This is an optimization exercise on Yosys and OpenROAD, whose aim is small area, not a production implementation.
Only simulation tests tie the RTL to the original design; equivalence was not proved.
Not every run is shown, and edits may drop behaviour that the tests do not exercise.

--- flow/run.sh ---
#!/bin/bash
# synth_recipe.tcl (not shown) runs the flow's synth.tcl, then flattens the netlist and writes it again
# the make line also repeats each setting of config.mk as NAME=value (left out here)
make -C /OpenROAD-flow-scripts/flow DESIGN_CONFIG=/design/flow/config.mk WORK_HOME=/design/flow/orfs CLKGATE_MAP_FILE= SYNTH_SCRIPT=/design/flow/synth_recipe.tcl finish
--- flow/config.mk ---
export PLATFORM = sky130hd
export DESIGN_NAME = ascon_128
export DESIGN_NICKNAME = ascon_128
export VERILOG_FILES = /design/flow/design.v
export SDC_FILE = /design/flow/constraint.sdc
export NUM_CORES = 4
export LEC_CHECK = 0
export CAP_MARGIN = 20
export CORE_MARGIN = 2
export CORE_UTILIZATION = 40
export SLEW_MARGIN = 20
--- flow/constraint.sdc ---
create_clock -name core_clock -period 5.0 [get_ports {clk}]
set_input_delay 1.0000 -clock core_clock [delete_from_list [all_inputs] [get_ports {clk}]]
set_output_delay 1.0000 -clock core_clock [all_outputs]
set_load 0.01 [all_outputs]
--- flow/design.v ---
`timescale 1ns / 1ps
module ascon_sbox (
  input logic [127:0] state_in,
  output logic [127:0] state_out
);
  logic [127:0] sbox_out;
  always_comb begin
    sbox_out[  31: 0] = ~state_in[ 127:96] & state_in[ 63:32] ^ state_in[  31: 0];
    sbox_out[ 63: 32] = ~state_in[  31: 0] & state_in[ 95: 64] ^ state_in[ 63: 32];
    sbox_out[ 95: 64] = ~state_in[ 63: 32] & state_in[ 127:96] ^ state_in[ 95: 64];
    sbox_out[ 127:96] = ~state_in[ 95: 64] & state_in[  31: 0] ^ state_in[ 127:96];
  end
  assign state_out = sbox_out;
endmodule
`timescale 1ns / 1ps
module ascon_add_constant(
  input logic [127:0] state_in,
  output logic [127:0] state_out,
  input logic [3:0] round_num
);
  logic [127:0] c;
  always_comb begin
    case (round_num)
      4'd0:  c = 128'h0000000000000000;
      4'd1:  c = 128'h13198a2e03707344;
      4'd2:  c = 128'ha4093822299f31d0;
      4'd3:  c = 128'h082efa98ec4e6c89;
      4'd4:  c = 128'h9b05688c2b3e6c1f;
      4'd5:  c = 128'h7b978c9dd695f5c5;
      4'd6:  c = 128'h97d4f3c3c5b0e3c6;
      4'd7:  c = 128'hbefa4f7e679f25fe;
      4'd8:  c = 128'h6dfe1e62b4f1c395;
      4'd9:  c = 128'hc11e1edb4b76f39b;
      4'd10: c = 128'hf1d32c4d6b70858;
      4'd11: c = 128'h3d93dda3e2787c13;
      default: c = 128'h0;
    endcase
  end
  logic [127:0] state_out_reg;
  always_comb begin
    state_out_reg = state_in + c;
  end
  assign state_out = state_out_reg;
endmodule
`timescale 1ns / 1ps
module ascon_linear_diffusion (
  input logic [127:0] state_in,
  output logic [127:0] state_out
);
  function automatic rotate (input x, input l);
    rotate = (x >> l) ^ (x << (64 - l));
  endfunction
  logic [63:0] t0, t1, t2, t3, t4;
  always_comb begin
    t0 = state_in[63:0];
    t1 = state_in[127:64];
    t2 = state_in[63:0];
    t3 = state_in[127:64];
    t4 = state_in[63:0];
    t0 = rotate(t0, 19);
    t1 = rotate(t1, 28);
    t2 = rotate(t2, 1);
    t3 = rotate(t3, 10);
    t4 = rotate(t4, 7);
    state_out[63:0] = state_in[63:0] ^ t0 ^ t1;
    state_out[127:64] = state_in[127:64] ^ t2 ^ t3 ^ t4;
  end
endmodule
`timescale 1ns / 1ps
module ascon_round (
  input logic clk,
  input logic rst,
  input logic enable,
  input logic [127:0] state_in,
  output logic [127:0] state_out,
  input logic [3:0] round_number
);
  logic [127:0] add_const_state;
  logic [127:0] sbox_state;
  logic [127:0] linear_state;
  ascon_add_constant constant_inst (
    .round_num(round_number),
    .state_in(state_in),
    .state_out(add_const_state)
  );
  ascon_sbox sbox_inst (
    .state_in(add_const_state),
    .state_out(sbox_state)
  );
  ascon_linear_diffusion diffusion_inst (
    .state_in(sbox_state),
    .state_out(linear_state)
  );
  always @(posedge clk or posedge rst) begin
    if (rst) begin
      state_out <= 128'h00000000000000000000000000000000;
    end else if (enable) begin
      state_out <= linear_state;
    end
  end
endmodule
`timescale 1ns / 1ps
module ascon_initialization (
  input logic clk,
  input logic rst,
  input logic enable,
  input logic [127:0] key,
  input logic [127:0] nonce,
  output logic [127:0] state_out
);
  logic [127:0] round_state;
  ascon_round round_inst (
    .clk(clk),
    .rst(rst),
    .enable(enable),
    .state_in(key ^ nonce),
    .state_out(round_state),
    .round_number(4'b0000)
  );
  always @(posedge clk or posedge rst) begin
    if (rst) begin
      state_out <= 128'h00000000000000000000000000000000;
    end else if (enable) begin
      state_out <= round_state;
    end
  end
endmodule
`timescale 1ns / 1ps
module ascon_key_schedule (
  input logic clk,
  input logic rst,
  input logic enable,
  input logic [127:0] state,
  input logic [127:0] key,
  output logic [127:0] state_out
);
  logic [127:0] round_key [5];
  logic [127:0] temp;
  always @(posedge clk or posedge rst) begin
    if (rst) begin
      round_key[0] <= 0;
      round_key[1] <= 0;
      round_key[2] <= 0;
      round_key[3] <= 0;
      round_key[4] <= 0;
      temp <= 0;
    end else if (enable) begin
      round_key[0] <= key ^ state;
      round_key[1] <= round_key[0] ^ state[63:0] ^ state[127:64];
      round_key[2] <= round_key[1] ^ state[95:32] ^ state[127:96];
      round_key[3] <= round_key[2] ^ state[127:64] ^ state[31:0];
      round_key[4] <= round_key[3] ^ state[95:32] ^ state[63:32] ^ state[127:96];
      temp <= round_key[4] ^ (temp >> 8);
    end
  end
  assign state_out = temp;
endmodule
`timescale 1ns / 1ps
module ascon_finalization (
  input logic clk,
  input logic rst,
  input logic enable,
  input logic [127:0] state,
  output logic [127:0] state_out
);
  logic [127:0] temp_state;
  always_ff @(posedge clk, posedge rst) begin
    if (rst) begin
      temp_state <= 0;
    end else if (enable) begin
      temp_state <= state ^ 64'h8080808080808080;
    end
  end
  assign state_out = temp_state;
endmodule
`timescale 1ns / 1ps
module ascon_128 (
  input logic clk,
  input logic rst,
  input enable,
  input logic [127:0] key,
  input logic [127:0] nonce,
  input logic [127:0] plaintext,
  output logic [127:0] ciphertext
);
  localparam int LENGTH = 128;
  localparam int ROUNDS = 12;
  logic [LENGTH-1:0] initialization_state;
  logic [LENGTH-1:0] key_schedule_state;
  logic [LENGTH-1:0] round_state [12];
  logic [LENGTH-1:0] finalization_state;
  ascon_initialization init_inst(
    .clk(clk),
    .rst(rst),
    .enable(enable),
    .key(key),
    .nonce(nonce),
    .state_out(initialization_state)
  );
  ascon_key_schedule ks_inst(
    .clk(clk),
    .rst(rst),
    .enable(enable),
    .state(initialization_state),
    .key(key),
    .state_out(key_schedule_state)
  );
  assign round_state[0] = key_schedule_state ^ plaintext;
  genvar i;
  generate
    for (i = 1; i < ROUNDS; i = i + 1) begin
      ascon_round round_inst (
        .clk(clk),
        .rst(rst),
        .enable(enable),
        .state_in(round_state[i-1]),
        .state_out(round_state[i]),
        .round_number(i)
      );
    end
  endgenerate
  ascon_finalization final_inst(
    .clk(clk),
    .rst(rst),
    .enable(enable),
    .state(round_state[11]),
    .state_out(finalization_state)
  );
    assign ciphertext = finalization_state;
endmodule
==> run_1/layer_met3.png <==
Drawn at 1 px/um. Cells faint in the background.
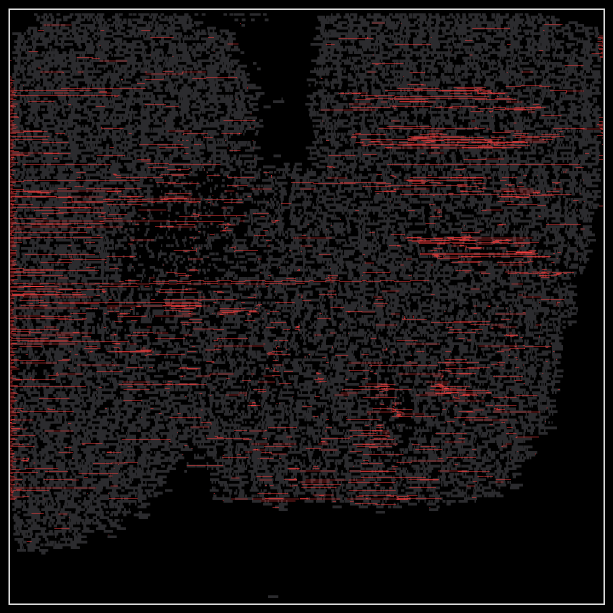
main direction = horizontal
nets with wire on the layer = 1182
share of all routed wire = 5.2%

==> run_1/layer_met1.png <==
Drawn at 1 px/um. Supply wires on this layer in grey.
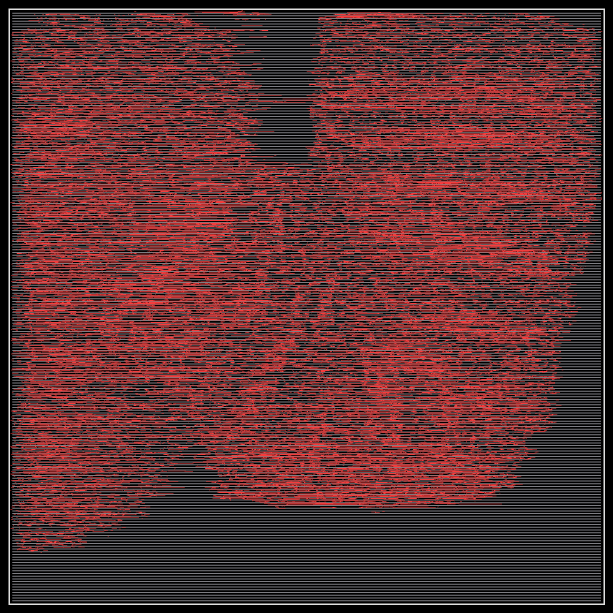
main direction = horizontal
nets with wire on the layer = 14245

==> reports/metrics.yaml, run 1 <==
max_cap_violations: 0
seq_cells: 2546
dr.max_layer_used: "met5"
cp_data_arrival_time_ps: 5260
drc: 0
crit_type: "reg2reg"
met3_usage: 0.0341
drt-initial-drc-count: 8698
start_util: 0.402
h-tree-depth: 5
regToRegSetupSlack_ps: 520
post_cts_buffers: 0
wl_met2_mm: 203
dr_total_vias: 104000
sh_seq_area: 0.395
synth_edf_count: 0
holdBufCountCts: 0
whs_path_depth: 1
clock_sinks: 2546
grt_overflow: 0
hold_path_end: "final_inst.temp_state[39]"
synth-compound-area-share: 0.107
cp_num_cells: 13
wl_met1_mm: 192
wire_per_inst_um: 22.1
hold_violations: 0
crit_top_cell: "buf_4"
cp-start-kind: "flip-flop"
taps: 4578
synthArstFlopShare: 1.00
cts_root_buffer: "clkbuf_16"
setup_viol: 0
synth-adder-area-share: 0.000991
signal_buffers: 948
final_antenna_net_count: 0
area_dominant_class: "multi-input gates"
use_met1: 0.329
clk_latency_ps: 910
cp_cell_sequence: "buf_4, or4_1, o31ai_1, buf_4, o221ai_1, a211oi_1, o41ai_1, a311oi_1, buf_4, xnor2_1, nor2b_1, xnor2_1, mux2_2"
yosysTopAreaCell: "dfrtp_1"
grtUsageTotal: 0.244
final_cells: 19700
finalNetCount: 15300
vias_per_cell: 5.30
synth-seq-cells: 2546
drv_slew: 0
clk_share: 0.0610
mostFrequentLayoutCells: "dfrtp_1, nor2_1, xnor2_1, a21oi_1, mux2_2"
multi_input_area_um2: 72300
slowest_stage: "or4_1"
relSlewSlack: 0.251
r2r_start: "genblk1[6].round_inst.state_out[1]"
hp-start: "genblk1[11].round_inst.state_out[39]"
cpPeakStageDelay_ps: 610
synth_top_family_by_area: "XOR/XNOR gates"
syn_inst: 14300
pre_cts_ws_ps: 42.7
reg2regPathDepth: 13
drive_above_1_share: 0.137
status: "finished clean"
crit_path_start: "genblk1[6].round_inst.state_out[1]"
fin_ws_ps: 516
diodes: 19
port_buffers: 513
inv_count: 135
min_path_type: "reg2reg"
die_h_um: 593
place_inst: 19200
required_ps: 5780
worstPathMaxFanout: 5
synth_simple_gate_area_frac: 0.143
synth_ff_type: "dfrtp_1"
critical_path.top_delay_family: "compound AO/OA/AOI/OAI gates"
fin_setup_tns_ps: 0
synth_area_leaders: "dfrtp_1, xnor2_1, mux2_2, nor2_1, xor2_1"
ff_latch_area_um2: 63700
clkTransAtPathRegs_ps: 60
syn-cell-area_um2: 139000
clkbuf_count: 418
cts-resized-gates: 0
synthDominantCellAreaShare: 0.459
tightest_slew_ps: 1120
coreArea_um2: 346000
fmax_mhz: 223
dp_hpwl_mm: 340
synth_mux_area_frac: 0.0901
num_rows: 216
area_delta_synth_final_pct: 16.0
synthXorXnorAreaFrac: 0.180
worstReg2RegEnd: "genblk1[7].round_inst.state_out[30]"
buf_share: 0.0556
whs_ps: 449
die_width_um: 593
cts_buffers: 291
grt_max_degree: 226
syn_area_per_cell_um2: 9.72
largest_reg_flops: 1397
cp-end-kind: "flip-flop"
grtUsageMet2: 0.399
cp_num_buf_inv: 3
fillers: 32900
grt_pass1_vias: 100000
crit_end: "genblk1[7].round_inst.state_out[30]"
synth_warnings: 22
place_area_um2: 151000
multi_input_cells: 11000
dr.pass1.iters: 7
grt.busiest_layer: "met2"
grt_pass1_wl_mm: 650
multi_input_area_share: 0.449
skew_ps: 57.8
gp_congestion: 0.975
route.met3.wl_mm: 22.5
antenna_found_initial: 46
==> run_1/layout.png <==
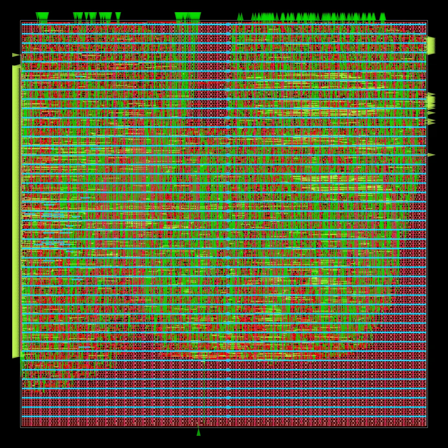
Design Area, Final: 161000 um^2
boundary pin count: 515
Final Util: 0.466
overall routed net length: 436 mm
Die ar.: 352000 um^2

run 1: Yosys cell counts, drive strengths merged, types with 40 or more instances:
| library cell | n |
|---|---|
| nor4 | 77 |
| nand4 | 58 |
| or4 | 48 |
| o21ai | 356 |
| a21o | 44 |
| a21oi | 1492 |
| inv | 133 |
| mux2 | 1080 |
| dfrtp | 2546 |
| nor3 | 218 |
| xnor2 | 1969 |
| or2 | 40 |
| o31ai | 74 |
| or3 | 126 |
| a211oi | 48 |
| nand2b | 50 |
| o211ai | 52 |
| xor2 | 867 |
| nor2 | 2213 |
| and3 | 77 |
| clkbuf | 609 |
| nand2 | 930 |
| a31oi | 158 |
| nand3 | 235 |
| and2 | 54 |
| nor2b | 197 |
==> run 2: a larger rewrite; changed files in full <==
==> flow/design.v <==
module ascon_sbox (
  input  logic [127:0] state_in,
  output logic [126:0] state_out
);
  logic [31:0] a0, a1, a2, a3, b0, b1, b2, b3;
  assign {a3, a2, a1, a0} = state_in;
  assign b0 = (~a3 & a1) ^ a0;
  assign b1 = (~a0 & a2) ^ a1;
  assign b2 = (~a1 & a3) ^ a2;
  assign b3 = (~a2 & a0) ^ a3;
  assign state_out = {b3, b2[31:1], b1, b0[31:1], b0[0] ^ b2[0]};
endmodule
module ascon_add_constant #(
  parameter int N = 1,
  parameter bit ZERO64 = 1,
  parameter int B = 4
) (
  input  logic [127:0] state_in,
  output logic [127:0] state_out
);
  function automatic logic [63:0] rc(input int n);
    case (n)
      1:  rc = 64'h13198a2e03707344;
      2:  rc = 64'ha4093822299f31d0;
      3:  rc = 64'h082efa98ec4e6c89;
      4:  rc = 64'h9b05688c2b3e6c1f;
      5:  rc = 64'h7b978c9dd695f5c5;
      6:  rc = 64'h97d4f3c3c5b0e3c6;
      7:  rc = 64'hbefa4f7e679f25fe;
      8:  rc = 64'h6dfe1e62b4f1c395;
      9:  rc = 64'hc11e1edb4b76f39b;
      10: rc = 64'h0f1d32c4d6b70858;
      11: rc = 64'h3d93dda3e2787c13;
      default: rc = 64'h0;
    endcase
  endfunction
  localparam logic [63:0] K = rc(N);
  localparam int W = ZERO64 ? 64 : 128;
  localparam int NB = W / B;
  function automatic int log2up(input int n);
    log2up = 0;
    while ((1 << log2up) < n) log2up++;
  endfunction
  localparam int LV = log2up(NB);
  localparam logic [127:0] KK = {64'h0, K};
  logic [W-1:0] g, t, p, c, sum;
  logic [NB-1:0] bg, bt;
  logic [NB-1:0] pg [0:LV];
  logic [NB-1:0] pt [0:LV];
  logic [NB:0] bc;
  genvar i, j, l;
  generate
    for (i = 0; i < W; i++) begin : g_gt
      if (KK[i]) begin : g_one
        assign g[i] = state_in[i];
        assign t[i] = 1'b1;
        assign p[i] = ~state_in[i];
      end else begin : g_zero
        assign g[i] = 1'b0;
        assign t[i] = state_in[i];
        assign p[i] = state_in[i];
      end
    end
    for (j = 0; j < NB; j++) begin : g_blk
      logic [B:0] gc, tc;
      assign gc[0] = 1'b0;
      assign tc[0] = 1'b1;
      for (i = 0; i < B; i++) begin : g_in
        assign gc[i+1] = g[j*B+i] | (t[j*B+i] & gc[i]);
        assign tc[i+1] = t[j*B+i] & tc[i];
        assign c[j*B+i] = gc[i] | (tc[i] & bc[j]);
      end
      assign bg[j] = gc[B];
      assign bt[j] = tc[B];
    end
    assign pg[0] = bg;
    assign pt[0] = bt;
    for (l = 0; l < LV; l++) begin : g_lv
      for (j = 0; j < NB; j++) begin : g_node
        if ((j >> l) & 1) begin : g_comb
          localparam int S = ((j >> l) << l) - 1;
          assign pg[l+1][j] = pg[l][j] | (pt[l][j] & pg[l][S]);
          assign pt[l+1][j] = pt[l][j] & pt[l][S];
        end else begin : g_pass
          assign pg[l+1][j] = pg[l][j];
          assign pt[l+1][j] = pt[l][j];
        end
      end
    end
    assign bc[0] = 1'b0;
    assign bc[NB:1] = pg[LV];
  endgenerate
  assign sum = p ^ c;
  generate
    if (ZERO64) begin : g_low
      assign state_out = {state_in[127:65], bc[NB], sum};
    end else begin : g_full
      assign state_out = sum;
    end
  endgenerate
endmodule
module ascon_round #(
  parameter int N = 1,
  parameter bit ZERO64 = 1
) (
  input  logic [127:0] state_in,
  output logic [126:0] state_out
);
  logic [127:0] a;
  generate
    if (N == 0) begin : g_nc
      assign a = state_in;
    end else begin : g_c
      ascon_add_constant #(.N(N), .ZERO64(ZERO64)) add_i (.state_in(state_in), .state_out(a));
    end
  endgenerate
  ascon_sbox sbox_i (.state_in(a), .state_out(state_out));
endmodule
module ascon_initialization (
  input  logic clk,
  input  logic rst,
  input  logic enable,
  input  logic [127:0] key,
  input  logic [127:0] nonce,
  output logic [127:0] state_out
);
  logic [126:0] r0, p0, iv;
  ascon_round #(.N(0), .ZERO64(0)) round_i (.state_in(key ^ nonce), .state_out(r0));
  always_ff @(posedge clk or posedge rst) begin
    if (rst) begin
      p0 <= '0;
      iv <= '0;
    end else if (enable) begin
      p0 <= r0;
      iv <= p0;
    end
  end
  assign state_out = {iv[126:64], 1'b0, iv[63:0]};
endmodule
module ascon_key_schedule (
  input  logic clk,
  input  logic rst,
  input  logic enable,
  input  logic [127:0] state,
  input  logic [127:0] key,
  output logic [127:0] state_out
);
  logic [127:0] k0, k1, k2, k3, k4, t;
  logic [31:0] x, y;
  assign x = state[31:0] ^ state[95:64];
  assign y = state[63:32] ^ state[127:96];
  always_ff @(posedge clk or posedge rst) begin
    if (rst) begin
      k0 <= '0;
      k1 <= '0;
      k2 <= '0;
      k3 <= '0;
      k4 <= '0;
      t  <= '0;
    end else if (enable) begin
      k0 <= key ^ state;
      k1 <= k0 ^ {64'h0, y, x};
      k2 <= k1 ^ {64'h0, state[95:64], y};
      k3 <= k2 ^ {64'h0, state[127:96], x};
      k4 <= k3 ^ {64'h0, state[95:64], state[127:96]};
      t  <= k4 ^ (t >> 8);
    end
  end
  assign state_out = t;
endmodule
module ascon_finalization (
  input  logic clk,
  input  logic rst,
  input  logic enable,
  input  logic [126:0] state,
  output logic [127:0] state_out
);
  logic [3:0] age;
  logic [126:0] f, nxt;
  logic [127:0] zv;
  always_comb begin
    case (age)
      4'd0:    zv = 128'h00000000000000008080808080808080;
      4'd1:    zv = 128'he2787c1300000000bd135d235f6b2130;
      4'd2:    zv = 128'h6a95bef792060810cc3190e834a2260f;
      4'd3:    zv = 128'hfae257c72964a218850f2dd75689d808;
      4'd4:    zv = 128'h9c37343302f5e0947c880e2ae24ada8d;
      4'd5:    zv = 128'hd9303262468f67b439c4189ba67b4d4d;
      4'd6:    zv = 128'h41ae404c98543c066c2221ddb5d85d97;
      4'd7:    zv = 128'h256028dbfbfd77b445ac0e039b31516c;
      4'd8:    zv = 128'h120c2004bdfd4f7cf2880af35d79658b;
      4'd9:    zv = 128'h02a0488bfd6fe27caf74974250bb3db5;
      4'd10:   zv = 128'h9a322888cfefd3f6e64e0e40b393f53e;
      default: zv = {state[126:64], 1'b0, state[63:0] ^ 64'h8080808080808080};
    endcase
  end
  assign nxt = {zv[127:65], zv[63:0]};
  always_ff @(posedge clk or posedge rst) begin
    if (rst) begin
      age <= 4'd0;
      f   <= '0;
    end else if (enable) begin
      if (age != 4'd11) age <= age + 4'd1;
      f <= nxt;
    end
  end
  assign state_out = {f[126:64], 1'b0, f[63:0]};
endmodule
module ascon_128 (
  input  logic clk,
  input  logic rst,
  input  enable,
  input  logic [127:0] key,
  input  logic [127:0] nonce,
  input  logic [127:0] plaintext,
  output logic [127:0] ciphertext
);
  logic [127:0] initialization_state;
  logic [127:0] key_schedule_state;
  logic [126:0] round_next [1:11];
  logic [126:0] round_state [1:11];
  ascon_initialization init_inst (
    .clk(clk), .rst(rst), .enable(enable),
    .key(key), .nonce(nonce), .state_out(initialization_state)
  );
  ascon_key_schedule ks_inst (
    .clk(clk), .rst(rst), .enable(enable),
    .state(initialization_state), .key(key), .state_out(key_schedule_state)
  );
  ascon_round #(.N(1), .ZERO64(0)) round1 (
    .state_in(key_schedule_state ^ plaintext), .state_out(round_next[1])
  );
  genvar i;
  generate
    for (i = 2; i <= 11; i = i + 1) begin : g_round
      ascon_round #(.N(i), .ZERO64(1)) round_inst (
        .state_in({round_state[i-1][126:64], 1'b0, round_state[i-1][63:0]}),
        .state_out(round_next[i])
      );
    end
  endgenerate
  always_ff @(posedge clk) begin
    if (enable) begin
      for (int n = 1; n <= 11; n++) round_state[n] <= round_next[n];
    end
  end
  ascon_finalization final_inst (
    .clk(clk), .rst(rst), .enable(enable),
    .state(round_state[11]), .state_out(ciphertext)
  );
endmodule
==> flow/config.mk <==
export PLATFORM = sky130hd
export DESIGN_NAME = ascon_128
export DESIGN_NICKNAME = ascon_128
export VERILOG_FILES = /design/flow/design.v
export SDC_FILE = /design/flow/constraint.sdc
export NUM_CORES = 4
export LEC_CHECK = 0
export CAP_MARGIN = 20
export CORE_MARGIN = 2
export CORE_UTILIZATION = 60
export SLEW_MARGIN = 20
==> run_2/layer_met2.png <==
Drawn at 1 px/um.
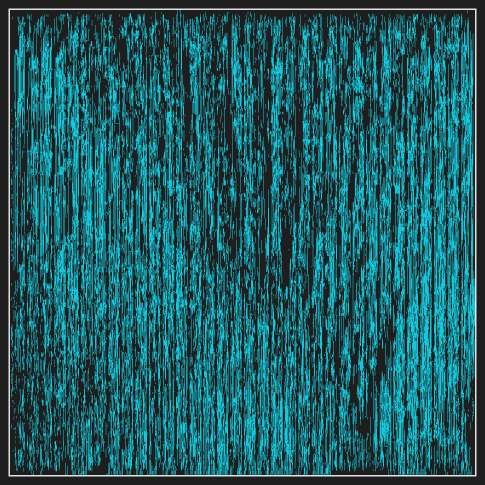
longest straight run = 217 um
nets with wire on the layer = 10587
share of all routed wire = 51%

==> run_2/layer_met1.png <==
Drawn at 1 px/um. Supply wires on this layer in grey.
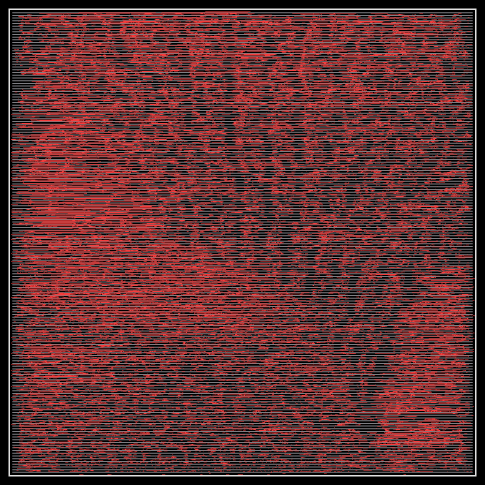
longest straight run = 125 um
share of all routed wire = 39%
main direction = horizontal
wire length on this layer = 129 mm

==> run_2/placement.png <==
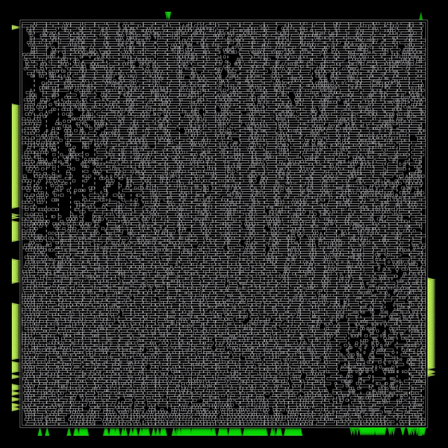
flip-flop and latch count: 2550
Rows: 169
fin cells: 14600
Fillers: 15300
Core Area: 212000 um^2

==> reports/metrics.yaml, run 2 <==
status: "finished clean"
hp-start: "ks_inst.k3[83]"
cp-start-kind: "flip-flop"
drt-initial-drc-count: 6286  # -28%
gp_congestion: 0.993  # +1.8%
grt_pass1_wl_mm: 500  # -23%
synthArstFlopShare: 0.452  # -0.548
dp_hpwl_mm: 263  # -23%
syn_area_per_cell_um2: 11.8  # +21%
setup_viol: 0  # unchanged
drc: 0  # unchanged
worstReg2RegEnd: "round_state[9][29]"
cp_data_arrival_time_ps: 5300  # +40 ps
netlist_top_cells_count: "xnor2_1, edfxtp_1, nor2_1, dfrtp_1, xor2_1"
crit_end: "round_state[9][29]"
start_util: 0.603  # +0.201
die_h_um: 465  # -22%
grt_overflow: 0  # unchanged
pre_cts_ws_ps: -224  # -266 ps
h-tree-depth: 5  # unchanged
area_delta_synth_final_pct: 14.6
place_area_um2: 137000  # -9.2%
synth_area_leaders: "edfxtp_1, dfrtp_1, xnor2_1, mux2_2, xor2_1"
synth-seq-cells: 2550  # +0.16%
hold_path_end: "ks_inst.k4[83]"
mostFrequentLayoutCells: "xnor2_1, edfxtp_1, nor2_1, dfrtp_1, xor2_1"
drive_above_1_share: 0.114  # -0.0228
met3_usage: 0.0458  # +0.0117
synth_edf_count: 1397  # +1397
die_width_um: 465  # -22%
crit_path_start: "round_state[8][0]"
fin_ws_ps: 335  # -181 ps
port_buffers: 513  # unchanged
required_ps: 5640  # -140 ps
synth_cell_type_count: 93
whs_ps: 480  # +30.6 ps
place_inst: 14100  # -27%
whs_path_depth: 1  # unchanged
fmax_mhz: 214  # -3.9%
wire_per_inst_um: 22.9  # +3.8%
skew_ps: 79.4  # +21.6 ps
r2r_start: "round_state[8][0]"
clk_latency_ps: 930  # +20 ps
use_met1: 0.372  # +0.0435
cts_buffers: 285  # -2.1%
dr.max_layer_used: "met5"
relSlewSlack: 0.255  # +0.00316
design.die.area_um2: 216000  # -39%
tightest_slew_ps: 1110  # -11.4 ps
min_path_type: "reg2reg"
hold_violations: 0  # unchanged
drt_wl_total_mm: 334  # -23%
worstPathMaxFanout: 7  # +2
route.met3.wl_mm: 16.7  # -26%
postLayoutCellArea_um2: 146000  # -9.3%
ios: 515  # unchanged
grt_pass1_vias: 82100  # -18%
dr.pass1.iters: 8  # +1
clkTransAtPathRegs_ps: 60  # about the same
max_cap_violations: 0  # unchanged
crit_type: "reg2reg"
clock_sinks: 2550  # +0.16%
grtUsageMet2: 0.544  # +0.144
final_core_util: 0.691  # +0.225
grt_max_degree: 184  # -19%
wl_met2_mm: 171  # -16%
layout_commonest_cell: "xnor2_1"
final_antenna_net_count: 0  # unchanged
drv_slew: 0  # unchanged
wl_met1_mm: 129  # -33%
vias_per_cell: 5.54  # +4.5%
cp-end-kind: "flip-flop"
synth_ff_type: "edfxtp_1"
yosysMostFrequentCell: "xnor2_1"
grt.busiest_layer: "met2"
syn_inst: 10800  # -24%
finalNetCount: 12200  # -20%
synthDominantCellAreaShare: 0.329  # -0.130
syn-cell-area_um2: 128000  # -8.2%
regToRegSetupSlack_ps: 330  # -180 ps
fin_setup_tns_ps: 0  # unchanged
dr_total_vias: 80600  # -23%
cts_root_buffer: "clkbuf_16"
synth_warnings: 40  # +82%
reg2regPathDepth: 20  # +7
grtUsageTotal: 0.309  # +0.0646
post_cts_buffers: 0  # unchanged
yosysTopAreaCell: "edfxtp_1"
==> run 2: worst max-delay path: stages (launching register included) <==
cell      delay (ps)
edfxtp_1         390
inv_1            150
ha_1             190
inv_1            100
ha_1             210
inv_1             50
ha_1             160
nand2b_1         100
a311oi_1         490
buf_4            250
o21ai_1           80
buf_4            170
o21ai_0          160
nand3_1          300
o21ai_0          500
nand2_1          150
and3_1           220
ha_1             200
xnor2_1          270
nor2_1           100
xnor2_1          140
==> run 2: layout make-up <==
type	count	area, um^2
Antenna cell	5	12.5
Clock buffer	392	8000
Clock inverter	81	822
Fill cell	15300	65500
Inverter	304	1140
Multi-Input combinational cell	7662	54500
Sequential cell	2550	70800
Tap cell	2821	3530
Timing Repair Buffer	753	7390
==> run 2: logic make-up after synthesis <==
kind of cell	Yosys count	share of synthesized area
AOI/OAI and AO/OA	1041	0.0488
xor gates and xnor gates	2772	0.190
adders and majority gates	271	0.0266
buffers and inverters	602	0.0178
DFF	2550	0.555
muxes	672	0.0593
other	1	0.0000294
and+or+nand+nor	2905	0.102
==> run 2: timing repair <==
item | 4_1_cts | 5_1_grt
setup endpoints to repair | 0 | 5
hold buffers | 0 | 0
resized for setup | 0 | 2
==> inputs of run 3 (changes only) <==
==> flow/flow/run.sh (new file) <==
#!/bin/bash
# The standard layout (standard.sh: standard synthesis, floorplan, power
# grid, tap cells, placement, CTS, routing), with two choices changed:
#  - every port is buffered with a sky130_fd_sc_hd__buf_1 cell;
#  - CTS clusters at most 30 flip-flops within 60 um per leaf buffer and
#    inserts no dummy loads.
# make's full output (every tool's output) goes to flow.log here; ORFS keeps
# each step's log under orfs/logs/.
set -euo pipefail
bash standard.sh \
  "BUFFER_PORTS_ARGS=-buffer_cell sky130_fd_sc_hd__buf_1" \
  "CTS_ARGS=-sink_clustering_enable -repair_clock_nets -dont_use_dummy_load -sink_clustering_size 30 -sink_clustering_max_diameter 60" \
  finish > flow.log 2>&1
==> flow/standard.sh (new file) <==
#!/bin/bash
# synth_recipe.tcl (not shown) runs the flow's synth.tcl, then flattens the netlist and writes it again
# the make line also repeats each setting of config.mk as NAME=value (left out here)
make -C /OpenROAD-flow-scripts/flow DESIGN_CONFIG=/design/flow/config.mk WORK_HOME=/design/flow/orfs CLKGATE_MAP_FILE= SYNTH_SCRIPT=/design/flow/synth_recipe.tcl "${@:-finish}"
removed: flow/run.sh
==> run_3/layout.png <==
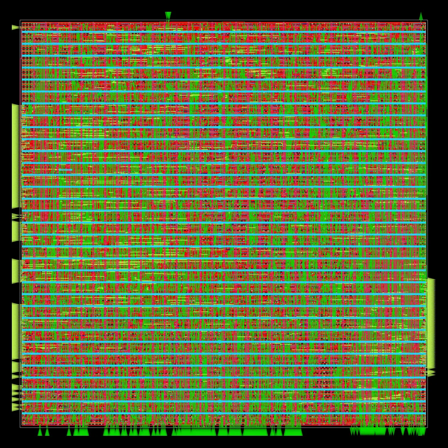
Die X: 465 um
overall routed net length: 330 mm

==> run_3/layer_met3.png <==
Drawn at 1 px/um. Cells faint in the background.
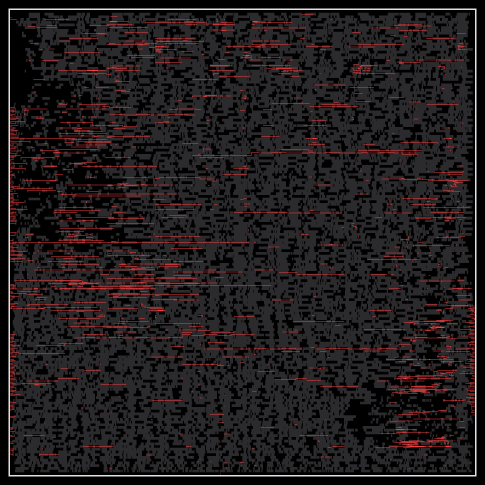
share of all routed wire = 4.3%
longest straight run = 151 um
nets with wire on the layer = 889

==> run_3/layer_met4.png <==
Drawn at 1 px/um. Supply wires on this layer in grey. Cells faint in the background.
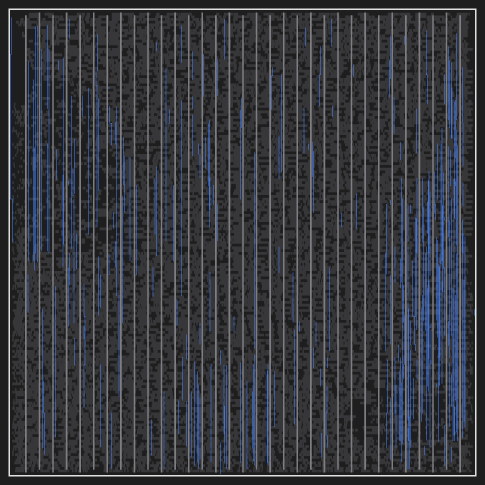
nets with wire on the layer = 174
wire length on this layer = 17200 um

==> reports/metrics.yaml, run 3 <==
status: "finished clean"
start_util: 0.603  # unchanged
fmax_mhz: 217  # +1.4%
dr.pass1.iters: 6  # -2
port_buffers: 513  # unchanged
synthXorXnorAreaFrac: 0.190  # unchanged
grt_pass1_vias: 80400  # -2.1%
mostFrequentLayoutCells: "xnor2_1, edfxtp_1, nor2_1, dfrtp_1, xor2_1"
wire_per_inst_um: 23.2  # +1.2%
drv_slew: 0  # unchanged
synth_cell_type_count: 93  # unchanged
required_ps: 5570  # -70 ps
synthDominantCellAreaShare: 0.329  # unchanged
postLayoutCellArea_um2: 138000  # -5.6%
synth_top_family_by_area: "XOR/XNOR gates"
holdBufCountCts: 0  # unchanged
dp_hpwl_mm: 262  # -0.55%
cts_root_buffer: "clkbuf_16"
final_cells: 14200  # -2.5%
cp_num_cells: 19  # -5.0%
place_area_um2: 134000  # -2.7%
critical_path.top_delay_family: "compound AO/OA/AOI/OAI gates"
cts-resized-gates: 0  # unchanged
synth_edf_count: 1397  # unchanged
cpPeakStageDelay_ps: 450  # -50 ps
synth_ff_type: "edfxtp_1"
cp-start-kind: "flip-flop"
worstPathMaxFanout: 5  # -2
syn-cell-area_um2: 128000  # unchanged
setup_viol: 0  # unchanged
drt-initial-drc-count: 6743  # +7.3%
yosysTopAreaCell: "edfxtp_1"
pre_cts_ws_ps: 0.163  # +224 ps
worstReg2RegEnd: "round_state[8][31]"
place_inst: 14000  # -0.39%
synth-compound-area-share: 0.0488  # unchanged
syn_inst: 10800  # unchanged
synth-seq-cells: 2550  # unchanged
final_core_util: 0.652  # -0.0388
area_delta_synth_final_pct: 8.18
cp_data_arrival_time_ps: 5170  # -130 ps
hold_violations: 0  # unchanged
yosysMostFrequentCell: "xnor2_1"
layout_commonest_cell: "xnor2_1"
cts_buffers: 171  # -40%
synth_warnings: 40  # unchanged
design.die.area_um2: 216000  # unchanged
clk_latency_ps: 850  # -80 ps
fin_ws_ps: 398  # +63.0 ps
coreArea_um2: 212000  # unchanged
finalNetCount: 12000  # -1.4%
reg2regPathDepth: 19  # -5.0%
clkTransAtPathRegs_ps: 80  # +20 ps
max_cap_violations: 0  # unchanged
h-tree-depth: 4  # -1
synth-adder-area-share: 0.0266  # unchanged
final_antenna_net_count: 0  # unchanged
post_cts_buffers: 0  # unchanged
grt_overflow: 0  # unchanged
drc: 0  # unchanged
min_path_type: "in2async"
grt_max_degree: 181  # -1.6%
ios: 515  # unchanged
grtUsageTotal: 0.304  # -0.00428
fin_setup_tns_ps: 0  # unchanged
drive_above_1_share: 0.0953  # -0.0192
==> run 3: per-layer routing <==
| metal | GRT usage | wire (um) |
|---|---|---|
| met5 | 0 | 12 |
| met4 | 0.139 | 17200 |
| met3 | 0.0355 | 14200 |
| met2 | 0.537 | 168000 |
| met1 | 0.376 | 131000 |
==> run 3: kinds of logic (layout without fill, tap and decap cells) <==
family	count (synthesis)	count (layout)
AOI/OAI and AO/OA	1041	1041
adders and majority gates	271	271
buffers and inverters	602	1173
and+or+nand+nor	2905	2905
other	1	6
xor gates and xnor gates	2772	2772
DFF	2550	2550
muxes	672	672
==> run 3: final cells by class <==
type | instances | area (um^2)
inverters | 304 | 1140
flip-flops and latches | 2550 | 70800
diodes | 5 | 12.5
fillers | 16100 | 73700
clock buffers | 171 | 4280
repair buffers | 698 | 3720
multi-input cells | 7662 | 54500
well taps | 2821 | 3530
==> run 3: worst max path at each step <==
| stage | startpoint | end |
|---|---|---|
| after global placement | plaintext[68] | round_state[1][68] |
| after floorplan | rst | final_inst.age[0] |
| after detailed placement | plaintext[68] | round_state[1][68] |
| after CTS | round_state[8][0] | round_state[9][92] |
| final | round_state[7][0] | round_state[8][31] |
| after global routing | round_state[8][0] | round_state[9][31] |
==> inputs of run 4 (changes only) <==
--- a/flow/design.v
+++ b/flow/design.v
@@ -143,9 +143,12 @@
   input  logic enable,
   input  logic [127:0] state,
   input  logic [127:0] key,
-  output logic [127:0] state_out
-);
-  logic [127:0] k0, k1, k2, k3, k4, t;
+  input  logic kv,
+  output logic [127:0] state_out
+);
+  logic [63:0] k0, k1, k2, k3, k4;       
+  logic [63:0] k0h, k1h, k2h, k3h, k4h;   
+  logic [127:0] t;
   logic [31:0] x, y;
   assign x = state[31:0] ^ state[95:64];
   assign y = state[63:32] ^ state[127:96];
@@ -158,12 +161,21 @@
       k4 <= '0;
       t  <= '0;
     end else if (enable) begin
-      k0 <= key ^ state;
-      k1 <= k0 ^ {64'h0, y, x};
-      k2 <= k1 ^ {64'h0, state[95:64], y};
-      k3 <= k2 ^ {64'h0, state[127:96], x};
-      k4 <= k3 ^ {64'h0, state[95:64], state[127:96]};
-      t  <= k4 ^ (t >> 8);
+      k0 <= key[63:0] ^ state[63:0];
+      k1 <= k0 ^ {y, x};
+      k2 <= k1 ^ {state[95:64], y};
+      k3 <= k2 ^ {state[127:96], x};
+      k4 <= k3 ^ {state[95:64], state[127:96]};
+      t  <= {k4h & {64{kv}}, k4} ^ (t >> 8);
+    end
+  end
+  always_ff @(posedge clk) begin
+    if (enable) begin
+      k0h <= key[127:64] ^ state[127:64];
+      k1h <= k0h;
+      k2h <= k1h;
+      k3h <= k2h;
+      k4h <= k3h;
     end
   end
   assign state_out = t;
@@ -172,10 +184,10 @@
   input  logic clk,
   input  logic rst,
   input  logic enable,
+  input  logic [3:0] age,
   input  logic [126:0] state,
   output logic [127:0] state_out
 );
-  logic [3:0] age;
   logic [126:0] f, nxt;
   logic [127:0] zv;
   always_comb begin
@@ -197,10 +209,8 @@
   assign nxt = {zv[127:65], zv[63:0]};
   always_ff @(posedge clk or posedge rst) begin
     if (rst) begin
-      age <= 4'd0;
       f   <= '0;
     end else if (enable) begin
-      if (age != 4'd11) age <= age + 4'd1;
       f <= nxt;
     end
   end
@@ -219,13 +229,21 @@
   logic [127:0] key_schedule_state;
   logic [126:0] round_next [1:11];
   logic [126:0] round_state [1:11];
+  logic [3:0] age;
+  always_ff @(posedge clk or posedge rst) begin
+    if (rst) begin
+      age <= 4'd0;
+    end else if (enable && age != 4'd11) begin
+      age <= age + 4'd1;
+    end
+  end
   ascon_initialization init_inst (
     .clk(clk), .rst(rst), .enable(enable),
     .key(key), .nonce(nonce), .state_out(initialization_state)
   );
   ascon_key_schedule ks_inst (
     .clk(clk), .rst(rst), .enable(enable),
-    .state(initialization_state), .key(key), .state_out(key_schedule_state)
+    .state(initialization_state), .key(key), .kv(age >= 4'd5), .state_out(key_schedule_state)
   );
   ascon_round #(.N(1), .ZERO64(0)) round1 (
     .state_in(key_schedule_state ^ plaintext), .state_out(round_next[1])
@@ -246,6 +264,6 @@
   end
   ascon_finalization final_inst (
     .clk(clk), .rst(rst), .enable(enable),
-    .state(round_state[11]), .state_out(ciphertext)
-  );
-endmodule
+    .age(age), .state(round_state[11]), .state_out(ciphertext)
+  );
+endmodule
==> run_4/layer_met3.png <==
Drawn at 1 px/um. Cells faint in the background.
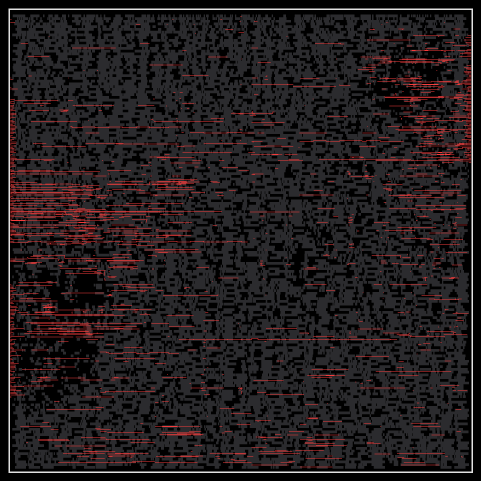
wire length on this layer = 16400 um
share of all routed wire = 5.1%
main direction = horizontal

==> run_4/layout.png <==
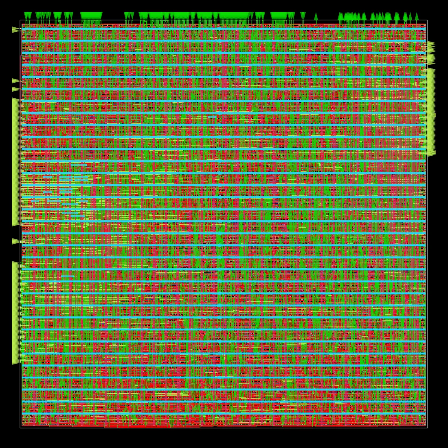
Die ar.: 213000 um^2
Die H: 461 um
Design Area, Final: 136000 um^2
Die X: 461 um

==> run_4/placement.png <==
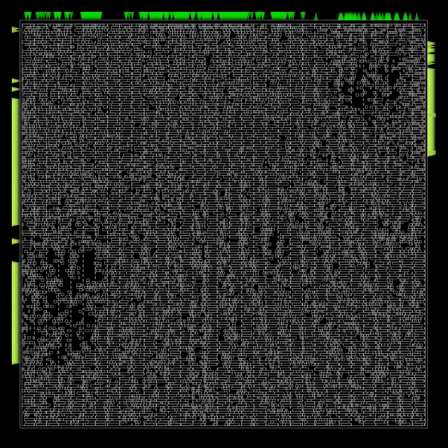
# Taps: 2788
Core Area: 207000 um^2
sequential share of cell area: 0.534
Final Util: 0.654

==> reports/metrics.yaml, run 4 <==
synth_cell_type_count: 99  # +6.5%
drc: 0  # unchanged
yosysMostFrequentCell: "xnor2_1"
wire_per_inst_um: 23.5  # +1.2%
grtUsageTotal: 0.304  # -0.000433
ff_latch_area_um2: 72400  # +2.3%
port_buffers: 513  # unchanged
post_cts_buffers: 0  # unchanged
synthDominantCellAreaShare: 0.411  # +0.0818
synth-compound-area-share: 0.0448  # -0.00400
synthXorXnorAreaFrac: 0.196  # +0.00534
critical_path.top_delay_family: "compound AO/OA/AOI/OAI gates"
clkTransAtPathRegs_ps: 100  # +20 ps
fillers: 15900  # -1.6%
area_delta_synth_final_pct: 8.10  # about the same
grt_max_degree: 237  # +31%
dr.pass1.iters: 6  # unchanged
multi_input_area_um2: 51000  # -6.4%
dr.max_layer_used: "met5"
h-tree-depth: 4  # unchanged
grt_pass1_vias: 76400  # -4.9%
synth_warnings: 40  # unchanged
ios: 515  # unchanged
holdBufCountCts: 0  # unchanged
synth-seq-cells: 2550  # unchanged
clk_latency_ps: 840  # about the same
min_path_type: "reg2reg"
cts_root_buffer: "clkbuf_16"
cp-start-kind: "flip-flop"
grt.busiest_layer: "met2"
mostFrequentLayoutCells: "xnor2_1, edfxtp_1, nor2_1, xor2_1, nand2_1"
worstPathMaxFanout: 5  # unchanged
setup_viol: 0  # unchanged
yosysTopAreaCell: "edfxtp_1"
grt_overflow: 0  # unchanged
wl_met2_mm: 162  # -3.5%
cpPeakStageDelay_ps: 560  # +110 ps
drv_slew: 0  # unchanged
synth-adder-area-share: 0.0270  # +0.000428
grtUsageMet2: 0.525  # -0.0116
final_antenna_net_count: 0  # unchanged
cts-resized-gates: 0  # unchanged
synth_edf_count: 1717  # +23%
syn-cell-area_um2: 126000  # -1.6%
max_cap_violations: 0  # unchanged
status: "finished clean"
met3_usage: 0.0434  # +0.00782
dp_hpwl_mm: 258  # -1.5%
use_met1: 0.377  # +0.00134
syn_inst: 10400  # -3.9%
drt-initial-drc-count: 6117  # -9.3%
route.met3.wl_mm: 16.4  # +16%
cp_data_arrival_time_ps: 5300  # +130 ps
required_ps: 5540  # -30 ps
[run 4: cell types whose count changed after synthesis, sizes merged, moves of 14 or more]
cell / delta
o31a: -14
a21oi: -81
mux2: -272
dfrtp: -320
nand2: +78
or4: -15
xor2: +144
nor2: -68
xnor2: -113
clkbuf: -52
a31oi: +17
o21ai: -38
edfxtp: +320
[run 4: cell type report]
type,count,share of cell area
sequential,2550,0.534
multi-input combinational,7280,0.376
clock buffer,169,0.0312
tap,2788,0.0257
timing repair buffer,663,0.0249
inverter,307,0.00852
antenna,9,0.000166
[run 4: worst paths after layout]
check | from | end | slack, ps | depth (start not counted)
worst min register to register | ks_inst.k0h[15] | ks_inst.k1h[15] | 390 | 0
worst min-delay path | ks_inst.k0h[15] | ks_inst.k1h[15] | 390 | 0
worst max register to register | round_state[8][0] | round_state[9][68] | 240 | 18
worst max-delay path | round_state[8][0] | round_state[9][68] | 240 | 18
max in group asynchronous | rst | ks_inst.k1[20] | 3270 | 4
min in group asynchronous | rst | init_inst.iv[105] | 410 | 2
[run 4: metrics by stage]
step                cell area (um^2)  setup slack [ps]
floorplan                     126000             -7440
CTS                           136000               133
global placement              131000               192
finish                        136000               245
global route                  136000            0.0773
detailed placement            131000               148
==> inputs of run 5 (changes only) <==
--- a/flow/design.v
+++ b/flow/design.v
@@ -122,20 +122,18 @@
   input  logic enable,
   input  logic [127:0] key,
   input  logic [127:0] nonce,
+  input  logic iv_ok,
   output logic [127:0] state_out
 );
   logic [126:0] r0, p0, iv;
   ascon_round #(.N(0), .ZERO64(0)) round_i (.state_in(key ^ nonce), .state_out(r0));
-  always_ff @(posedge clk or posedge rst) begin
-    if (rst) begin
-      p0 <= '0;
-      iv <= '0;
-    end else if (enable) begin
+  always_ff @(posedge clk) begin
+    if (enable) begin
       p0 <= r0;
       iv <= p0;
     end
   end
-  assign state_out = {iv[126:64], 1'b0, iv[63:0]};
+  assign state_out = {iv[126:64], 1'b0, iv[63:0]} & {128{iv_ok}};
 endmodule
 module ascon_key_schedule (
   input  logic clk,
@@ -239,7 +237,7 @@
   end
   ascon_initialization init_inst (
     .clk(clk), .rst(rst), .enable(enable),
-    .key(key), .nonce(nonce), .state_out(initialization_state)
+    .key(key), .nonce(nonce), .iv_ok(age >= 4'd2), .state_out(initialization_state)
   );
   ascon_key_schedule ks_inst (
     .clk(clk), .rst(rst), .enable(enable),
==> run_5/layer_met2.png <==
Drawn at 1 px/um.
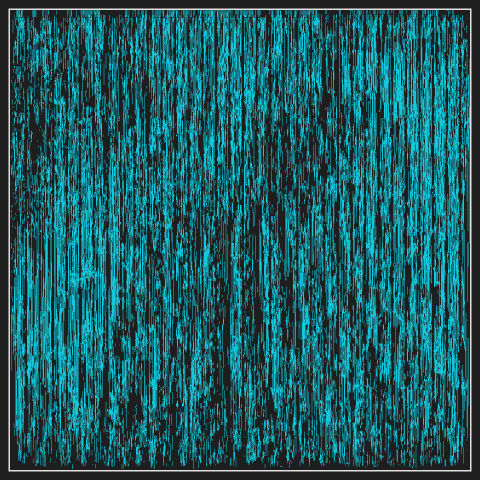
wire length on this layer = 165 mm
nets with wire on the layer = 10060

==> run_5/layer_met3.png <==
Drawn at 1 px/um. Cells faint in the background.
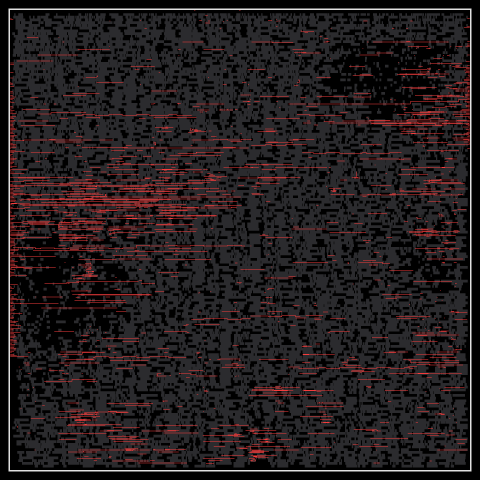
longest straight run = 173 um
share of all routed wire = 5.3%
nets with wire on the layer = 948

==> run_5/layer_met1.png <==
Drawn at 1 px/um. Supply wires on this layer in grey.
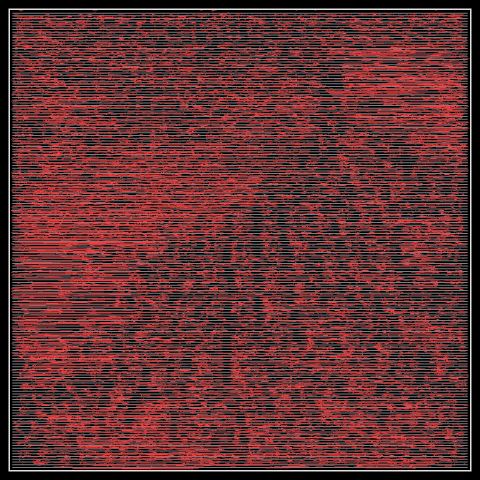
share of all routed wire = 39%
nets with wire on the layer = 11084
main direction = horizontal
wire length on this layer = 128 mm

==> reports/metrics.yaml, run 5 <==
status: "finished clean"
crit_path_start: "round_state[9][3]"
syn-cell-area_um2: 125000  # -0.57%
crit_type: "reg2reg"
holdBufCountCts: 0  # unchanged
regToRegSetupSlack_ps: 360  # +120 ps
fmax_mhz: 216
clock_sinks: 2550
final_antenna_net_count: 0  # unchanged
top_register: "round_state"
dr_total_vias: 77500
design.die.area_um2: 212000  # -0.57%
die_h_um: 460  # -0.28%
synth_edf_count: 1971  # +15%
cp_cell_sequence: "o21a_1, o21ai_0, buf_4, a2111oi_1, buf_4, nor4_1, buf_4, a21oi_1, inv_1, a21oi_1, ha_1, inv_1, ha_1, xor2_1, xor2_1"
skew_ps: 147
num_rows: 167
dp_hpwl_mm: 263  # +1.9%
wire_per_inst_um: 23.9  # +1.6%
fin_ws_ps: 361  # +116 ps
synth_cell_type_count: 93  # -6.1%
pre_cts_ws_ps: 261  # +113 ps
grt_pass1_vias: 76800  # +0.50%
clk_latency_ps: 860  # +20 ps
crit_end: "round_state[10][42]"
mostFrequentLayoutCells: "edfxtp_1, xnor2_1, nor2_1, xor2_1, nand2_1"
post_cts_buffers: 0  # unchanged
cts_tree: "done"
coreArea_um2: 207000  # -0.30%
cp-end-kind: "flip-flop"
hold_violations: 0
synthXorXnorAreaFrac: 0.198  # +0.00193
start_util: 0.603
finalNetCount: 11800
syn_inst: 10500  # +1.1%
max_cap_violations: 0  # unchanged
place_area_um2: 131000  # -0.25%
h-tree-depth: 4  # unchanged
synthesis.nets: 11200
worstReg2RegEnd: "round_state[10][42]"
synthArstFlopShare: 0.227
vias_per_cell: 5.60
synth-adder-area-share: 0.0272  # +0.000155
drc: 0  # unchanged
cts_buffers: 169
period_needed_ps: 4640
largest_reg_flops: 1397
dr.pass1.iters: 6  # unchanged
synth_mux_area_frac: 0.00146
cpPeakStageDelay_ps: 620  # +60 ps
gp_congestion: 0.960
cts_root_buffer: "clkbuf_16"
grtUsageTotal: 0.312  # +0.00750
reg2regPathDepth: 15  # -3
rsz0062_at_grt: "false"
place_inst: 13700
whs_ps: 361
grt_pass1_wl_mm: 483
final_core_util: 0.654  # about the same
synth-seq-cells: 2550  # unchanged
min_path_type: "in2async"
largestRegisters: "round_state (1397), ks_inst.t (128)"
synth_top_family_by_area: "XOR/XNOR gates"
crit_top_cell: "buf_4"
setup_viol: 0  # unchanged
slowest_stage: "a21oi_1"
yosysTopAreaCell: "edfxtp_1"
synth-compound-area-share: 0.0546  # +0.00972
r2r_start: "round_state[9][3]"
synth_simple_gate_area_frac: 0.113
synth_ff_type: "edfxtp_1"
synth_seq_area_share: 0.590
final_cells: 13900
fin_setup_tns_ps: 0
synth_area_leaders: "edfxtp_1, xnor2_1, dfrtp_1, xor2_1, nor2_1"
clock_path_buffers: 3
ios: 515  # unchanged
relSlewSlack: 0.210
clkTransAtPathRegs_ps: 90  # about the same
area_delta_synth_final_pct: 8.43
port_buffers: 513  # unchanged
layout_commonest_cell: "edfxtp_1"
grt_overflow: 0  # unchanged
tightest_slew_ps: 1180
yosysMostFrequentCell: "edfxtp_1"
die_width_um: 460  # -0.28%
drt_wl_total_mm: 331
synth_warnings: 40  # unchanged
required_ps: 5540  # about the same
grt_max_degree: 155  # -35%
antenna_found_initial: 20
postLayoutCellArea_um2: 135000  # -0.27%
cts-resized-gates: 0  # unchanged
drv_slew: 0  # unchanged
fin_crit_sh: 0.928
drt-initial-drc-count: 6650  # +8.7%
worstPathMaxFanout: 5  # unchanged
cp_data_arrival_time_ps: 5180  # -120 ps
synthDominantCellAreaShare: 0.474  # +0.0635
syn_area_per_cell_um2: 11.9
netlist_top_cells_count: "edfxtp_1, xnor2_1, nor2_1, xor2_1, nand2_1"
drive_above_1_share: 0.0390
cp-start-kind: "flip-flop"
==> run 5: changes by cell type after synthesis, sizes merged, moves of 89 or more <==
cell / before / now
a21oi: 487 / 635
edfxtp: 1717 / 1971
xor2: 975 / 1064
dfrtp: 833 / 579
nand2: 871 / 1005
nor2: 1183 / 1366
mux2: 386 / 6
==> run 5: per-layer routing <==
layer | part of all wire | track usage | vias up | wire (um)
met5 | 0.00034 | 0 | - | 114
met4 | 0.060 | 0.163 | 18 | 20000
met3 | 0.052 | 0.0461 | 635 | 17300
met2 | 0.50 | 0.537 | 2083 | 165000
met1 | 0.39 | 0.380 | 37900 | 128000
li1 | - | - | 36900 | -
==> run 5: area by class of cell <==
class,instances,area [um^2]
diodes,10,25.0
clock buffers,169,4230
fillers,15700,71500
inverters,318,1200
multi-input cells,7419,49200
flip-flops and latches,2550,73700
well taps,2704,3380
repair buffers,684,3650
==> run 5: critical path: cells and delay by family (launching register included) <==
| kind | cells | cell delay [ps] |
|---|---|---|
| buffers and inverters | 5 | 850 |
| AOI/OAI and AO/OA | 5 | 1810 |
| DFF | 1 | 480 |
| and+or+nand+nor | 1 | 100 |
| xor gates and xnor gates | 2 | 660 |
| adders and majority gates | 2 | 450 |
==> inputs of run 6 (changes only) <==
--- a/flow/design.v
+++ b/flow/design.v
@@ -1,14 +1,23 @@
 module ascon_sbox (
   input  logic [127:0] state_in,
-  output logic [126:0] state_out
-);
-  logic [31:0] a0, a1, a2, a3, b0, b1, b2, b3;
+  output logic [94:0]  state_out
+);
+  logic [31:0] a0, a1, a2, a3, b0, b1, b2;
   assign {a3, a2, a1, a0} = state_in;
   assign b0 = (~a3 & a1) ^ a0;
   assign b1 = (~a0 & a2) ^ a1;
   assign b2 = (~a1 & a3) ^ a2;
-  assign b3 = (~a2 & a0) ^ a3;
-  assign state_out = {b3, b2[31:1], b1, b0[31:1], b0[0] ^ b2[0]};
+  assign state_out = {b2[31:1], b1, b0[31:1], b0[0] ^ b2[0]};
+endmodule
+module ascon_expand (
+  input  logic [94:0]  packed_in,
+  output logic [127:0] state_out
+);
+  logic [31:0] l0, l1, l2;
+  assign l0 = packed_in[31:0];
+  assign l1 = packed_in[63:32];
+  assign l2 = {packed_in[94:64], 1'b0};
+  assign state_out = {l0 ^ l1 ^ l2, l2, l1, l0};
 endmodule
 module ascon_add_constant #(
   parameter int N = 1,
@@ -104,7 +113,7 @@
   parameter bit ZERO64 = 1
 ) (
   input  logic [127:0] state_in,
-  output logic [126:0] state_out
+  output logic [94:0]  state_out
 );
   logic [127:0] a;
   generate
@@ -125,7 +134,7 @@
   input  logic iv_ok,
   output logic [127:0] state_out
 );
-  logic [126:0] r0, p0, iv;
+  logic [94:0] r0, p0, iv;
   ascon_round #(.N(0), .ZERO64(0)) round_i (.state_in(key ^ nonce), .state_out(r0));
   always_ff @(posedge clk) begin
     if (enable) begin
@@ -133,7 +142,7 @@
       iv <= p0;
     end
   end
-  assign state_out = {iv[126:64], 1'b0, iv[63:0]} & {128{iv_ok}};
+  ascon_expand exp_i (.packed_in(iv & {95{iv_ok}}), .state_out(state_out));
 endmodule
 module ascon_key_schedule (
   input  logic clk,
@@ -147,9 +156,10 @@
   logic [63:0] k0, k1, k2, k3, k4;       
   logic [63:0] k0h, k1h, k2h, k3h, k4h;   
   logic [127:0] t;
-  logic [31:0] x, y;
-  assign x = state[31:0] ^ state[95:64];
-  assign y = state[63:32] ^ state[127:96];
+  logic [31:0] i2, i3, x;
+  assign i2 = state[95:64];
+  assign i3 = state[127:96];
+  assign x = state[31:0] ^ i2;
   always_ff @(posedge clk or posedge rst) begin
     if (rst) begin
       k0 <= '0;
@@ -160,10 +170,10 @@
       t  <= '0;
     end else if (enable) begin
       k0 <= key[63:0] ^ state[63:0];
-      k1 <= k0 ^ {y, x};
-      k2 <= k1 ^ {state[95:64], y};
-      k3 <= k2 ^ {state[127:96], x};
-      k4 <= k3 ^ {state[95:64], state[127:96]};
+      k1 <= k0 ^ {x, x};
+      k2 <= k1 ^ {i2, x};
+      k3 <= k2 ^ {i3, x};
+      k4 <= k3 ^ {i2, i3};
       t  <= {k4h & {64{kv}}, k4} ^ (t >> 8);
     end
   end
@@ -183,36 +193,34 @@
   input  logic rst,
   input  logic enable,
   input  logic [3:0] age,
-  input  logic [126:0] state,
-  output logic [127:0] state_out
-);
-  logic [126:0] f, nxt;
-  logic [127:0] zv;
+  input  logic [94:0] state,
+  output logic [127:0] state_out
+);
+  logic [94:0] f, zv;
   always_comb begin
     case (age)
-      4'd0:    zv = 128'h00000000000000008080808080808080;
-      4'd1:    zv = 128'he2787c1300000000bd135d235f6b2130;
-      4'd2:    zv = 128'h6a95bef792060810cc3190e834a2260f;
-      4'd3:    zv = 128'hfae257c72964a218850f2dd75689d808;
-      4'd4:    zv = 128'h9c37343302f5e0947c880e2ae24ada8d;
-      4'd5:    zv = 128'hd9303262468f67b439c4189ba67b4d4d;
-      4'd6:    zv = 128'h41ae404c98543c066c2221ddb5d85d97;
-      4'd7:    zv = 128'h256028dbfbfd77b445ac0e039b31516c;
-      4'd8:    zv = 128'h120c2004bdfd4f7cf2880af35d79658b;
-      4'd9:    zv = 128'h02a0488bfd6fe27caf74974250bb3db5;
-      4'd10:   zv = 128'h9a322888cfefd3f6e64e0e40b393f53e;
-      default: zv = {state[126:64], 1'b0, state[63:0] ^ 64'h8080808080808080};
+      4'd0:   zv = 95'h000000008080808080808080;
+      4'd1:   zv = 95'h00000000bd135d235f6b2130;
+      4'd2:   zv = 95'h49030408cc3190e834a2260f;
+      4'd3:   zv = 95'h14b2510c850f2dd75689d808;
+      4'd4:   zv = 95'h017af04a7c880e2ae24ada8d;
+      4'd5:   zv = 95'h2347b3da39c4189ba67b4d4d;
+      4'd6:   zv = 95'h4c2a1e036c2221ddb5d85d97;
+      4'd7:   zv = 95'h7dfebbda45ac0e039b31516c;
+      4'd8:   zv = 95'h5efea7bef2880af35d79658b;
+      4'd9:   zv = 95'h7eb7f13eaf74974250bb3db5;
+      4'd10:  zv = 95'h67f7e9fbe64e0e40b393f53e;
+      default: zv = state ^ 95'h8080808080808080;
     endcase
   end
-  assign nxt = {zv[127:65], zv[63:0]};
   always_ff @(posedge clk or posedge rst) begin
     if (rst) begin
-      f   <= '0;
+      f <= '0;
     end else if (enable) begin
-      f <= nxt;
-    end
-  end
-  assign state_out = {f[126:64], 1'b0, f[63:0]};
+      f <= zv;
+    end
+  end
+  ascon_expand exp_i (.packed_in(f), .state_out(state_out));
 endmodule
 module ascon_128 (
   input  logic clk,
@@ -225,8 +233,8 @@
 );
   logic [127:0] initialization_state;
   logic [127:0] key_schedule_state;
-  logic [126:0] round_next [1:11];
-  logic [126:0] round_state [1:11];
+  logic [94:0] round_next [1:11];
+  logic [94:0] round_state [1:11];
   logic [3:0] age;
   always_ff @(posedge clk or posedge rst) begin
     if (rst) begin
@@ -249,10 +257,9 @@
   genvar i;
   generate
     for (i = 2; i <= 11; i = i + 1) begin : g_round
-      ascon_round #(.N(i), .ZERO64(1)) round_inst (
-        .state_in({round_state[i-1][126:64], 1'b0, round_state[i-1][63:0]}),
-        .state_out(round_next[i])
-      );
+      logic [127:0] s;
+      ascon_expand exp_i (.packed_in(round_state[i-1]), .state_out(s));
+      ascon_round #(.N(i), .ZERO64(1)) round_inst (.state_in(s), .state_out(round_next[i]));
     end
   endgenerate
   always_ff @(posedge clk) begin
==> run_6/layer_met2.png <==
Drawn at 1 px/um.
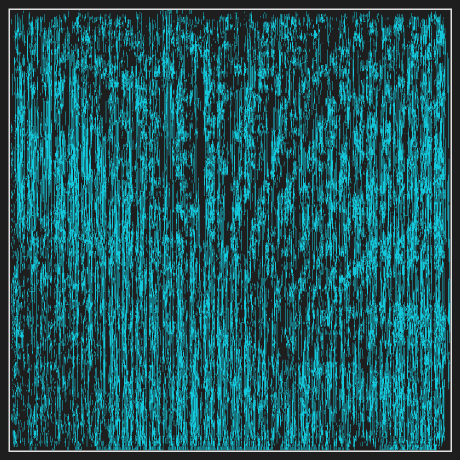
nets with wire on the layer = 10080
share of all routed wire = 50%
wire length on this layer = 150 mm
longest straight run = 155 um
main direction = vertical

==> run_6/placement.png <==
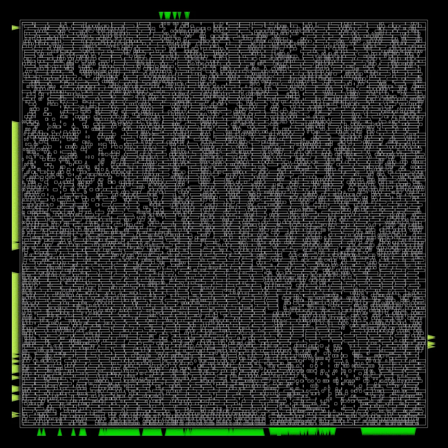
Rows: 160
flip-flop and latch count: 2102
fin cells: 13600
sequential share of cell area: 0.488
Core Area: 190000 um^2

==> run_6/layer_met3.png <==
Drawn at 1 px/um. Cells faint in the background.
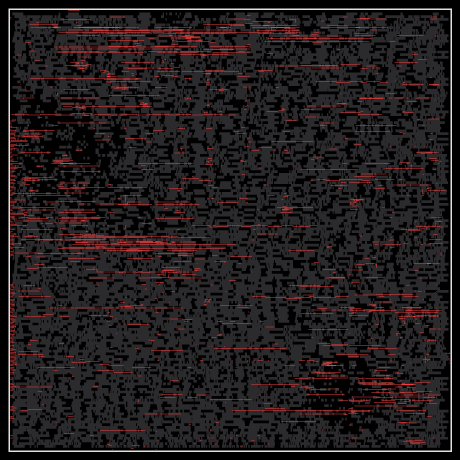
nets with wire on the layer = 899
longest straight run = 167 um
share of all routed wire = 4.7%
main direction = horizontal

==> reports/metrics.yaml, run 6 <==
synth_edf_count: 1555  # -21%
yosysMostFrequentCell: "edfxtp_1"
skew_ps: 90.9  # -56.3 ps
synth-seq-cells: 2102  # -18%
place_area_um2: 120000  # -8.6%
crit_top_cell: "ha_1"
grt_pass1_vias: 75300  # -2.1%
drc: 0  # unchanged
h-tree-depth: 4  # unchanged
finalNetCount: 11700  # -0.79%
drt_wl_total_mm: 303  # -8.3%
clkbuf_count: 157  # -7.1%
final_antenna_net_count: 0  # unchanged
antenna_found_initial: 11  # -45%
grtUsageTotal: 0.310  # -0.00164
synth_warnings: 40  # unchanged
wl_met1_mm: 123  # -4.2%
cts_tree: "done"
buf_share: 0.0308  # +0.00386
worstPathMaxFanout: 7  # +2
cpPeakStageDelay_ps: 530  # -90 ps
synthesis.nets: 11200  # +0.70%
grt_overflow: 0  # unchanged
fin_ws_ps: 255  # -105 ps
vias_per_cell: 5.74  # +2.6%
largestRegisters: "round_state (1045), ks_inst.t (128)"
design.die.area_um2: 194000  # -8.3%
grt.busiest_layer: "met2"
cp_cell_sequence: "inv_1, ha_1, ha_1, ha_1, nor2b_1, o41ai_1, buf_4, a311oi_1, or3_1, o31ai_1, inv_1, a21oi_1, and2_1, ha_1, nor2_1, a211oi_1, a21oi_1, xnor2_1"
slowest_stage: "or3_1"
required_ps: 5520  # -20 ps
inv_count: 417  # +31%
whs_ps: 309  # -52.1 ps
synth_cell_type_count: 91  # -2.2%
synth_ff_type: "edfxtp_1"
start_util: 0.602  # -0.00103
route.met3.wl_mm: 14.2  # -18%
use_met1: 0.392  # +0.0115
area_delta_synth_final_pct: 8.25
synthDominantCellAreaShare: 0.408  # -0.0657
regToRegSetupSlack_ps: 260  # -110 ps
fin_crit_sh: 0.949  # +0.0211
clock_path_buffers: 3  # unchanged
netlist_top_cells_count: "edfxtp_1, xnor2_1, nor2_1, xor2_1, nand2_1"
grtUsageMet2: 0.533  # -0.00362
cts_buffers: 157  # -7.1%
grt_max_degree: 162  # +4.5%
clock_sinks: 2102  # -18%
pre_cts_ws_ps: 218  # -43.4 ps
cp_num_buf_inv: 3  # -2
critical_path.top_delay_family: "compound AO/OA/AOI/OAI gates"
drive_above_1_share: 0.0491  # +0.0102
final_core_util: 0.652  # -0.00219
syn_inst: 10600  # +0.79%
fillers: 14800  # -5.8%
taps: 2511  # -7.1%
holdBufCountCts: 0  # unchanged
grt_pass1_wl_mm: 451  # -6.7%
met3_usage: 0.0356  # -0.0105
cp-start-kind: "flip-flop"
wl_met2_mm: 150  # -8.9%
ff_latch_area_um2: 60400  # -18%
crit_type: "reg2reg"
cts-resized-gates: 0  # unchanged
dp_hpwl_mm: 240  # -8.9%
largest_reg_flops: 1045  # -25%
dr.max_layer_used: "met4"
max_cap_violations: 0  # unchanged
post_cts_buffers: 0  # unchanged
diodes: 6  # -4
rsz0062_at_grt: "false"
clkTransAtPathRegs_ps: 90  # about the same
synth_area_leaders: "edfxtp_1, dfrtp_1, xnor2_1, xor2_1, nor2_1"
area_dominant_class: "registers"
syn-cell-area_um2: 114000  # -8.4%
min_path_type: "in2async"
ios: 515  # unchanged
wire_per_inst_um: 22.3  # -6.4%
die_h_um: 440  # -4.3%
postLayoutCellArea_um2: 124000  # -8.6%
hold_violations: 0  # unchanged
die_width_um: 440  # -4.3%
gp_congestion: 0.959  # -0.11%
setup_viol: 0  # unchanged
layout_commonest_cell: "edfxtp_1"
multi_input_area_share: 0.411  # +0.0479
port_buffers: 513  # unchanged
dr.pass1.iters: 6  # unchanged
status: "finished clean"
place_inst: 13400  # -2.0%
mostFrequentLayoutCells: "edfxtp_1, xnor2_1, nor2_1, xor2_1, nand2_1"
clk_latency_ps: 840  # -20 ps
cts_root_buffer: "clkbuf_16"
tightest_slew_ps: 1130  # -51.1 ps
fin_setup_tns_ps: 0  # unchanged
period_needed_ps: 4740  # +105 ps
syn_area_per_cell_um2: 10.8  # -9.1%
dr_total_vias: 77900  # +0.47%
yosysTopAreaCell: "edfxtp_1"
relSlewSlack: 0.239  # +0.0286
drt-initial-drc-count: 6252  # -6.0%
fmax_mhz: 211  # -2.2%
signal_buffers: 706  # +3.2%
cp-end-kind: "flip-flop"
drv_slew: 0  # unchanged
multi_input_cells: 7670  # +3.4%
cp_data_arrival_time_ps: 5260  # +80 ps
synth_seq_area_share: 0.528  # -0.0621
synthArstFlopShare: 0.260  # +0.0332
multi_input_area_um2: 50900  # +3.5%
top_register: "round_state"
clk_share: 0.0317  # +0.000500
[run 6: changes by cell type after synthesis, sizes merged, moves of 107 or more]
| cell | before | now |
|---|---|---|
| mux2i | 7 | 114 |
| a21oi | 635 | 889 |
| edfxtp | 1971 | 1555 |
| xnor2 | 1747 | 1447 |
| mux2 | 6 | 127 |
| xor2 | 1064 | 955 |
| nor2 | 1366 | 1188 |
| clkbuf | 201 | 365 |
| o21ai | 123 | 302 |
[run 6: cell families (layout without fill, tap and decap cells)]
kind of cell,after synthesis,in the layout,synth area share
AOI/OAI and AO/OA,1798,1798,0.0939
xor gates and xnor gates,2402,2402,0.184
buffers and inverters,812,1280,0.0268
other,1,7,0.0000328
and+or+nand+nor,2932,2932,0.113
DFF,2102,2102,0.528
muxes,241,241,0.0225
adders and majority gates,296,296,0.0317
[run 6: worst paths after layout]
kind | startpoint | depth (start not counted) | to
setup / recovery | round_state[3][1] | 18 | round_state[4][21]
hold / removal | rst | 2 | ks_inst.k1[24]
setup reg to reg | round_state[3][1] | 18 | round_state[4][21]
hold reg to reg | init_inst.p0[31] | 0 | init_inst.iv[31]
max in group asynchronous | rst | 3 | ks_inst.t[10]
min in group core_clock | init_inst.p0[31] | 0 | init_inst.iv[31]
==> inputs of run 7 (changes only) <==
--- a/flow/config.mk
+++ b/flow/config.mk
@@ -7,5 +7,5 @@
 export LEC_CHECK = 0
 export CAP_MARGIN = 20
 export CORE_MARGIN = 2
-export CORE_UTILIZATION = 60
+export CORE_UTILIZATION = 72
 export SLEW_MARGIN = 20
==> run_7/layout.png <==
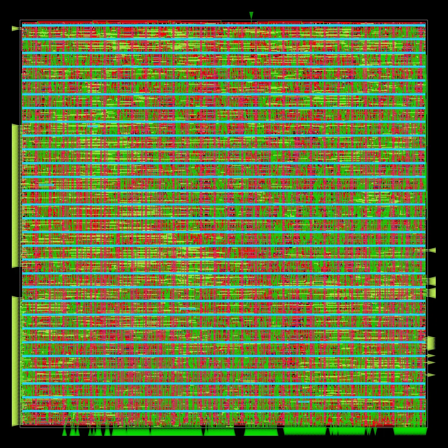
Rows: 146
Final Util: 0.775
Die ar.: 162000 um^2
fin cells: 13100

==> run_7/layer_met1.png <==
Drawn at 1 px/um. Supply wires on this layer in grey.
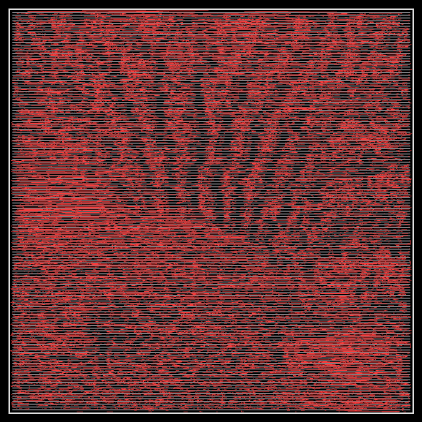
longest straight run = 80.0 um
wire length on this layer = 113 mm

==> run_7/layer_met3.png <==
Drawn at 1.5 px/um. Cells faint in the background.
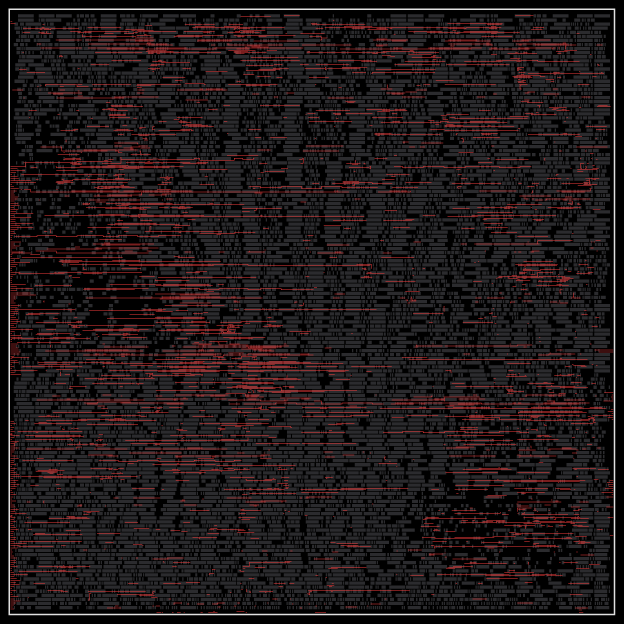
nets with wire on the layer = 1379
wire length on this layer = 22.5 mm

==> reports/metrics.yaml, run 7 <==
status: "finished clean"
yosysTopAreaCell: "edfxtp_1"
cp_num_cells: 20  # +2
fin_crit_sh: 0.942  # -0.00682
fin_ws_ps: 289  # +34.1 ps
clkTransAtPathRegs_ps: 110  # +20 ps
synth_mux_area_frac: 0.0225  # unchanged
grt_max_degree: 180  # +11%
crit_type: "reg2reg"
reg2regPathDepth: 20  # +2
netlist_top_cells_count: "edfxtp_1, xnor2_1, nor2_1, xor2_1, nand2_1"
synthDominantCellAreaShare: 0.408  # unchanged
dr.max_layer_used: "met5"
port_buffers: 513  # unchanged
largestRegisters: "round_state (1045), ks_inst.t (128)"
grt_pass1_vias: 79100  # +5.1%
max_cap_violations: 0  # unchanged
area_delta_synth_final_pct: 7.18
worstPathMaxFanout: 7  # unchanged
wire_per_inst_um: 23.3  # +4.2%
cts_root_buffer: "clkbuf_16"
post_cts_buffers: 0  # unchanged
tightest_slew_ps: 1070  # -67.2 ps
setup_viol: 0  # unchanged
synth_cell_type_count: 91  # unchanged
syn_area_per_cell_um2: 10.8  # unchanged
worstReg2RegEnd: "round_state[3][18]"
cts-resized-gates: 0  # unchanged
required_ps: 5540  # +20 ps
regToRegSetupSlack_ps: 290  # +30 ps
synth_warnings: 40  # unchanged
syn-cell-area_um2: 114000  # unchanged
mostFrequentLayoutCells: "edfxtp_1, xnor2_1, nor2_1, xor2_1, nand2_1"
grt_pass1_wl_mm: 457  # +1.4%
fmax_mhz: 212  # +0.72%
whs_ps: 377  # +67.7 ps
final_antenna_net_count: 0  # unchanged
ios: 515  # unchanged
synth-seq-cells: 2102  # unchanged
grt_overflow: 0  # unchanged
min_path_type: "in2async"
hold_violations: 0  # unchanged
fin_setup_tns_ps: 0  # unchanged
fillers: 9819  # -34%
synth-compound-area-share: 0.0939  # unchanged
dp_hpwl_mm: 236  # -1.6%
syn_inst: 10600  # unchanged
route.met3.wl_mm: 22.5  # +59%
slowest_stage: "a311oi_1"
layout_commonest_cell: "edfxtp_1"
wl_met2_mm: 151  # +0.30%
yosysMostFrequentCell: "edfxtp_1"
drv_slew: 0  # unchanged
dr.pass1.iters: 8  # +2
clock_path_buffers: 3  # unchanged
synthArstFlopShare: 0.260  # unchanged
r2r_start: "round_state[2][1]"
start_util: 0.723  # +0.121
wl_met1_mm: 113  # -8.2%
relSlewSlack: 0.287  # +0.0485
place_inst: 12900  # -3.5%
cp-start-kind: "flip-flop"
vias_per_cell: 6.13  # +6.8%
clk_latency_ps: 800  # -40 ps
cts_buffers: 144  # -8.3%
coreArea_um2: 158000  # -17%
antenna_found_initial: 18  # +7
grtUsageTotal: 0.373  # +0.0627
finalNetCount: 11700  # -0.36%
drc: 0  # unchanged
drt-initial-drc-count: 8211  # +31%
drive_above_1_share: 0.0456  # -0.00354
skew_ps: 91.1  # +0.114 ps
die_h_um: 402  # -8.6%
crit_top_cell: "ha_1"
cp_cell_sequence: "ha_1, ha_1, inv_1, ha_1, inv_1, nand4_1, ha_1, nand3b_1, a311oi_1, o2111ai_1, a211o_1, and3_1, nand2_1, ha_1, inv_1, ha_1, nor2_1, a21oi_1, a21oi_1, xnor2_1"
gp_congestion: 1.01  # +5.0%
synth-adder-area-share: 0.0317  # unchanged
critical_path.top_delay_family: "compound AO/OA/AOI/OAI gates"
period_needed_ps: 4710  # -34.1 ps
rsz0062_at_grt: "false"
cp-end-kind: "flip-flop"
holdBufCountCts: 0  # unchanged
top_register: "round_state"
cp_num_buf_inv: 3  # unchanged
crit_path_start: "round_state[2][1]"
largest_reg_flops: 1045  # unchanged
synthesis.nets: 11200  # unchanged
synth_ff_type: "edfxtp_1"
synth_simple_gate_area_frac: 0.113  # unchanged
die_width_um: 402  # -8.6%
pre_cts_ws_ps: 328  # +110 ps
postLayoutCellArea_um2: 123000  # -0.99%
h-tree-depth: 4  # unchanged
synth_edf_count: 1555  # unchanged
place_area_um2: 119000  # -0.76%
clock_sinks: 2102  # unchanged
cts_tree: "done"
synth_seq_area_share: 0.528  # unchanged
dr_total_vias: 80300  # +3.1%
synthXorXnorAreaFrac: 0.184  # unchanged
drt_wl_total_mm: 305  # +0.55%
cpPeakStageDelay_ps: 540  # about the same
synth_top_family_by_area: "XOR/XNOR gates"
synth_area_leaders: "edfxtp_1, dfrtp_1, xnor2_1, xor2_1, nor2_1"
cp_data_arrival_time_ps: 5250  # about the same
crit_end: "round_state[3][18]"
==> run 7: per-layer routing <==
metal | vias to the layer above | global-route usage
li1 | 37200 | -
met1 | 39000 | 0.455
met2 | 3299 | 0.636
met3 | 771 | 0.0614
met4 | 8 | 0.203
met5 | - | 0
==> run 7: cell type report <==
class                      instances  area [um^2]  area share
timing repair buffer             677         3450      0.0281
antenna                           10         25.0    0.000204
clock buffer                     144         3600      0.0294
inverter                         417         1570      0.0128
tap                             2072         2590      0.0212
sequential                      2102        60400       0.493
multi-input combinational       7670        50900       0.415
==> run 7: worst reg2reg max path, delay by kind of cell, from the launching register on <==
kind,cells,cell delay [ps]
buffers and inverters,3,200
and+or+nand+nor,5,1080
xor gates and xnor gates,1,90
adders and majority gates,6,1290
DFF,1,390
AOI/OAI and AO/OA,5,1460
==> inputs of run 8 (changes only) <==
--- a/flow/design.v
+++ b/flow/design.v
@@ -71,16 +71,16 @@
       end
     end
     for (j = 0; j < NB; j++) begin : g_blk
-      logic [B:0] gc, tc;
+      logic [B:0] gc, cc;
       assign gc[0] = 1'b0;
-      assign tc[0] = 1'b1;
+      assign cc[0] = bc[j];
       for (i = 0; i < B; i++) begin : g_in
         assign gc[i+1] = g[j*B+i] | (t[j*B+i] & gc[i]);
-        assign tc[i+1] = t[j*B+i] & tc[i];
-        assign c[j*B+i] = gc[i] | (tc[i] & bc[j]);
+        assign cc[i+1] = g[j*B+i] | (t[j*B+i] & cc[i]);
+        assign c[j*B+i] = cc[i];
       end
       assign bg[j] = gc[B];
-      assign bt[j] = tc[B];
+      assign bt[j] = &t[j*B +: B];
     end
     assign pg[0] = bg;
     assign pt[0] = bt;
==> run_8/layout.png <==
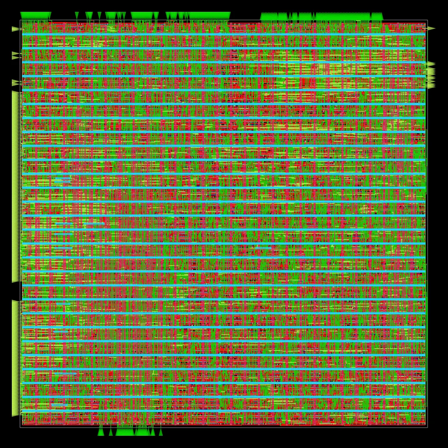
Rows: 144
overall routed net length: 287 mm
Die H: 397 um
Die ar.: 158000 um^2

==> run_8/placement.png <==
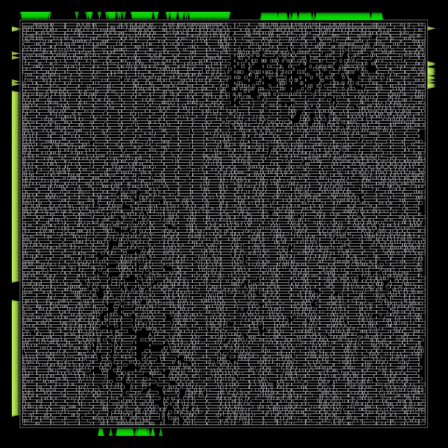
Core Area: 154000 um^2
fin cells: 12300
Final Util: 0.782

==> run_8/layer_met2.png <==
Drawn at 1 px/um.
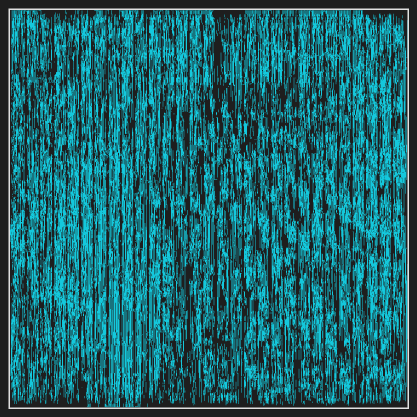
nets with wire on the layer = 9957
share of all routed wire = 51%
main direction = vertical
wire length on this layer = 146 mm
longest straight run = 161 um

==> reports/metrics.yaml, run 8 <==
status: "finished clean"
clkbuf_count: 142  # -1.4%
multi_input_cells: 6808  # -11%
mostFrequentLayoutCells: "edfxtp_1, xnor2_1, nor2_1, xor2_1, a21oi_1"
route.met3.wl_mm: 18.7  # -17%
post_cts_buffers: 0  # unchanged
regToRegSetupSlack_ps: 180  # -110 ps
cp_num_buf_inv: 2  # -1
clk_latency_ps: 810  # about the same
place_inst: 12200  # -5.9%
grt_max_degree: 190  # +5.6%
postLayoutCellArea_um2: 120000  # -1.8%
wl_met1_mm: 104  # -7.7%
crit_top_cell: "ha_1"
taps: 2044  # -1.4%
cp-end-kind: "flip-flop"
grt_overflow: 0  # unchanged
inv_count: 548  # +31%
synth-compound-area-share: 0.0666  # -0.0273
wire_per_inst_um: 23.3  # about the same
relSlewSlack: 0.248  # -0.0396
critical_path.top_delay_family: "compound AO/OA/AOI/OAI gates"
synth-adder-area-share: 0.0647  # +0.0329
required_ps: 5510  # -30 ps
cts_tree: "done"
cp_cell_sequence: "a2111oi_0, o21bai_1, a221o_1, o41a_1, a2111oi_0, buf_4, nor2_1, nor2_1, ha_1, ha_1, ha_1, inv_1, maj3_1, mux2_2"
synth_seq_area_share: 0.542  # +0.0135
final_antenna_net_count: 0  # unchanged
fillers: 9247  # -5.8%
multi_input_area_um2: 48200  # -5.2%
synth_warnings: 40  # unchanged
port_buffers: 513  # unchanged
rsz0062_at_grt: "false"
drive_above_1_share: 0.0527  # +0.00714
cpPeakStageDelay_ps: 1020  # +480 ps
area_delta_synth_final_pct: 7.92
wl_met2_mm: 146  # -3.4%
crit_type: "reg2reg"
period_needed_ps: 4820  # +111 ps
setup_viol: 0  # unchanged
h-tree-depth: 4  # unchanged
met3_usage: 0.0641  # +0.00272
crit_path_start: "round_state[4][33]"
buf_share: 0.0289  # +0.000709
synth_top_family_by_area: "XOR/XNOR gates"
synth_cell_type_count: 76  # -16%
whs_ps: 259  # -118 ps
place_area_um2: 117000  # -1.9%
cts_buffers: 142  # -1.4%
signal_buffers: 677  # unchanged
syn-cell-area_um2: 111000  # -2.5%
dr_total_vias: 73600  # -8.3%
cp-start-kind: "flip-flop"
synthesis.nets: 10700  # -5.1%
yosysTopAreaCell: "edfxtp_1"
largestRegisters: "round_state (1045), ks_inst.t (128)"
finalNetCount: 11200  # -3.7%
synth_ff_type: "edfxtp_1"
largest_reg_flops: 1045  # unchanged
skew_ps: 86.2  # -4.85 ps
synthArstFlopShare: 0.260  # unchanged
grtUsageMet2: 0.637  # +0.00148
synth-seq-cells: 2102  # unchanged
synth_simple_gate_area_frac: 0.0936  # -0.0192
fin_setup_tns_ps: 0  # unchanged
grtUsageTotal: 0.362  # -0.0103
dr.max_layer_used: "met5"
dp_hpwl_mm: 224  # -5.1%
synth_area_leaders: "edfxtp_1, dfrtp_1, xnor2_1, xor2_1, ha_1"
diodes: 13  # +3
synthDominantCellAreaShare: 0.419  # +0.0104
cts-resized-gates: 6  # +6
hold_violations: 0  # unchanged
synth_edf_count: 1555  # unchanged
gp_congestion: 1.03  # +2.4%
synth_mux_area_frac: 0.0208  # -0.00169
antenna_found_initial: 23  # +5
clock_sinks: 2102  # unchanged
fin_ws_ps: 178  # -111 ps
multi_input_area_share: 0.401  # -0.0145
dr.pass1.iters: 6  # -2
top_register: "round_state"
clkTransAtPathRegs_ps: 110  # about the same
area_dominant_class: "registers"
pre_cts_ws_ps: -292  # -620 ps
ios: 515  # unchanged
syn_inst: 9703  # -8.3%
grt_pass1_wl_mm: 431  # -5.8%
tightest_slew_ps: 1100  # +33.4 ps
seq_cells: 2102  # unchanged
fmax_mhz: 207  # -2.3%
vias_per_cell: 5.97  # -2.7%
drv_slew: 0  # unchanged
fin_crit_sh: 0.964  # +0.0222
drc: 0  # unchanged
cts_root_buffer: "clkbuf_16"
clock_path_buffers: 3  # unchanged
ff_latch_area_um2: 60400  # unchanged
min_path_type: "in2async"
clk_share: 0.0295  # +0.000129
sh_seq_area: 0.502  # +0.00914
cp_data_arrival_time_ps: 5330  # +80 ps
worstPathMaxFanout: 6  # -1
drt-initial-drc-count: 6867  # -16%
grt.busiest_layer: "met2"
syn_area_per_cell_um2: 11.5  # +6.4%
## run 8: logic make-up (layout without fill, tap and decap cells)
logic type      count (synthesis)  in the layout
flops                        2102           2102
compound gates               1281           1281
other cells                     1             14
buf+inv                       793           1367
simple gates                 2376           2376
mux                           208            208
fa+ha+maj                     578            578
xor+xnor                     2364           2364
## run 8: final timing paths
check	cells after the start	end
setup / recovery	14	round_state[5][94]
min in group core_clock	0	ks_inst.k1h[16]
hold / removal	2	ks_inst.k0[52]
max in group asynchronous	3	final_inst.f[80]
setup reg to reg	14	round_state[5][94]
hold reg to reg	0	ks_inst.k1h[16]
## run 8: worst register-to-register path, stage by stage, from the launching register on
cell and delay, ps:
edfxtp_1 530, a2111oi_0 1020, o21bai_1 240, a221o_1 460, o41a_1 360, a2111oi_0 440
buf_4 220, nor2_1 50, nor2_1 100, ha_1 160, ha_1 150, ha_1 180
inv_1 50, maj3_1 340, mux2_2 280
==> inputs of run 9 (changes only) <==
--- a/flow/design.v
+++ b/flow/design.v
@@ -82,19 +82,37 @@
       assign bg[j] = gc[B];
       assign bt[j] = &t[j*B +: B];
     end
-    assign pg[0] = bg;
-    assign pt[0] = bt;
-    for (l = 0; l < LV; l++) begin : g_lv
+    logic [NB-1:0] ug [0:LV];
+    logic [NB-1:0] ut [0:LV];
+    assign ug[0] = bg;
+    assign ut[0] = bt;
+    for (l = 0; l < LV; l++) begin : g_up
       for (j = 0; j < NB; j++) begin : g_node
-        if ((j >> l) & 1) begin : g_comb
-          localparam int S = ((j >> l) << l) - 1;
-          assign pg[l+1][j] = pg[l][j] | (pt[l][j] & pg[l][S]);
-          assign pt[l+1][j] = pt[l][j] & pt[l][S];
+        if (((j + 1) % (2 << l)) == 0) begin : g_comb
+          assign ug[l+1][j] = ug[l][j] | (ut[l][j] & ug[l][j - (1 << l)]);
+          assign ut[l+1][j] = ut[l][j] & ut[l][j - (1 << l)];
         end else begin : g_pass
-          assign pg[l+1][j] = pg[l][j];
-          assign pt[l+1][j] = pt[l][j];
+          assign ug[l+1][j] = ug[l][j];
+          assign ut[l+1][j] = ut[l][j];
         end
       end
+    end
+    assign pg[0] = ug[LV];
+    assign pt[0] = ut[LV];
+    for (l = LV - 1; l >= 1; l--) begin : g_down
+      for (j = 0; j < NB; j++) begin : g_node
+        if (((j + 1) % (1 << l)) == (1 << (l - 1)) && j >= (1 << l)) begin : g_comb
+          assign pg[LV-l][j] = pg[LV-l-1][j] | (pt[LV-l-1][j] & pg[LV-l-1][j - (1 << (l - 1))]);
+          assign pt[LV-l][j] = pt[LV-l-1][j] & pt[LV-l-1][j - (1 << (l - 1))];
+        end else begin : g_pass
+          assign pg[LV-l][j] = pg[LV-l-1][j];
+          assign pt[LV-l][j] = pt[LV-l-1][j];
+        end
+      end
+    end
+    for (j = 0; j < NB; j++) begin : g_fin
+      assign pg[LV][j] = pg[LV-1][j];
+      assign pt[LV][j] = pt[LV-1][j];
     end
     assign bc[0] = 1'b0;
     assign bc[NB:1] = pg[LV];
==> run_9/placement.png <==
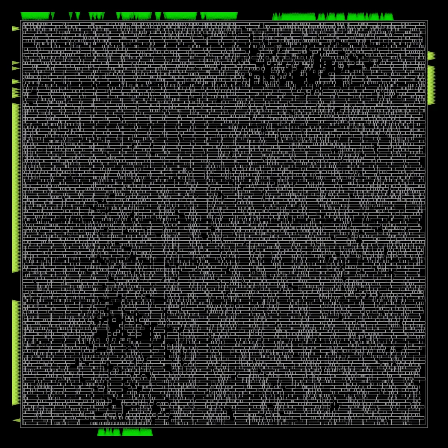
Fillers: 9389
Core Area: 154000 um^2
sequential share of cell area: 0.504

==> run_9/layer_met1.png <==
Drawn at 1 px/um. Supply wires on this layer in grey.
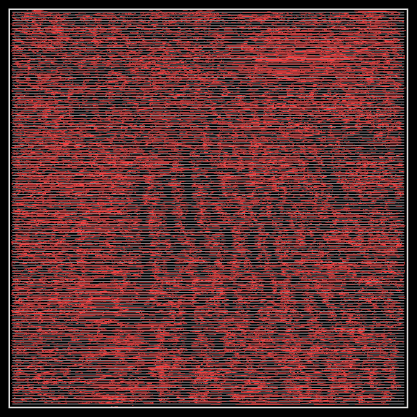
share of all routed wire = 36%
longest straight run = 97.1 um

==> run_9/layer_met4.png <==
Drawn at 1 px/um. Supply wires on this layer in grey. Cells faint in the background.
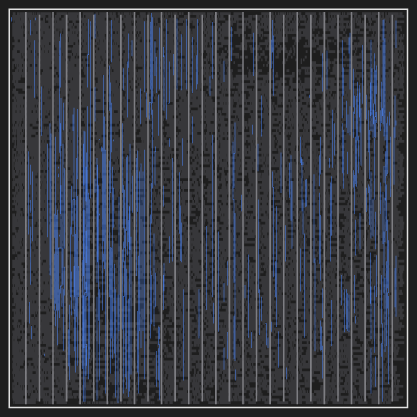
longest straight run = 243 um
share of all routed wire = 7.2%
nets with wire on the layer = 267
main direction = vertical

==> reports/metrics.yaml, run 9 <==
crit_path_start: "round_state[10][0]"
synth_seq_area_share: 0.544  # +0.00228
wire_per_inst_um: 22.9  # -1.5%
grt.busiest_layer: "met2"
cp-end-kind: "flip-flop"
met3_usage: 0.0533  # -0.0108
synth-adder-area-share: 0.0651  # +0.000385
required_ps: 5530  # +20 ps
synth_warnings: 62  # +55%
synthArstFlopShare: 0.260  # unchanged
grtUsageTotal: 0.356  # -0.00590
synth_ff_type: "edfxtp_1"
cp_data_arrival_time_ps: 5250  # -80 ps
critical_path.top_delay_family: "compound AO/OA/AOI/OAI gates"
clock_path_buffers: 3  # unchanged
relSlewSlack: 0.215  # -0.0323
route.met3.wl_mm: 17.0  # -9.1%
drv_slew: 0  # unchanged
cts_root_buffer: "clkbuf_16"
status: "finished clean"
die_h_um: 397  # -0.21%
tightest_slew_ps: 1180  # +76.9 ps
dr_total_vias: 72600  # -1.3%
crit_top_cell: "ha_1"
cp_cell_sequence: "inv_1, ha_1, inv_1, ha_1, ha_1, o2111a_1, a311o_1, a21oi_2, o211a_1, o211a_1, a21bo_2, nand2_1, o311ai_0, ha_1, inv_1, ha_1, ha_1, mux2_2"
min_path_type: "in2async"
top_register: "round_state"
fin_crit_sh: 0.944  # -0.0204
drive_above_1_share: 0.0525  # -0.000195
finalNetCount: 11200  # -0.67%
final_antenna_net_count: 0  # unchanged
crit_end: "round_state[11][85]"
synth-seq-cells: 2102  # unchanged
synth_mux_area_frac: 0.0211  # +0.000324
synthesis.nets: 10600  # -0.83%
reg2regPathDepth: 18  # +4
period_needed_ps: 4720  # -102 ps
clk_latency_ps: 820  # about the same
hold_violations: 0  # unchanged
cpPeakStageDelay_ps: 480  # -540 ps
drc: 0  # unchanged
cp_num_cells: 18  # +4
design.die.area_um2: 157000  # -0.41%
port_buffers: 513  # unchanged
crit_type: "reg2reg"
grt_max_degree: 161  # -15%
yosysTopAreaCell: "edfxtp_1"
vias_per_cell: 5.93  # -0.66%
largest_reg_flops: 1045  # unchanged
syn_inst: 9614  # -0.92%
post_cts_buffers: 0  # unchanged
antenna_found_initial: 13  # -43%
ios: 515  # unchanged
largestRegisters: "round_state (1045), ks_inst.t (128)"
syn-cell-area_um2: 111000  # -0.42%
grtUsageMet2: 0.624  # -0.0135
cts_buffers: 144  # +1.4%
num_rows: 144  # unchanged
cts_tree: "done"
synth-compound-area-share: 0.0646  # -0.00196
grt_pass1_wl_mm: 422  # -1.9%
synth_cell_type_count: 78  # +2.6%
mostFrequentLayoutCells: "edfxtp_1, xnor2_1, nor2_1, xor2_1, a21oi_1"
clock_sinks: 2102  # unchanged
syn_area_per_cell_um2: 11.5  # +0.50%
drt-initial-drc-count: 6392  # -6.9%
clkTransAtPathRegs_ps: 100  # about the same
dr.max_layer_used: "met5"
gp_congestion: 1.00  # -2.7%
synthDominantCellAreaShare: 0.421  # +0.00176
## run 9: cell type report
type,count,area (um^2),share of cell area
inverters,545,2050,0.0171
flip-flops and latches,2102,60400,0.504
well taps,2044,2560,0.0213
diodes,9,22.5,0.000188
repair buffers,673,3420,0.0285
multi-input cells,6737,47800,0.399
clock buffers,144,3600,0.0301
## run 9: logic make-up (layout without fill, tap and decap cells)
family / after synthesis / after routing
AOI/OAI and AO/OA: 1235 / 1235
xor gates and xnor gates: 2368 / 2368
adders and majority gates: 579 / 579
buffers and inverters: 775 / 1362
DFF: 2102 / 2102
muxes: 211 / 211
other: 1 / 10
and+or+nand+nor: 2343 / 2343
## run 9: per-stage QoR
| step | utilization | setup TNS (ps) | cell area, um^2 | setup slack (ps) |
|---|---|---|---|---|
| 5_1_grt | 0.780 | 0 | 120000 | 33.0 |
| 4_1_cts | 0.780 | 0 | 120000 | 81.0 |
| 3_5_place_dp | 0.757 | -33.5 | 116000 | -30.8 |
| 2_1_floorplan | - | -1882710 | 111000 | -3440 |
| 3_3_place_gp | 0.757 | 0 | 116000 | 28.6 |
| 6_report | 0.781 | 0 | 120000 | 281 |
==> inputs of run 10 (changes only) <==
--- a/flow/design.v
+++ b/flow/design.v
@@ -211,7 +211,7 @@
   input  logic rst,
   input  logic enable,
   input  logic [3:0] age,
-  input  logic [94:0] state,
+  input  logic [94:0] state,      
   output logic [127:0] state_out
 );
   logic [94:0] f, zv;
@@ -228,7 +228,7 @@
       4'd8:   zv = 95'h5efea7bef2880af35d79658b;
       4'd9:   zv = 95'h7eb7f13eaf74974250bb3db5;
       4'd10:  zv = 95'h67f7e9fbe64e0e40b393f53e;
-      default: zv = state ^ 95'h8080808080808080;
+      default: zv = state;
     endcase
   end
   always_ff @(posedge clk or posedge rst) begin
@@ -272,17 +272,33 @@
   ascon_round #(.N(1), .ZERO64(0)) round1 (
     .state_in(key_schedule_state ^ plaintext), .state_out(round_next[1])
   );
+  function automatic logic [94:0] pol(input int n);
+    case (n)
+      2:  pol = {31'h0, 64'ha4093822299f31d0};
+      3:  pol = {31'h0, 64'h082efa98ec4e6c89};
+      4:  pol = {31'h0, 64'h9b05688c2b3e6c1f};
+      5:  pol = {31'h0, 64'h7b978c9dd695f5c5};
+      6:  pol = {31'h0, 64'h97d4f3c3c5b0e3c6};
+      7:  pol = {31'h0, 64'hbefa4f7e679f25fe};
+      8:  pol = {31'h0, 64'h6dfe1e62b4f1c395};
+      9:  pol = {31'h0, 64'hc11e1edb4b76f39b};
+      10: pol = {31'h0, 64'h0f1d32c4d6b70858};
+      11: pol = {31'h0, 64'h3d93dda3e2787c13};
+      12: pol = {31'h0, 64'h8080808080808080};
+      default: pol = '0;
+    endcase
+  endfunction
   genvar i;
   generate
     for (i = 2; i <= 11; i = i + 1) begin : g_round
       logic [127:0] s;
-      ascon_expand exp_i (.packed_in(round_state[i-1]), .state_out(s));
+      ascon_expand exp_i (.packed_in(round_state[i-1] ^ pol(i)), .state_out(s));
       ascon_round #(.N(i), .ZERO64(1)) round_inst (.state_in(s), .state_out(round_next[i]));
     end
   endgenerate
   always_ff @(posedge clk) begin
     if (enable) begin
-      for (int n = 1; n <= 11; n++) round_state[n] <= round_next[n];
+      for (int n = 1; n <= 11; n++) round_state[n] <= round_next[n] ^ pol(n + 1);
     end
   end
   ascon_finalization final_inst (
==> run_10/placement.png <==
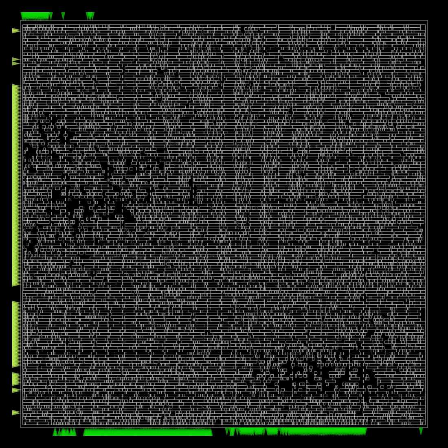
# Taps: 2030
sequential share of cell area: 0.508
Rows: 143
Core Area: 152000 um^2
Final Util: 0.780

==> run_10/layer_met3.png <==
Drawn at 1.5 px/um. Cells faint in the background.
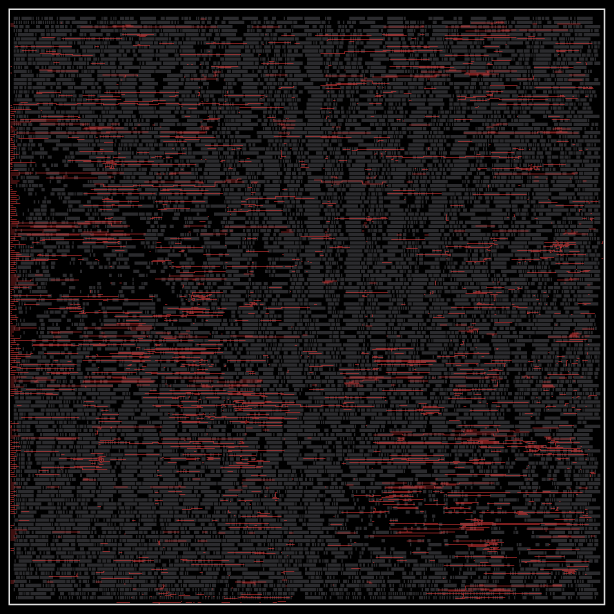
longest straight run = 122 um
main direction = horizontal

==> run_10/layer_met4.png <==
Drawn at 1 px/um. Supply wires on this layer in grey. Cells faint in the background.
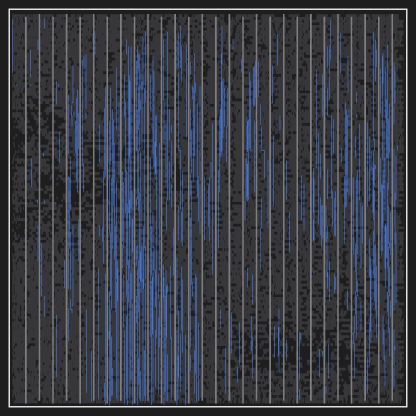
main direction = vertical
wire length on this layer = 20.5 mm
longest straight run = 180 um
share of all routed wire = 7.2%

==> reports/metrics.yaml, run 10 <==
syn-cell-area_um2: 111000  # -0.38%
final_cells: 12100
die_width_um: 396
multi_input_cells: 6828  # +1.4%
cp-end-kind: "flip-flop"
port_buffers: 513  # unchanged
wire_per_inst_um: 23.6  # +2.8%
largest_reg_flops: 1045  # unchanged
dr.pass1.iters: 8
area_dominant_class: "registers"
clock_sinks: 2102  # unchanged
grt_pass1_vias: 73000
fin_ws_ps: 323  # +42.4 ps
start_util: 0.726
mostFrequentLayoutCells: "edfxtp_1, xnor2_1, xor2_1, nor2_1, nand2_1"
grt_pass1_wl_mm: 423  # about the same
top_register: "round_state"
ios: 515  # unchanged
crit_type: "reg2reg"
dp_hpwl_mm: 219
grtUsageTotal: 0.358  # +0.00193
final_antenna_net_count: 0  # unchanged
yosysMostFrequentCell: "edfxtp_1"
seq_cells: 2102  # unchanged
skew_ps: 79.0
synthDominantCellAreaShare: 0.422  # +0.00159
worstPathMaxFanout: 5
antenna_found_initial: 23  # +10
synthArstFlopShare: 0.260  # unchanged
synth_cell_type_count: 79  # +1.3%
synthesis.nets: 10400  # -1.2%
synth_edf_count: 1555
whs_ps: 369
synth_warnings: 62  # unchanged
fillers: 9270  # -1.3%
critical_path.top_delay_family: "adder cells"
gp_congestion: 0.983  # -2.0%
cts_tree: "done"
cts_root_buffer: "clkbuf_16"
required_ps: 5490  # -40 ps
dr_total_vias: 72700  # +0.096%
synth_seq_area_share: 0.546  # +0.00205
postLayoutCellArea_um2: 119000  # -0.82%
grt.busiest_layer: "met2"
buf_share: 0.0241  # -0.00446
fin_crit_sh: 0.935  # -0.00849
clkTransAtPathRegs_ps: 100  # about the same
grtUsageMet2: 0.611  # -0.0125
period_needed_ps: 4680  # -42.4 ps
hold_violations: 0  # unchanged
relSlewSlack: 0.227  # +0.0112
rsz0062_at_grt: "false"
syn_area_per_cell_um2: 11.7  # +0.97%
setup_viol: 0
die_h_um: 396  # -0.19%
design.die.area_um2: 157000  # -0.37%
use_met1: 0.431
place_inst: 11900
cp-start-kind: "flip-flop"
drc: 0  # unchanged
cp_cell_sequence: "ha_1, inv_1, ha_1, ha_1, nand2b_1, a311oi_1, buf_4, o2111ai_1, a31oi_1, nor2_1, nor2_1, nand2_1, a21oi_1, ha_1, inv_1, ha_1, inv_1, ha_1, inv_1, maj3_1, nand2_1, o21ai_0"
layout_commonest_cell: "edfxtp_1"
multi_input_area_share: 0.405  # +0.00628
area_delta_synth_final_pct: 7.46
drv_slew: 0  # unchanged
max_cap_violations: 0
clk_latency_ps: 800  # -20 ps
finalNetCount: 11000  # -1.7%
pre_cts_ws_ps: 146  # +177 ps
fmax_mhz: 214
grt_max_degree: 188  # +17%
tightest_slew_ps: 1160  # -16.8 ps
yosysTopAreaCell: "edfxtp_1"
ff_latch_area_um2: 60400  # unchanged
cts-resized-gates: 0
cts_buffers: 146  # +1.4%
grt_overflow: 0
synth_ff_type: "edfxtp_1"
min_path_type: "in2async"
cpPeakStageDelay_ps: 510  # +30 ps
holdBufCountCts: 0
cp_data_arrival_time_ps: 5160  # -90 ps
crit_top_cell: "ha_1"
netlist_top_cells_count: "edfxtp_1, xnor2_1, xor2_1, nor2_1, nand2_1"
post_cts_buffers: 0  # unchanged
largestRegisters: "round_state (1045), ks_inst.t (128)"
fin_setup_tns_ps: 0  # unchanged
status: "finished clean"
clk_share: 0.0307  # +0.000670
multi_input_area_um2: 48100  # +0.74%
h-tree-depth: 4
clock_path_buffers: 3  # unchanged
place_area_um2: 115000  # -0.87%
diodes: 18  # +9
inv_count: 323  # -41%
syn_inst: 9486  # -1.3%
drt_wl_total_mm: 284
drt-initial-drc-count: 6741  # +5.5%
met3_usage: 0.0496  # -0.00362
clkbuf_count: 146  # +1.4%
synth-seq-cells: 2102  # unchanged
slowest_stage: "a31oi_1"
drive_above_1_share: 0.0445  # -0.00807
vias_per_cell: 6.03  # +1.8%
synth_area_leaders: "edfxtp_1, dfrtp_1, xnor2_1, xor2_1, ha_1"
cp_num_buf_inv: 5
signal_buffers: 607  # -9.8%
[run 10: routing by layer]
metal	vias to the layer above	share of wire
met1	35400	0.37
met2	2833	0.49
met5	-	0.00037
met3	810	0.061
li1	33600	-
met4	16	0.072
[run 10: worst paths after layout]
path / start / endpoint / slack [ps] / cells after the start
setup / recovery: round_state[10][1] / round_state[11][78] / 320 / 22
hold / removal: rst / ks_inst.k3[24] / 370 / 2
setup reg to reg: round_state[10][1] / round_state[11][78] / 320 / 22
hold reg to reg: ks_inst.k3h[35] / ks_inst.k4h[35] / 380 / 0
max in group asynchronous: rst / ks_inst.t[49] / 3360 / 4
min in group core_clock: ks_inst.k3h[35] / ks_inst.k4h[35] / 380 / 0
[run 10: cell families (layout without fill, tap and decap cells)]
family / count (synthesis) / count (layout) / share of synthesized area
compound gates: 1293 / 1293 / 0.0679
xor+xnor: 2363 / 2363 / 0.187
fa+ha+maj: 578 / 578 / 0.0652
buf+inv: 556 / 1076 / 0.0190
flops: 2102 / 2102 / 0.546
mux: 206 / 206 / 0.0206
other cells: 1 / 19 / 0.0000339
simple gates: 2387 / 2387 / 0.0941
==> inputs of run 11 (changes only) <==
==> flow/flow/run.sh (replaced) <==
#!/bin/bash
# The standard layout (standard.sh: standard synthesis, floorplan, power
# grid, tap cells, placement, CTS, routing), with two choices changed:
#  - every port is buffered with a sky130_fd_sc_hd__buf_1 cell;
#  - CTS uses clkbuf_8 cells (clkbuf_16 at the root), clusters at most 18
#    flip-flops within 45 um per leaf buffer and inserts no dummy loads.
# make's full output (every tool's output) goes to flow.log here; ORFS keeps
# each step's log under orfs/logs/.
set -euo pipefail
bash standard.sh \
  "BUFFER_PORTS_ARGS=-buffer_cell sky130_fd_sc_hd__buf_1" \
  "CTS_ARGS=-sink_clustering_enable -repair_clock_nets -dont_use_dummy_load -sink_clustering_size 18 -sink_clustering_max_diameter 45 -buf_list sky130_fd_sc_hd__clkbuf_8 -root_buf sky130_fd_sc_hd__clkbuf_16" \
  finish > flow.log 2>&1
==> run_11/layout.png <==
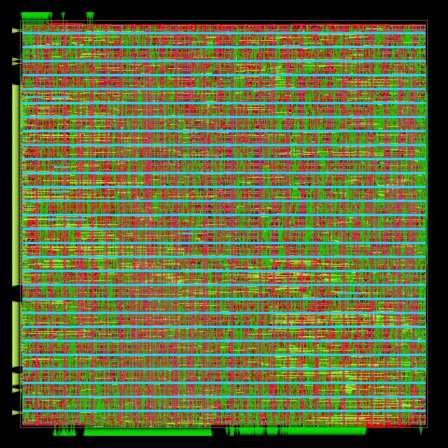
overall routed net length: 280 mm
Design Area, Final: 118000 um^2
Die X: 396 um

==> run_11/layer_met4.png <==
Drawn at 1 px/um. Supply wires on this layer in grey. Cells faint in the background.
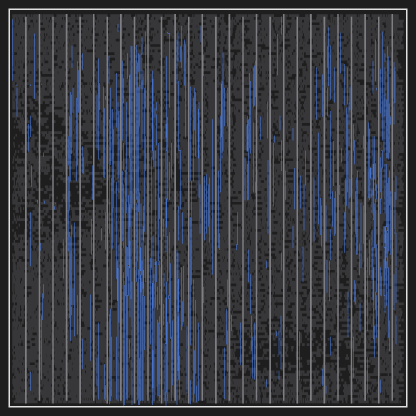
share of all routed wire = 7.2%
wire length on this layer = 20.2 mm
main direction = vertical

==> run_11/layer_met2.png <==
Drawn at 1 px/um.
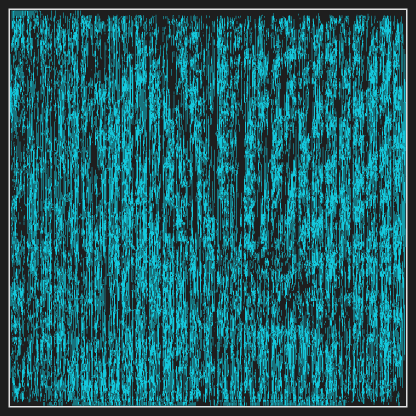
wire length on this layer = 138 mm
main direction = vertical
share of all routed wire = 49%
longest straight run = 107 um

==> reports/metrics.yaml, run 11 <==
status: "finished clean"
crit_type: "reg2reg"
synth_mux_area_frac: 0.0206  # unchanged
syn_area_per_cell_um2: 11.7  # unchanged
clkTransAtPathRegs_ps: 90  # about the same
grt_pass1_wl_mm: 418  # -1.1%
fin_setup_tns_ps: 0  # unchanged
dr.max_layer_used: "met5"
ios: 515  # unchanged
setup_viol: 0  # unchanged
cp_data_arrival_time_ps: 5150  # about the same
synth_seq_area_share: 0.546  # unchanged
synth_warnings: 62  # unchanged
drive_above_1_share: 0.0505  # +0.00598
signal_buffers: 607  # unchanged
synth_edf_count: 1555  # unchanged
vias_per_cell: 5.97  # -0.99%
gp_congestion: 0.983  # unchanged
mostFrequentLayoutCells: "edfxtp_1, xnor2_1, xor2_1, nor2_1, nand2_1"
h-tree-depth: 4  # unchanged
wl_met2_mm: 138  # -1.7%
slowest_stage: "a31oi_1"
seq_cells: 2102  # unchanged
final_cells: 12100  # +0.51%
cts_tree: "done"
dr_total_vias: 72400  # -0.49%
grt_pass1_vias: 73000  # -0.067%
grt_overflow: 0  # unchanged
rsz0062_at_grt: "false"
cp_num_cells: 22  # unchanged
cp_cell_sequence: "ha_1, inv_1, ha_1, ha_1, nand2b_1, a311oi_1, buf_4, o2111ai_1, a31oi_1, nor2_1, nor2_1, nand2_1, a21oi_1, ha_1, inv_1, ha_1, inv_1, ha_1, inv_1, maj3_1, nand2_1, o21ai_0"
ff_latch_area_um2: 60400  # unchanged
antenna_found_initial: 23  # unchanged
layout_commonest_cell: "edfxtp_1"
crit_top_cell: "ha_1"
min_path_type: "in2async"
clk_share: 0.0245  # -0.00629
worstPathMaxFanout: 5  # unchanged
hold_violations: 0  # unchanged
diodes: 16  # -2
cts-resized-gates: 0  # unchanged
fmax_mhz: 216  # +0.95%
syn-cell-area_um2: 111000  # unchanged
taps: 2030  # unchanged
num_rows: 143  # unchanged
multi_input_area_share: 0.408  # +0.00264
synthDominantCellAreaShare: 0.422  # unchanged
grtUsageTotal: 0.354  # -0.00432
pre_cts_ws_ps: 146  # unchanged
fin_ws_ps: 367  # +43.9 ps
largest_reg_flops: 1045  # unchanged
period_needed_ps: 4630  # -43.9 ps
area_dominant_class: "registers"
largestRegisters: "round_state (1045), ks_inst.t (128)"
dp_hpwl_mm: 219  # unchanged
final_antenna_net_count: 0  # unchanged
multi_input_cells: 6828  # unchanged
start_util: 0.726  # unchanged
route.met3.wl_mm: 17.1  # -1.2%
max_cap_violations: 0  # unchanged
coreArea_um2: 152000  # unchanged
fillers: 9462  # +2.1%
sh_seq_area: 0.511  # +0.00331
synth-seq-cells: 2102  # unchanged
fin_crit_sh: 0.927  # -0.00879
grt_max_degree: 188  # unchanged
yosysMostFrequentCell: "edfxtp_1"
cpPeakStageDelay_ps: 560  # +50 ps
wire_per_inst_um: 23.1  # -2.1%
drc: 0  # unchanged
synth_area_leaders: "edfxtp_1, dfrtp_1, xnor2_1, xor2_1, ha_1"
place_inst: 11900  # unchanged
synthArstFlopShare: 0.260  # unchanged
port_buffers: 513  # unchanged
place_area_um2: 115000  # unchanged
tightest_slew_ps: 1110  # -45.7 ps
clkbuf_count: 209  # +43%
critical_path.top_delay_family: "adder cells"
clk_latency_ps: 810  # about the same
clock_sinks: 2102  # unchanged
cp_num_buf_inv: 5  # unchanged
required_ps: 5520  # +30 ps
finalNetCount: 11000  # +0.57%
clock_path_buffers: 3  # unchanged
final_core_util: 0.775  # -0.00506
relSlewSlack: 0.249  # +0.0226
design.die.area_um2: 157000  # unchanged
synthXorXnorAreaFrac: 0.187  # unchanged
whs_ps: 351  # -18.0 ps
cp-start-kind: "flip-flop"
netlist_top_cells_count: "edfxtp_1, xnor2_1, xor2_1, nor2_1, nand2_1"
skew_ps: 117  # +38.0 ps
synth_ff_type: "edfxtp_1"
cts_root_buffer: "clkbuf_16"
syn_inst: 9486  # unchanged
synth_top_family_by_area: "XOR/XNOR gates"
yosysTopAreaCell: "edfxtp_1"
area_delta_synth_final_pct: 6.76
met3_usage: 0.0546  # +0.00497
synth_cell_type_count: 79  # unchanged
use_met1: 0.423  # -0.00795
top_register: "round_state"
synthesis.nets: 10400  # unchanged
multi_input_area_um2: 48100  # unchanged
buf_share: 0.0242  # +0.000157
synth-compound-area-share: 0.0679  # unchanged
inv_count: 323  # unchanged
drt-initial-drc-count: 6546  # -2.9%
reg2regPathDepth: 22  # unchanged
post_cts_buffers: 0  # unchanged
holdBufCountCts: 0  # unchanged
synth-adder-area-share: 0.0652  # unchanged
cts_buffers: 209  # +43%
dr.pass1.iters: 6  # -2
grtUsageMet2: 0.602  # -0.00915
wl_met1_mm: 104  # -1.4%
grt.busiest_layer: "met2"
synth_simple_gate_area_frac: 0.0941  # unchanged
drv_slew: 0  # unchanged
cp-end-kind: "flip-flop"
[run 11: cells by family (layout without fill, tap and decap cells)]
kind of cell / Yosys count / after routing
buffers and inverters: 556 / 1139
other: 1 / 17
flip-flops: 2102 / 2102
AND/OR/NAND/NOR: 2387 / 2387
multiplexers: 206 / 206
adder cells (fa/ha/maj): 578 / 578
XOR/XNOR: 2363 / 2363
AO/OA/AOI/OAI: 1293 / 1293
[run 11: path summary, 6_finish.rpt]
kind | start | to | slack, ps
worst min register to register | ks_inst.k1h[62] | ks_inst.k2h[62] | 380
max in group asynchronous | rst | ks_inst.k0[42] | 3380
min in group core_clock | ks_inst.k1h[62] | ks_inst.k2h[62] | 380
worst min-delay path | rst | ks_inst.k1[56] | 350
worst max register to register | round_state[10][1] | round_state[11][78] | 370
worst max-delay path | round_state[10][1] | round_state[11][78] | 370
==> inputs of run 12 (changes only) <==
--- a/flow/config.mk
+++ b/flow/config.mk
@@ -7,5 +7,5 @@
 export LEC_CHECK = 0
 export CAP_MARGIN = 20
 export CORE_MARGIN = 2
-export CORE_UTILIZATION = 72
+export CORE_UTILIZATION = 78
 export SLEW_MARGIN = 20
==> run_12/layer_met4.png <==
Drawn at 1 px/um. Supply wires on this layer in grey. Cells faint in the background.
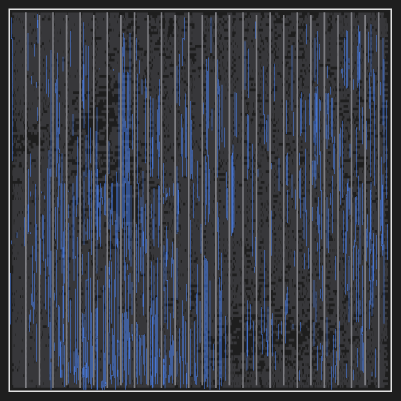
nets with wire on the layer = 436
wire length on this layer = 23.3 mm
share of all routed wire = 7.9%

==> run_12/layer_met2.png <==
Drawn at 1 px/um.
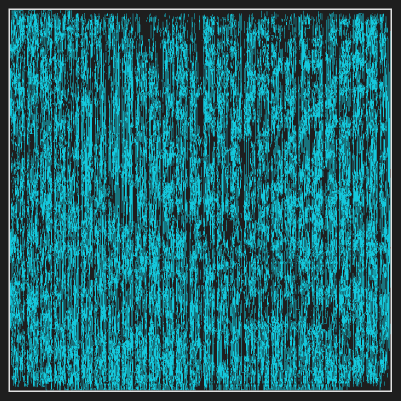
nets with wire on the layer = 9922
share of all routed wire = 50%

==> run_12/layout.png <==
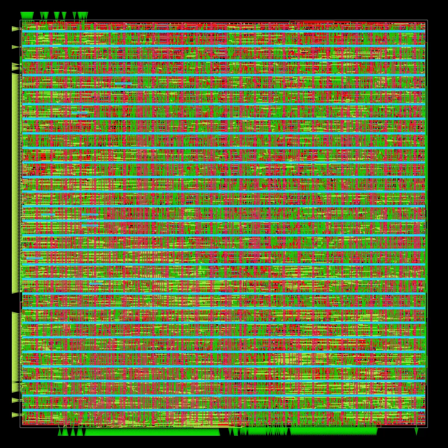
Final Util: 0.835
Die ar.: 145000 um^2
overall routed net length: 296 mm
Die X: 381 um
Rows: 138

==> reports/metrics.yaml, run 12 <==
status: "finished clean"
clk_latency_ps: 850  # +40 ps
multi_input_cells: 6828  # unchanged
grt_pass1_vias: 76900  # +5.4%
h-tree-depth: 4  # unchanged
reg2regPathDepth: 22  # unchanged
syn_inst: 9486  # unchanged
fillers: 7157  # -24%
synth-compound-area-share: 0.0679  # unchanged
cp_data_arrival_time_ps: 5190  # +40 ps
drive_above_1_share: 0.0488  # -0.00170
ios: 515  # unchanged
multi_input_area_share: 0.409  # +0.000997
mostFrequentLayoutCells: "edfxtp_1, xnor2_1, xor2_1, nor2_1, nand2_1"
synth_area_leaders: "edfxtp_1, dfrtp_1, xnor2_1, xor2_1, ha_1"
synthesis.nets: 10400  # unchanged
cpPeakStageDelay_ps: 480  # -80 ps
inv_count: 323  # unchanged
gp_congestion: 0.976  # -0.71%
clock_path_buffers: 3  # unchanged
synth_cell_type_count: 79  # unchanged
cts_root_buffer: "clkbuf_16"
syn-cell-area_um2: 111000  # unchanged
synth_warnings: 62  # unchanged
period_needed_ps: 4680  # +45.6 ps
ff_latch_area_um2: 60400  # unchanged
grt_pass1_wl_mm: 443  # +5.9%
clkTransAtPathRegs_ps: 120  # +30 ps
place_inst: 11700  # -1.2%
drt-initial-drc-count: 8556  # +31%
dr_total_vias: 75300  # +4.0%
sh_seq_area: 0.513  # +0.00125
fin_crit_sh: 0.936  # +0.00911
critical_path.top_delay_family: "adder cells"
cts_buffers: 195  # -6.7%
regToRegSetupSlack_ps: 320  # -50 ps
synthXorXnorAreaFrac: 0.187  # unchanged
synthArstFlopShare: 0.260  # unchanged
place_area_um2: 115000  # -0.11%
grt.busiest_layer: "met2"
finalNetCount: 11000  # -0.16%
skew_ps: 125  # +8.30 ps
tightest_slew_ps: 977  # -138 ps
crit_type: "reg2reg"
drc: 0  # unchanged
crit_end: "round_state[8][94]"
synth-seq-cells: 2102  # unchanged
synth_ff_type: "edfxtp_1"
grtUsageMet2: 0.691  # +0.0888
relSlewSlack: 0.349  # +0.0998
synth_simple_gate_area_frac: 0.0941  # unchanged
synthDominantCellAreaShare: 0.422  # unchanged
postLayoutCellArea_um2: 118000  # -0.24%
wl_met1_mm: 101  # -2.6%
final_antenna_net_count: 0  # unchanged
start_util: 0.784  # +0.0576
setup_viol: 0  # unchanged
fmax_mhz: 214  # -0.97%
vias_per_cell: 6.29  # +5.3%
slowest_stage: "a311oi_1"
diodes: 26  # +10
area_delta_synth_final_pct: 6.50
wire_per_inst_um: 24.7  # +7.0%
antenna_found_initial: 24  # +4.3%
required_ps: 5510  # about the same
crit_top_cell: "ha_1"
signal_buffers: 603  # -0.66%
buf_share: 0.0248  # +0.000527
cp-start-kind: "flip-flop"
multi_input_area_um2: 48100  # unchanged
synth_mux_area_frac: 0.0206  # unchanged
dp_hpwl_mm: 223  # +1.9%
netlist_top_cells_count: "edfxtp_1, xnor2_1, xor2_1, nor2_1, nand2_1"
grt_max_degree: 160  # -15%
port_buffers: 513  # unchanged
cp_num_cells: 22  # unchanged
hold_violations: 0  # unchanged
taps: 1890  # -6.9%
cp-end-kind: "flip-flop"
syn_area_per_cell_um2: 11.7  # unchanged
synth_seq_area_share: 0.546  # unchanged
dr.pass1.iters: 8  # +2
max_cap_violations: 0  # unchanged
holdBufCountCts: 0  # unchanged
clkbuf_count: 195  # -6.7%
area_dominant_class: "registers"
use_met1: 0.467  # +0.0434
cp_num_buf_inv: 4  # -1
synth-adder-area-share: 0.0652  # unchanged
crit_path_start: "round_state[7][1]"
top_register: "round_state"
route.met3.wl_mm: 24.0  # +40%
layout_commonest_cell: "edfxtp_1"
wl_met2_mm: 147  # +6.4%
met3_usage: 0.0786  # +0.0240
grt_overflow: 0  # unchanged
coreArea_um2: 141000  # -7.4%
seq_cells: 2102  # unchanged
grtUsageTotal: 0.406  # +0.0517
dr.max_layer_used: "met5"
clock_sinks: 2102  # unchanged
largestRegisters: "round_state (1045), ks_inst.t (128)"
rsz0062_at_grt: "false"
synth_top_family_by_area: "XOR/XNOR gates"
final_cells: 12000  # -1.2%
r2r_start: "round_state[7][1]"
synth_edf_count: 1555  # unchanged
worstPathMaxFanout: 5  # unchanged
worstReg2RegEnd: "round_state[8][94]"
[run 12: changes by cell type in the layout (fill, tap and decap cells not counted), sizes merged]
cell	change
clkbuf	-14
diode	+10
buf	-4
[run 12: per-stage QoR]
step / setup TNS (ps) / hold WS (ps) / worst slack (ps)
finish: 0 / 262 / 321
global route: 0 / 273 / 46.1
CTS: 0 / 229 / 206
detailed placement: 0 / 405 / 232
global placement: 0 / 400 / 210
floorplan: -1882710 / 400 / -3440
[run 12: worst min path at each step]
stage / cells past startpoint / end / slack (ps) / start
2_1_floorplan: 0 / init_inst.iv[0] / 400 / init_inst.p0[0]
3_3_place_gp: 0 / init_inst.iv[78] / 400 / init_inst.p0[78]
3_5_place_dp: 0 / init_inst.iv[1] / 400 / init_inst.p0[1]
4_1_cts: 2 / ks_inst.k0[28] / 230 / rst
5_1_grt: 2 / ks_inst.k1[28] / 270 / rst
6_report: 2 / ks_inst.k0[28] / 260 / rst
[run 12: timing repair]
item / in CTS / in global routing
setup endpoints to repair: 0 / 3
setup buffers: 0 / 0
resized for setup: 0 / 2

[re-timing with driven ports]
The results above use ideal ports. As a check the final layouts listed here were re-extracted and re-timed, cells and wires unchanged. Step 1 (the two cells are an assumption about what drives the block):
set clk [get_ports {clk}]
set_driving_cell -lib_cell sky130_fd_sc_hd__clkbuf_16 $clk
set_driving_cell -lib_cell sky130_fd_sc_hd__buf_2 [delete_from_list [all_inputs] $clk]
Step 2, shift: input delay + t, output delay - t, t = (earliest + latest rising clock arrival at the registers) / 2. This alone moves slack from input paths to output paths. Slacks: ideal ports / drivers / drivers and shift; pairs: ideal ports / drivers.
run	shift t [ns]	slack for setup (ns)	worst hold slack (ns)	worst setup path at the end	worst data-port slew with drivers (ns)
run 1	1.002	0.516 / 0.516 / -0.144	0.449 / 0.449 / 0.449	input to register	0.20
run 2	0.990	0.335 / 0.335 / -0.247	0.480 / 0.480 / 0.480	input to register	0.20
run 3	0.895	0.398 / 0.398 / -0.039	0.341 / 0.262 / 0.466	input to register	0.15
run 4	0.894	0.245 / 0.245 / 0.186	0.391 / 0.336 / 0.391	input to register	0.16
run 5	0.890	0.361 / 0.361 / 0.176	0.361 / 0.317 / 0.365	input to register	0.17
run 6	0.888	0.255 / 0.255 / 0.168	0.309 / 0.239 / 0.387	input to register	0.16
run 7	0.847	0.289 / 0.289 / 0.276	0.377 / 0.321 / 0.399	input to register	0.15
run 8	0.862	0.178 / 0.178 / -0.265	0.259 / 0.196 / 0.398	input to register	0.13
run 9	0.863	0.281 / 0.281 / -0.088	0.366 / 0.307 / 0.380	input to register	0.15
run 10	0.857	0.323 / 0.323 / 0.015	0.369 / 0.298 / 0.376	input to register	0.17
run 11	0.857	0.367 / 0.367 / 0.045	0.351 / 0.281 / 0.377	input to register	0.17
run 12	0.879	0.321 / 0.321 / 0.030	0.262 / 0.196 / 0.397	input to register	0.17
With both steps, setup timing fails in 5 of these runs, where it was met with ideal ports. For run 1, which loses most, drivers alone change the setup slack by 0.000 ns; drivers and shift together by -0.660 ns.
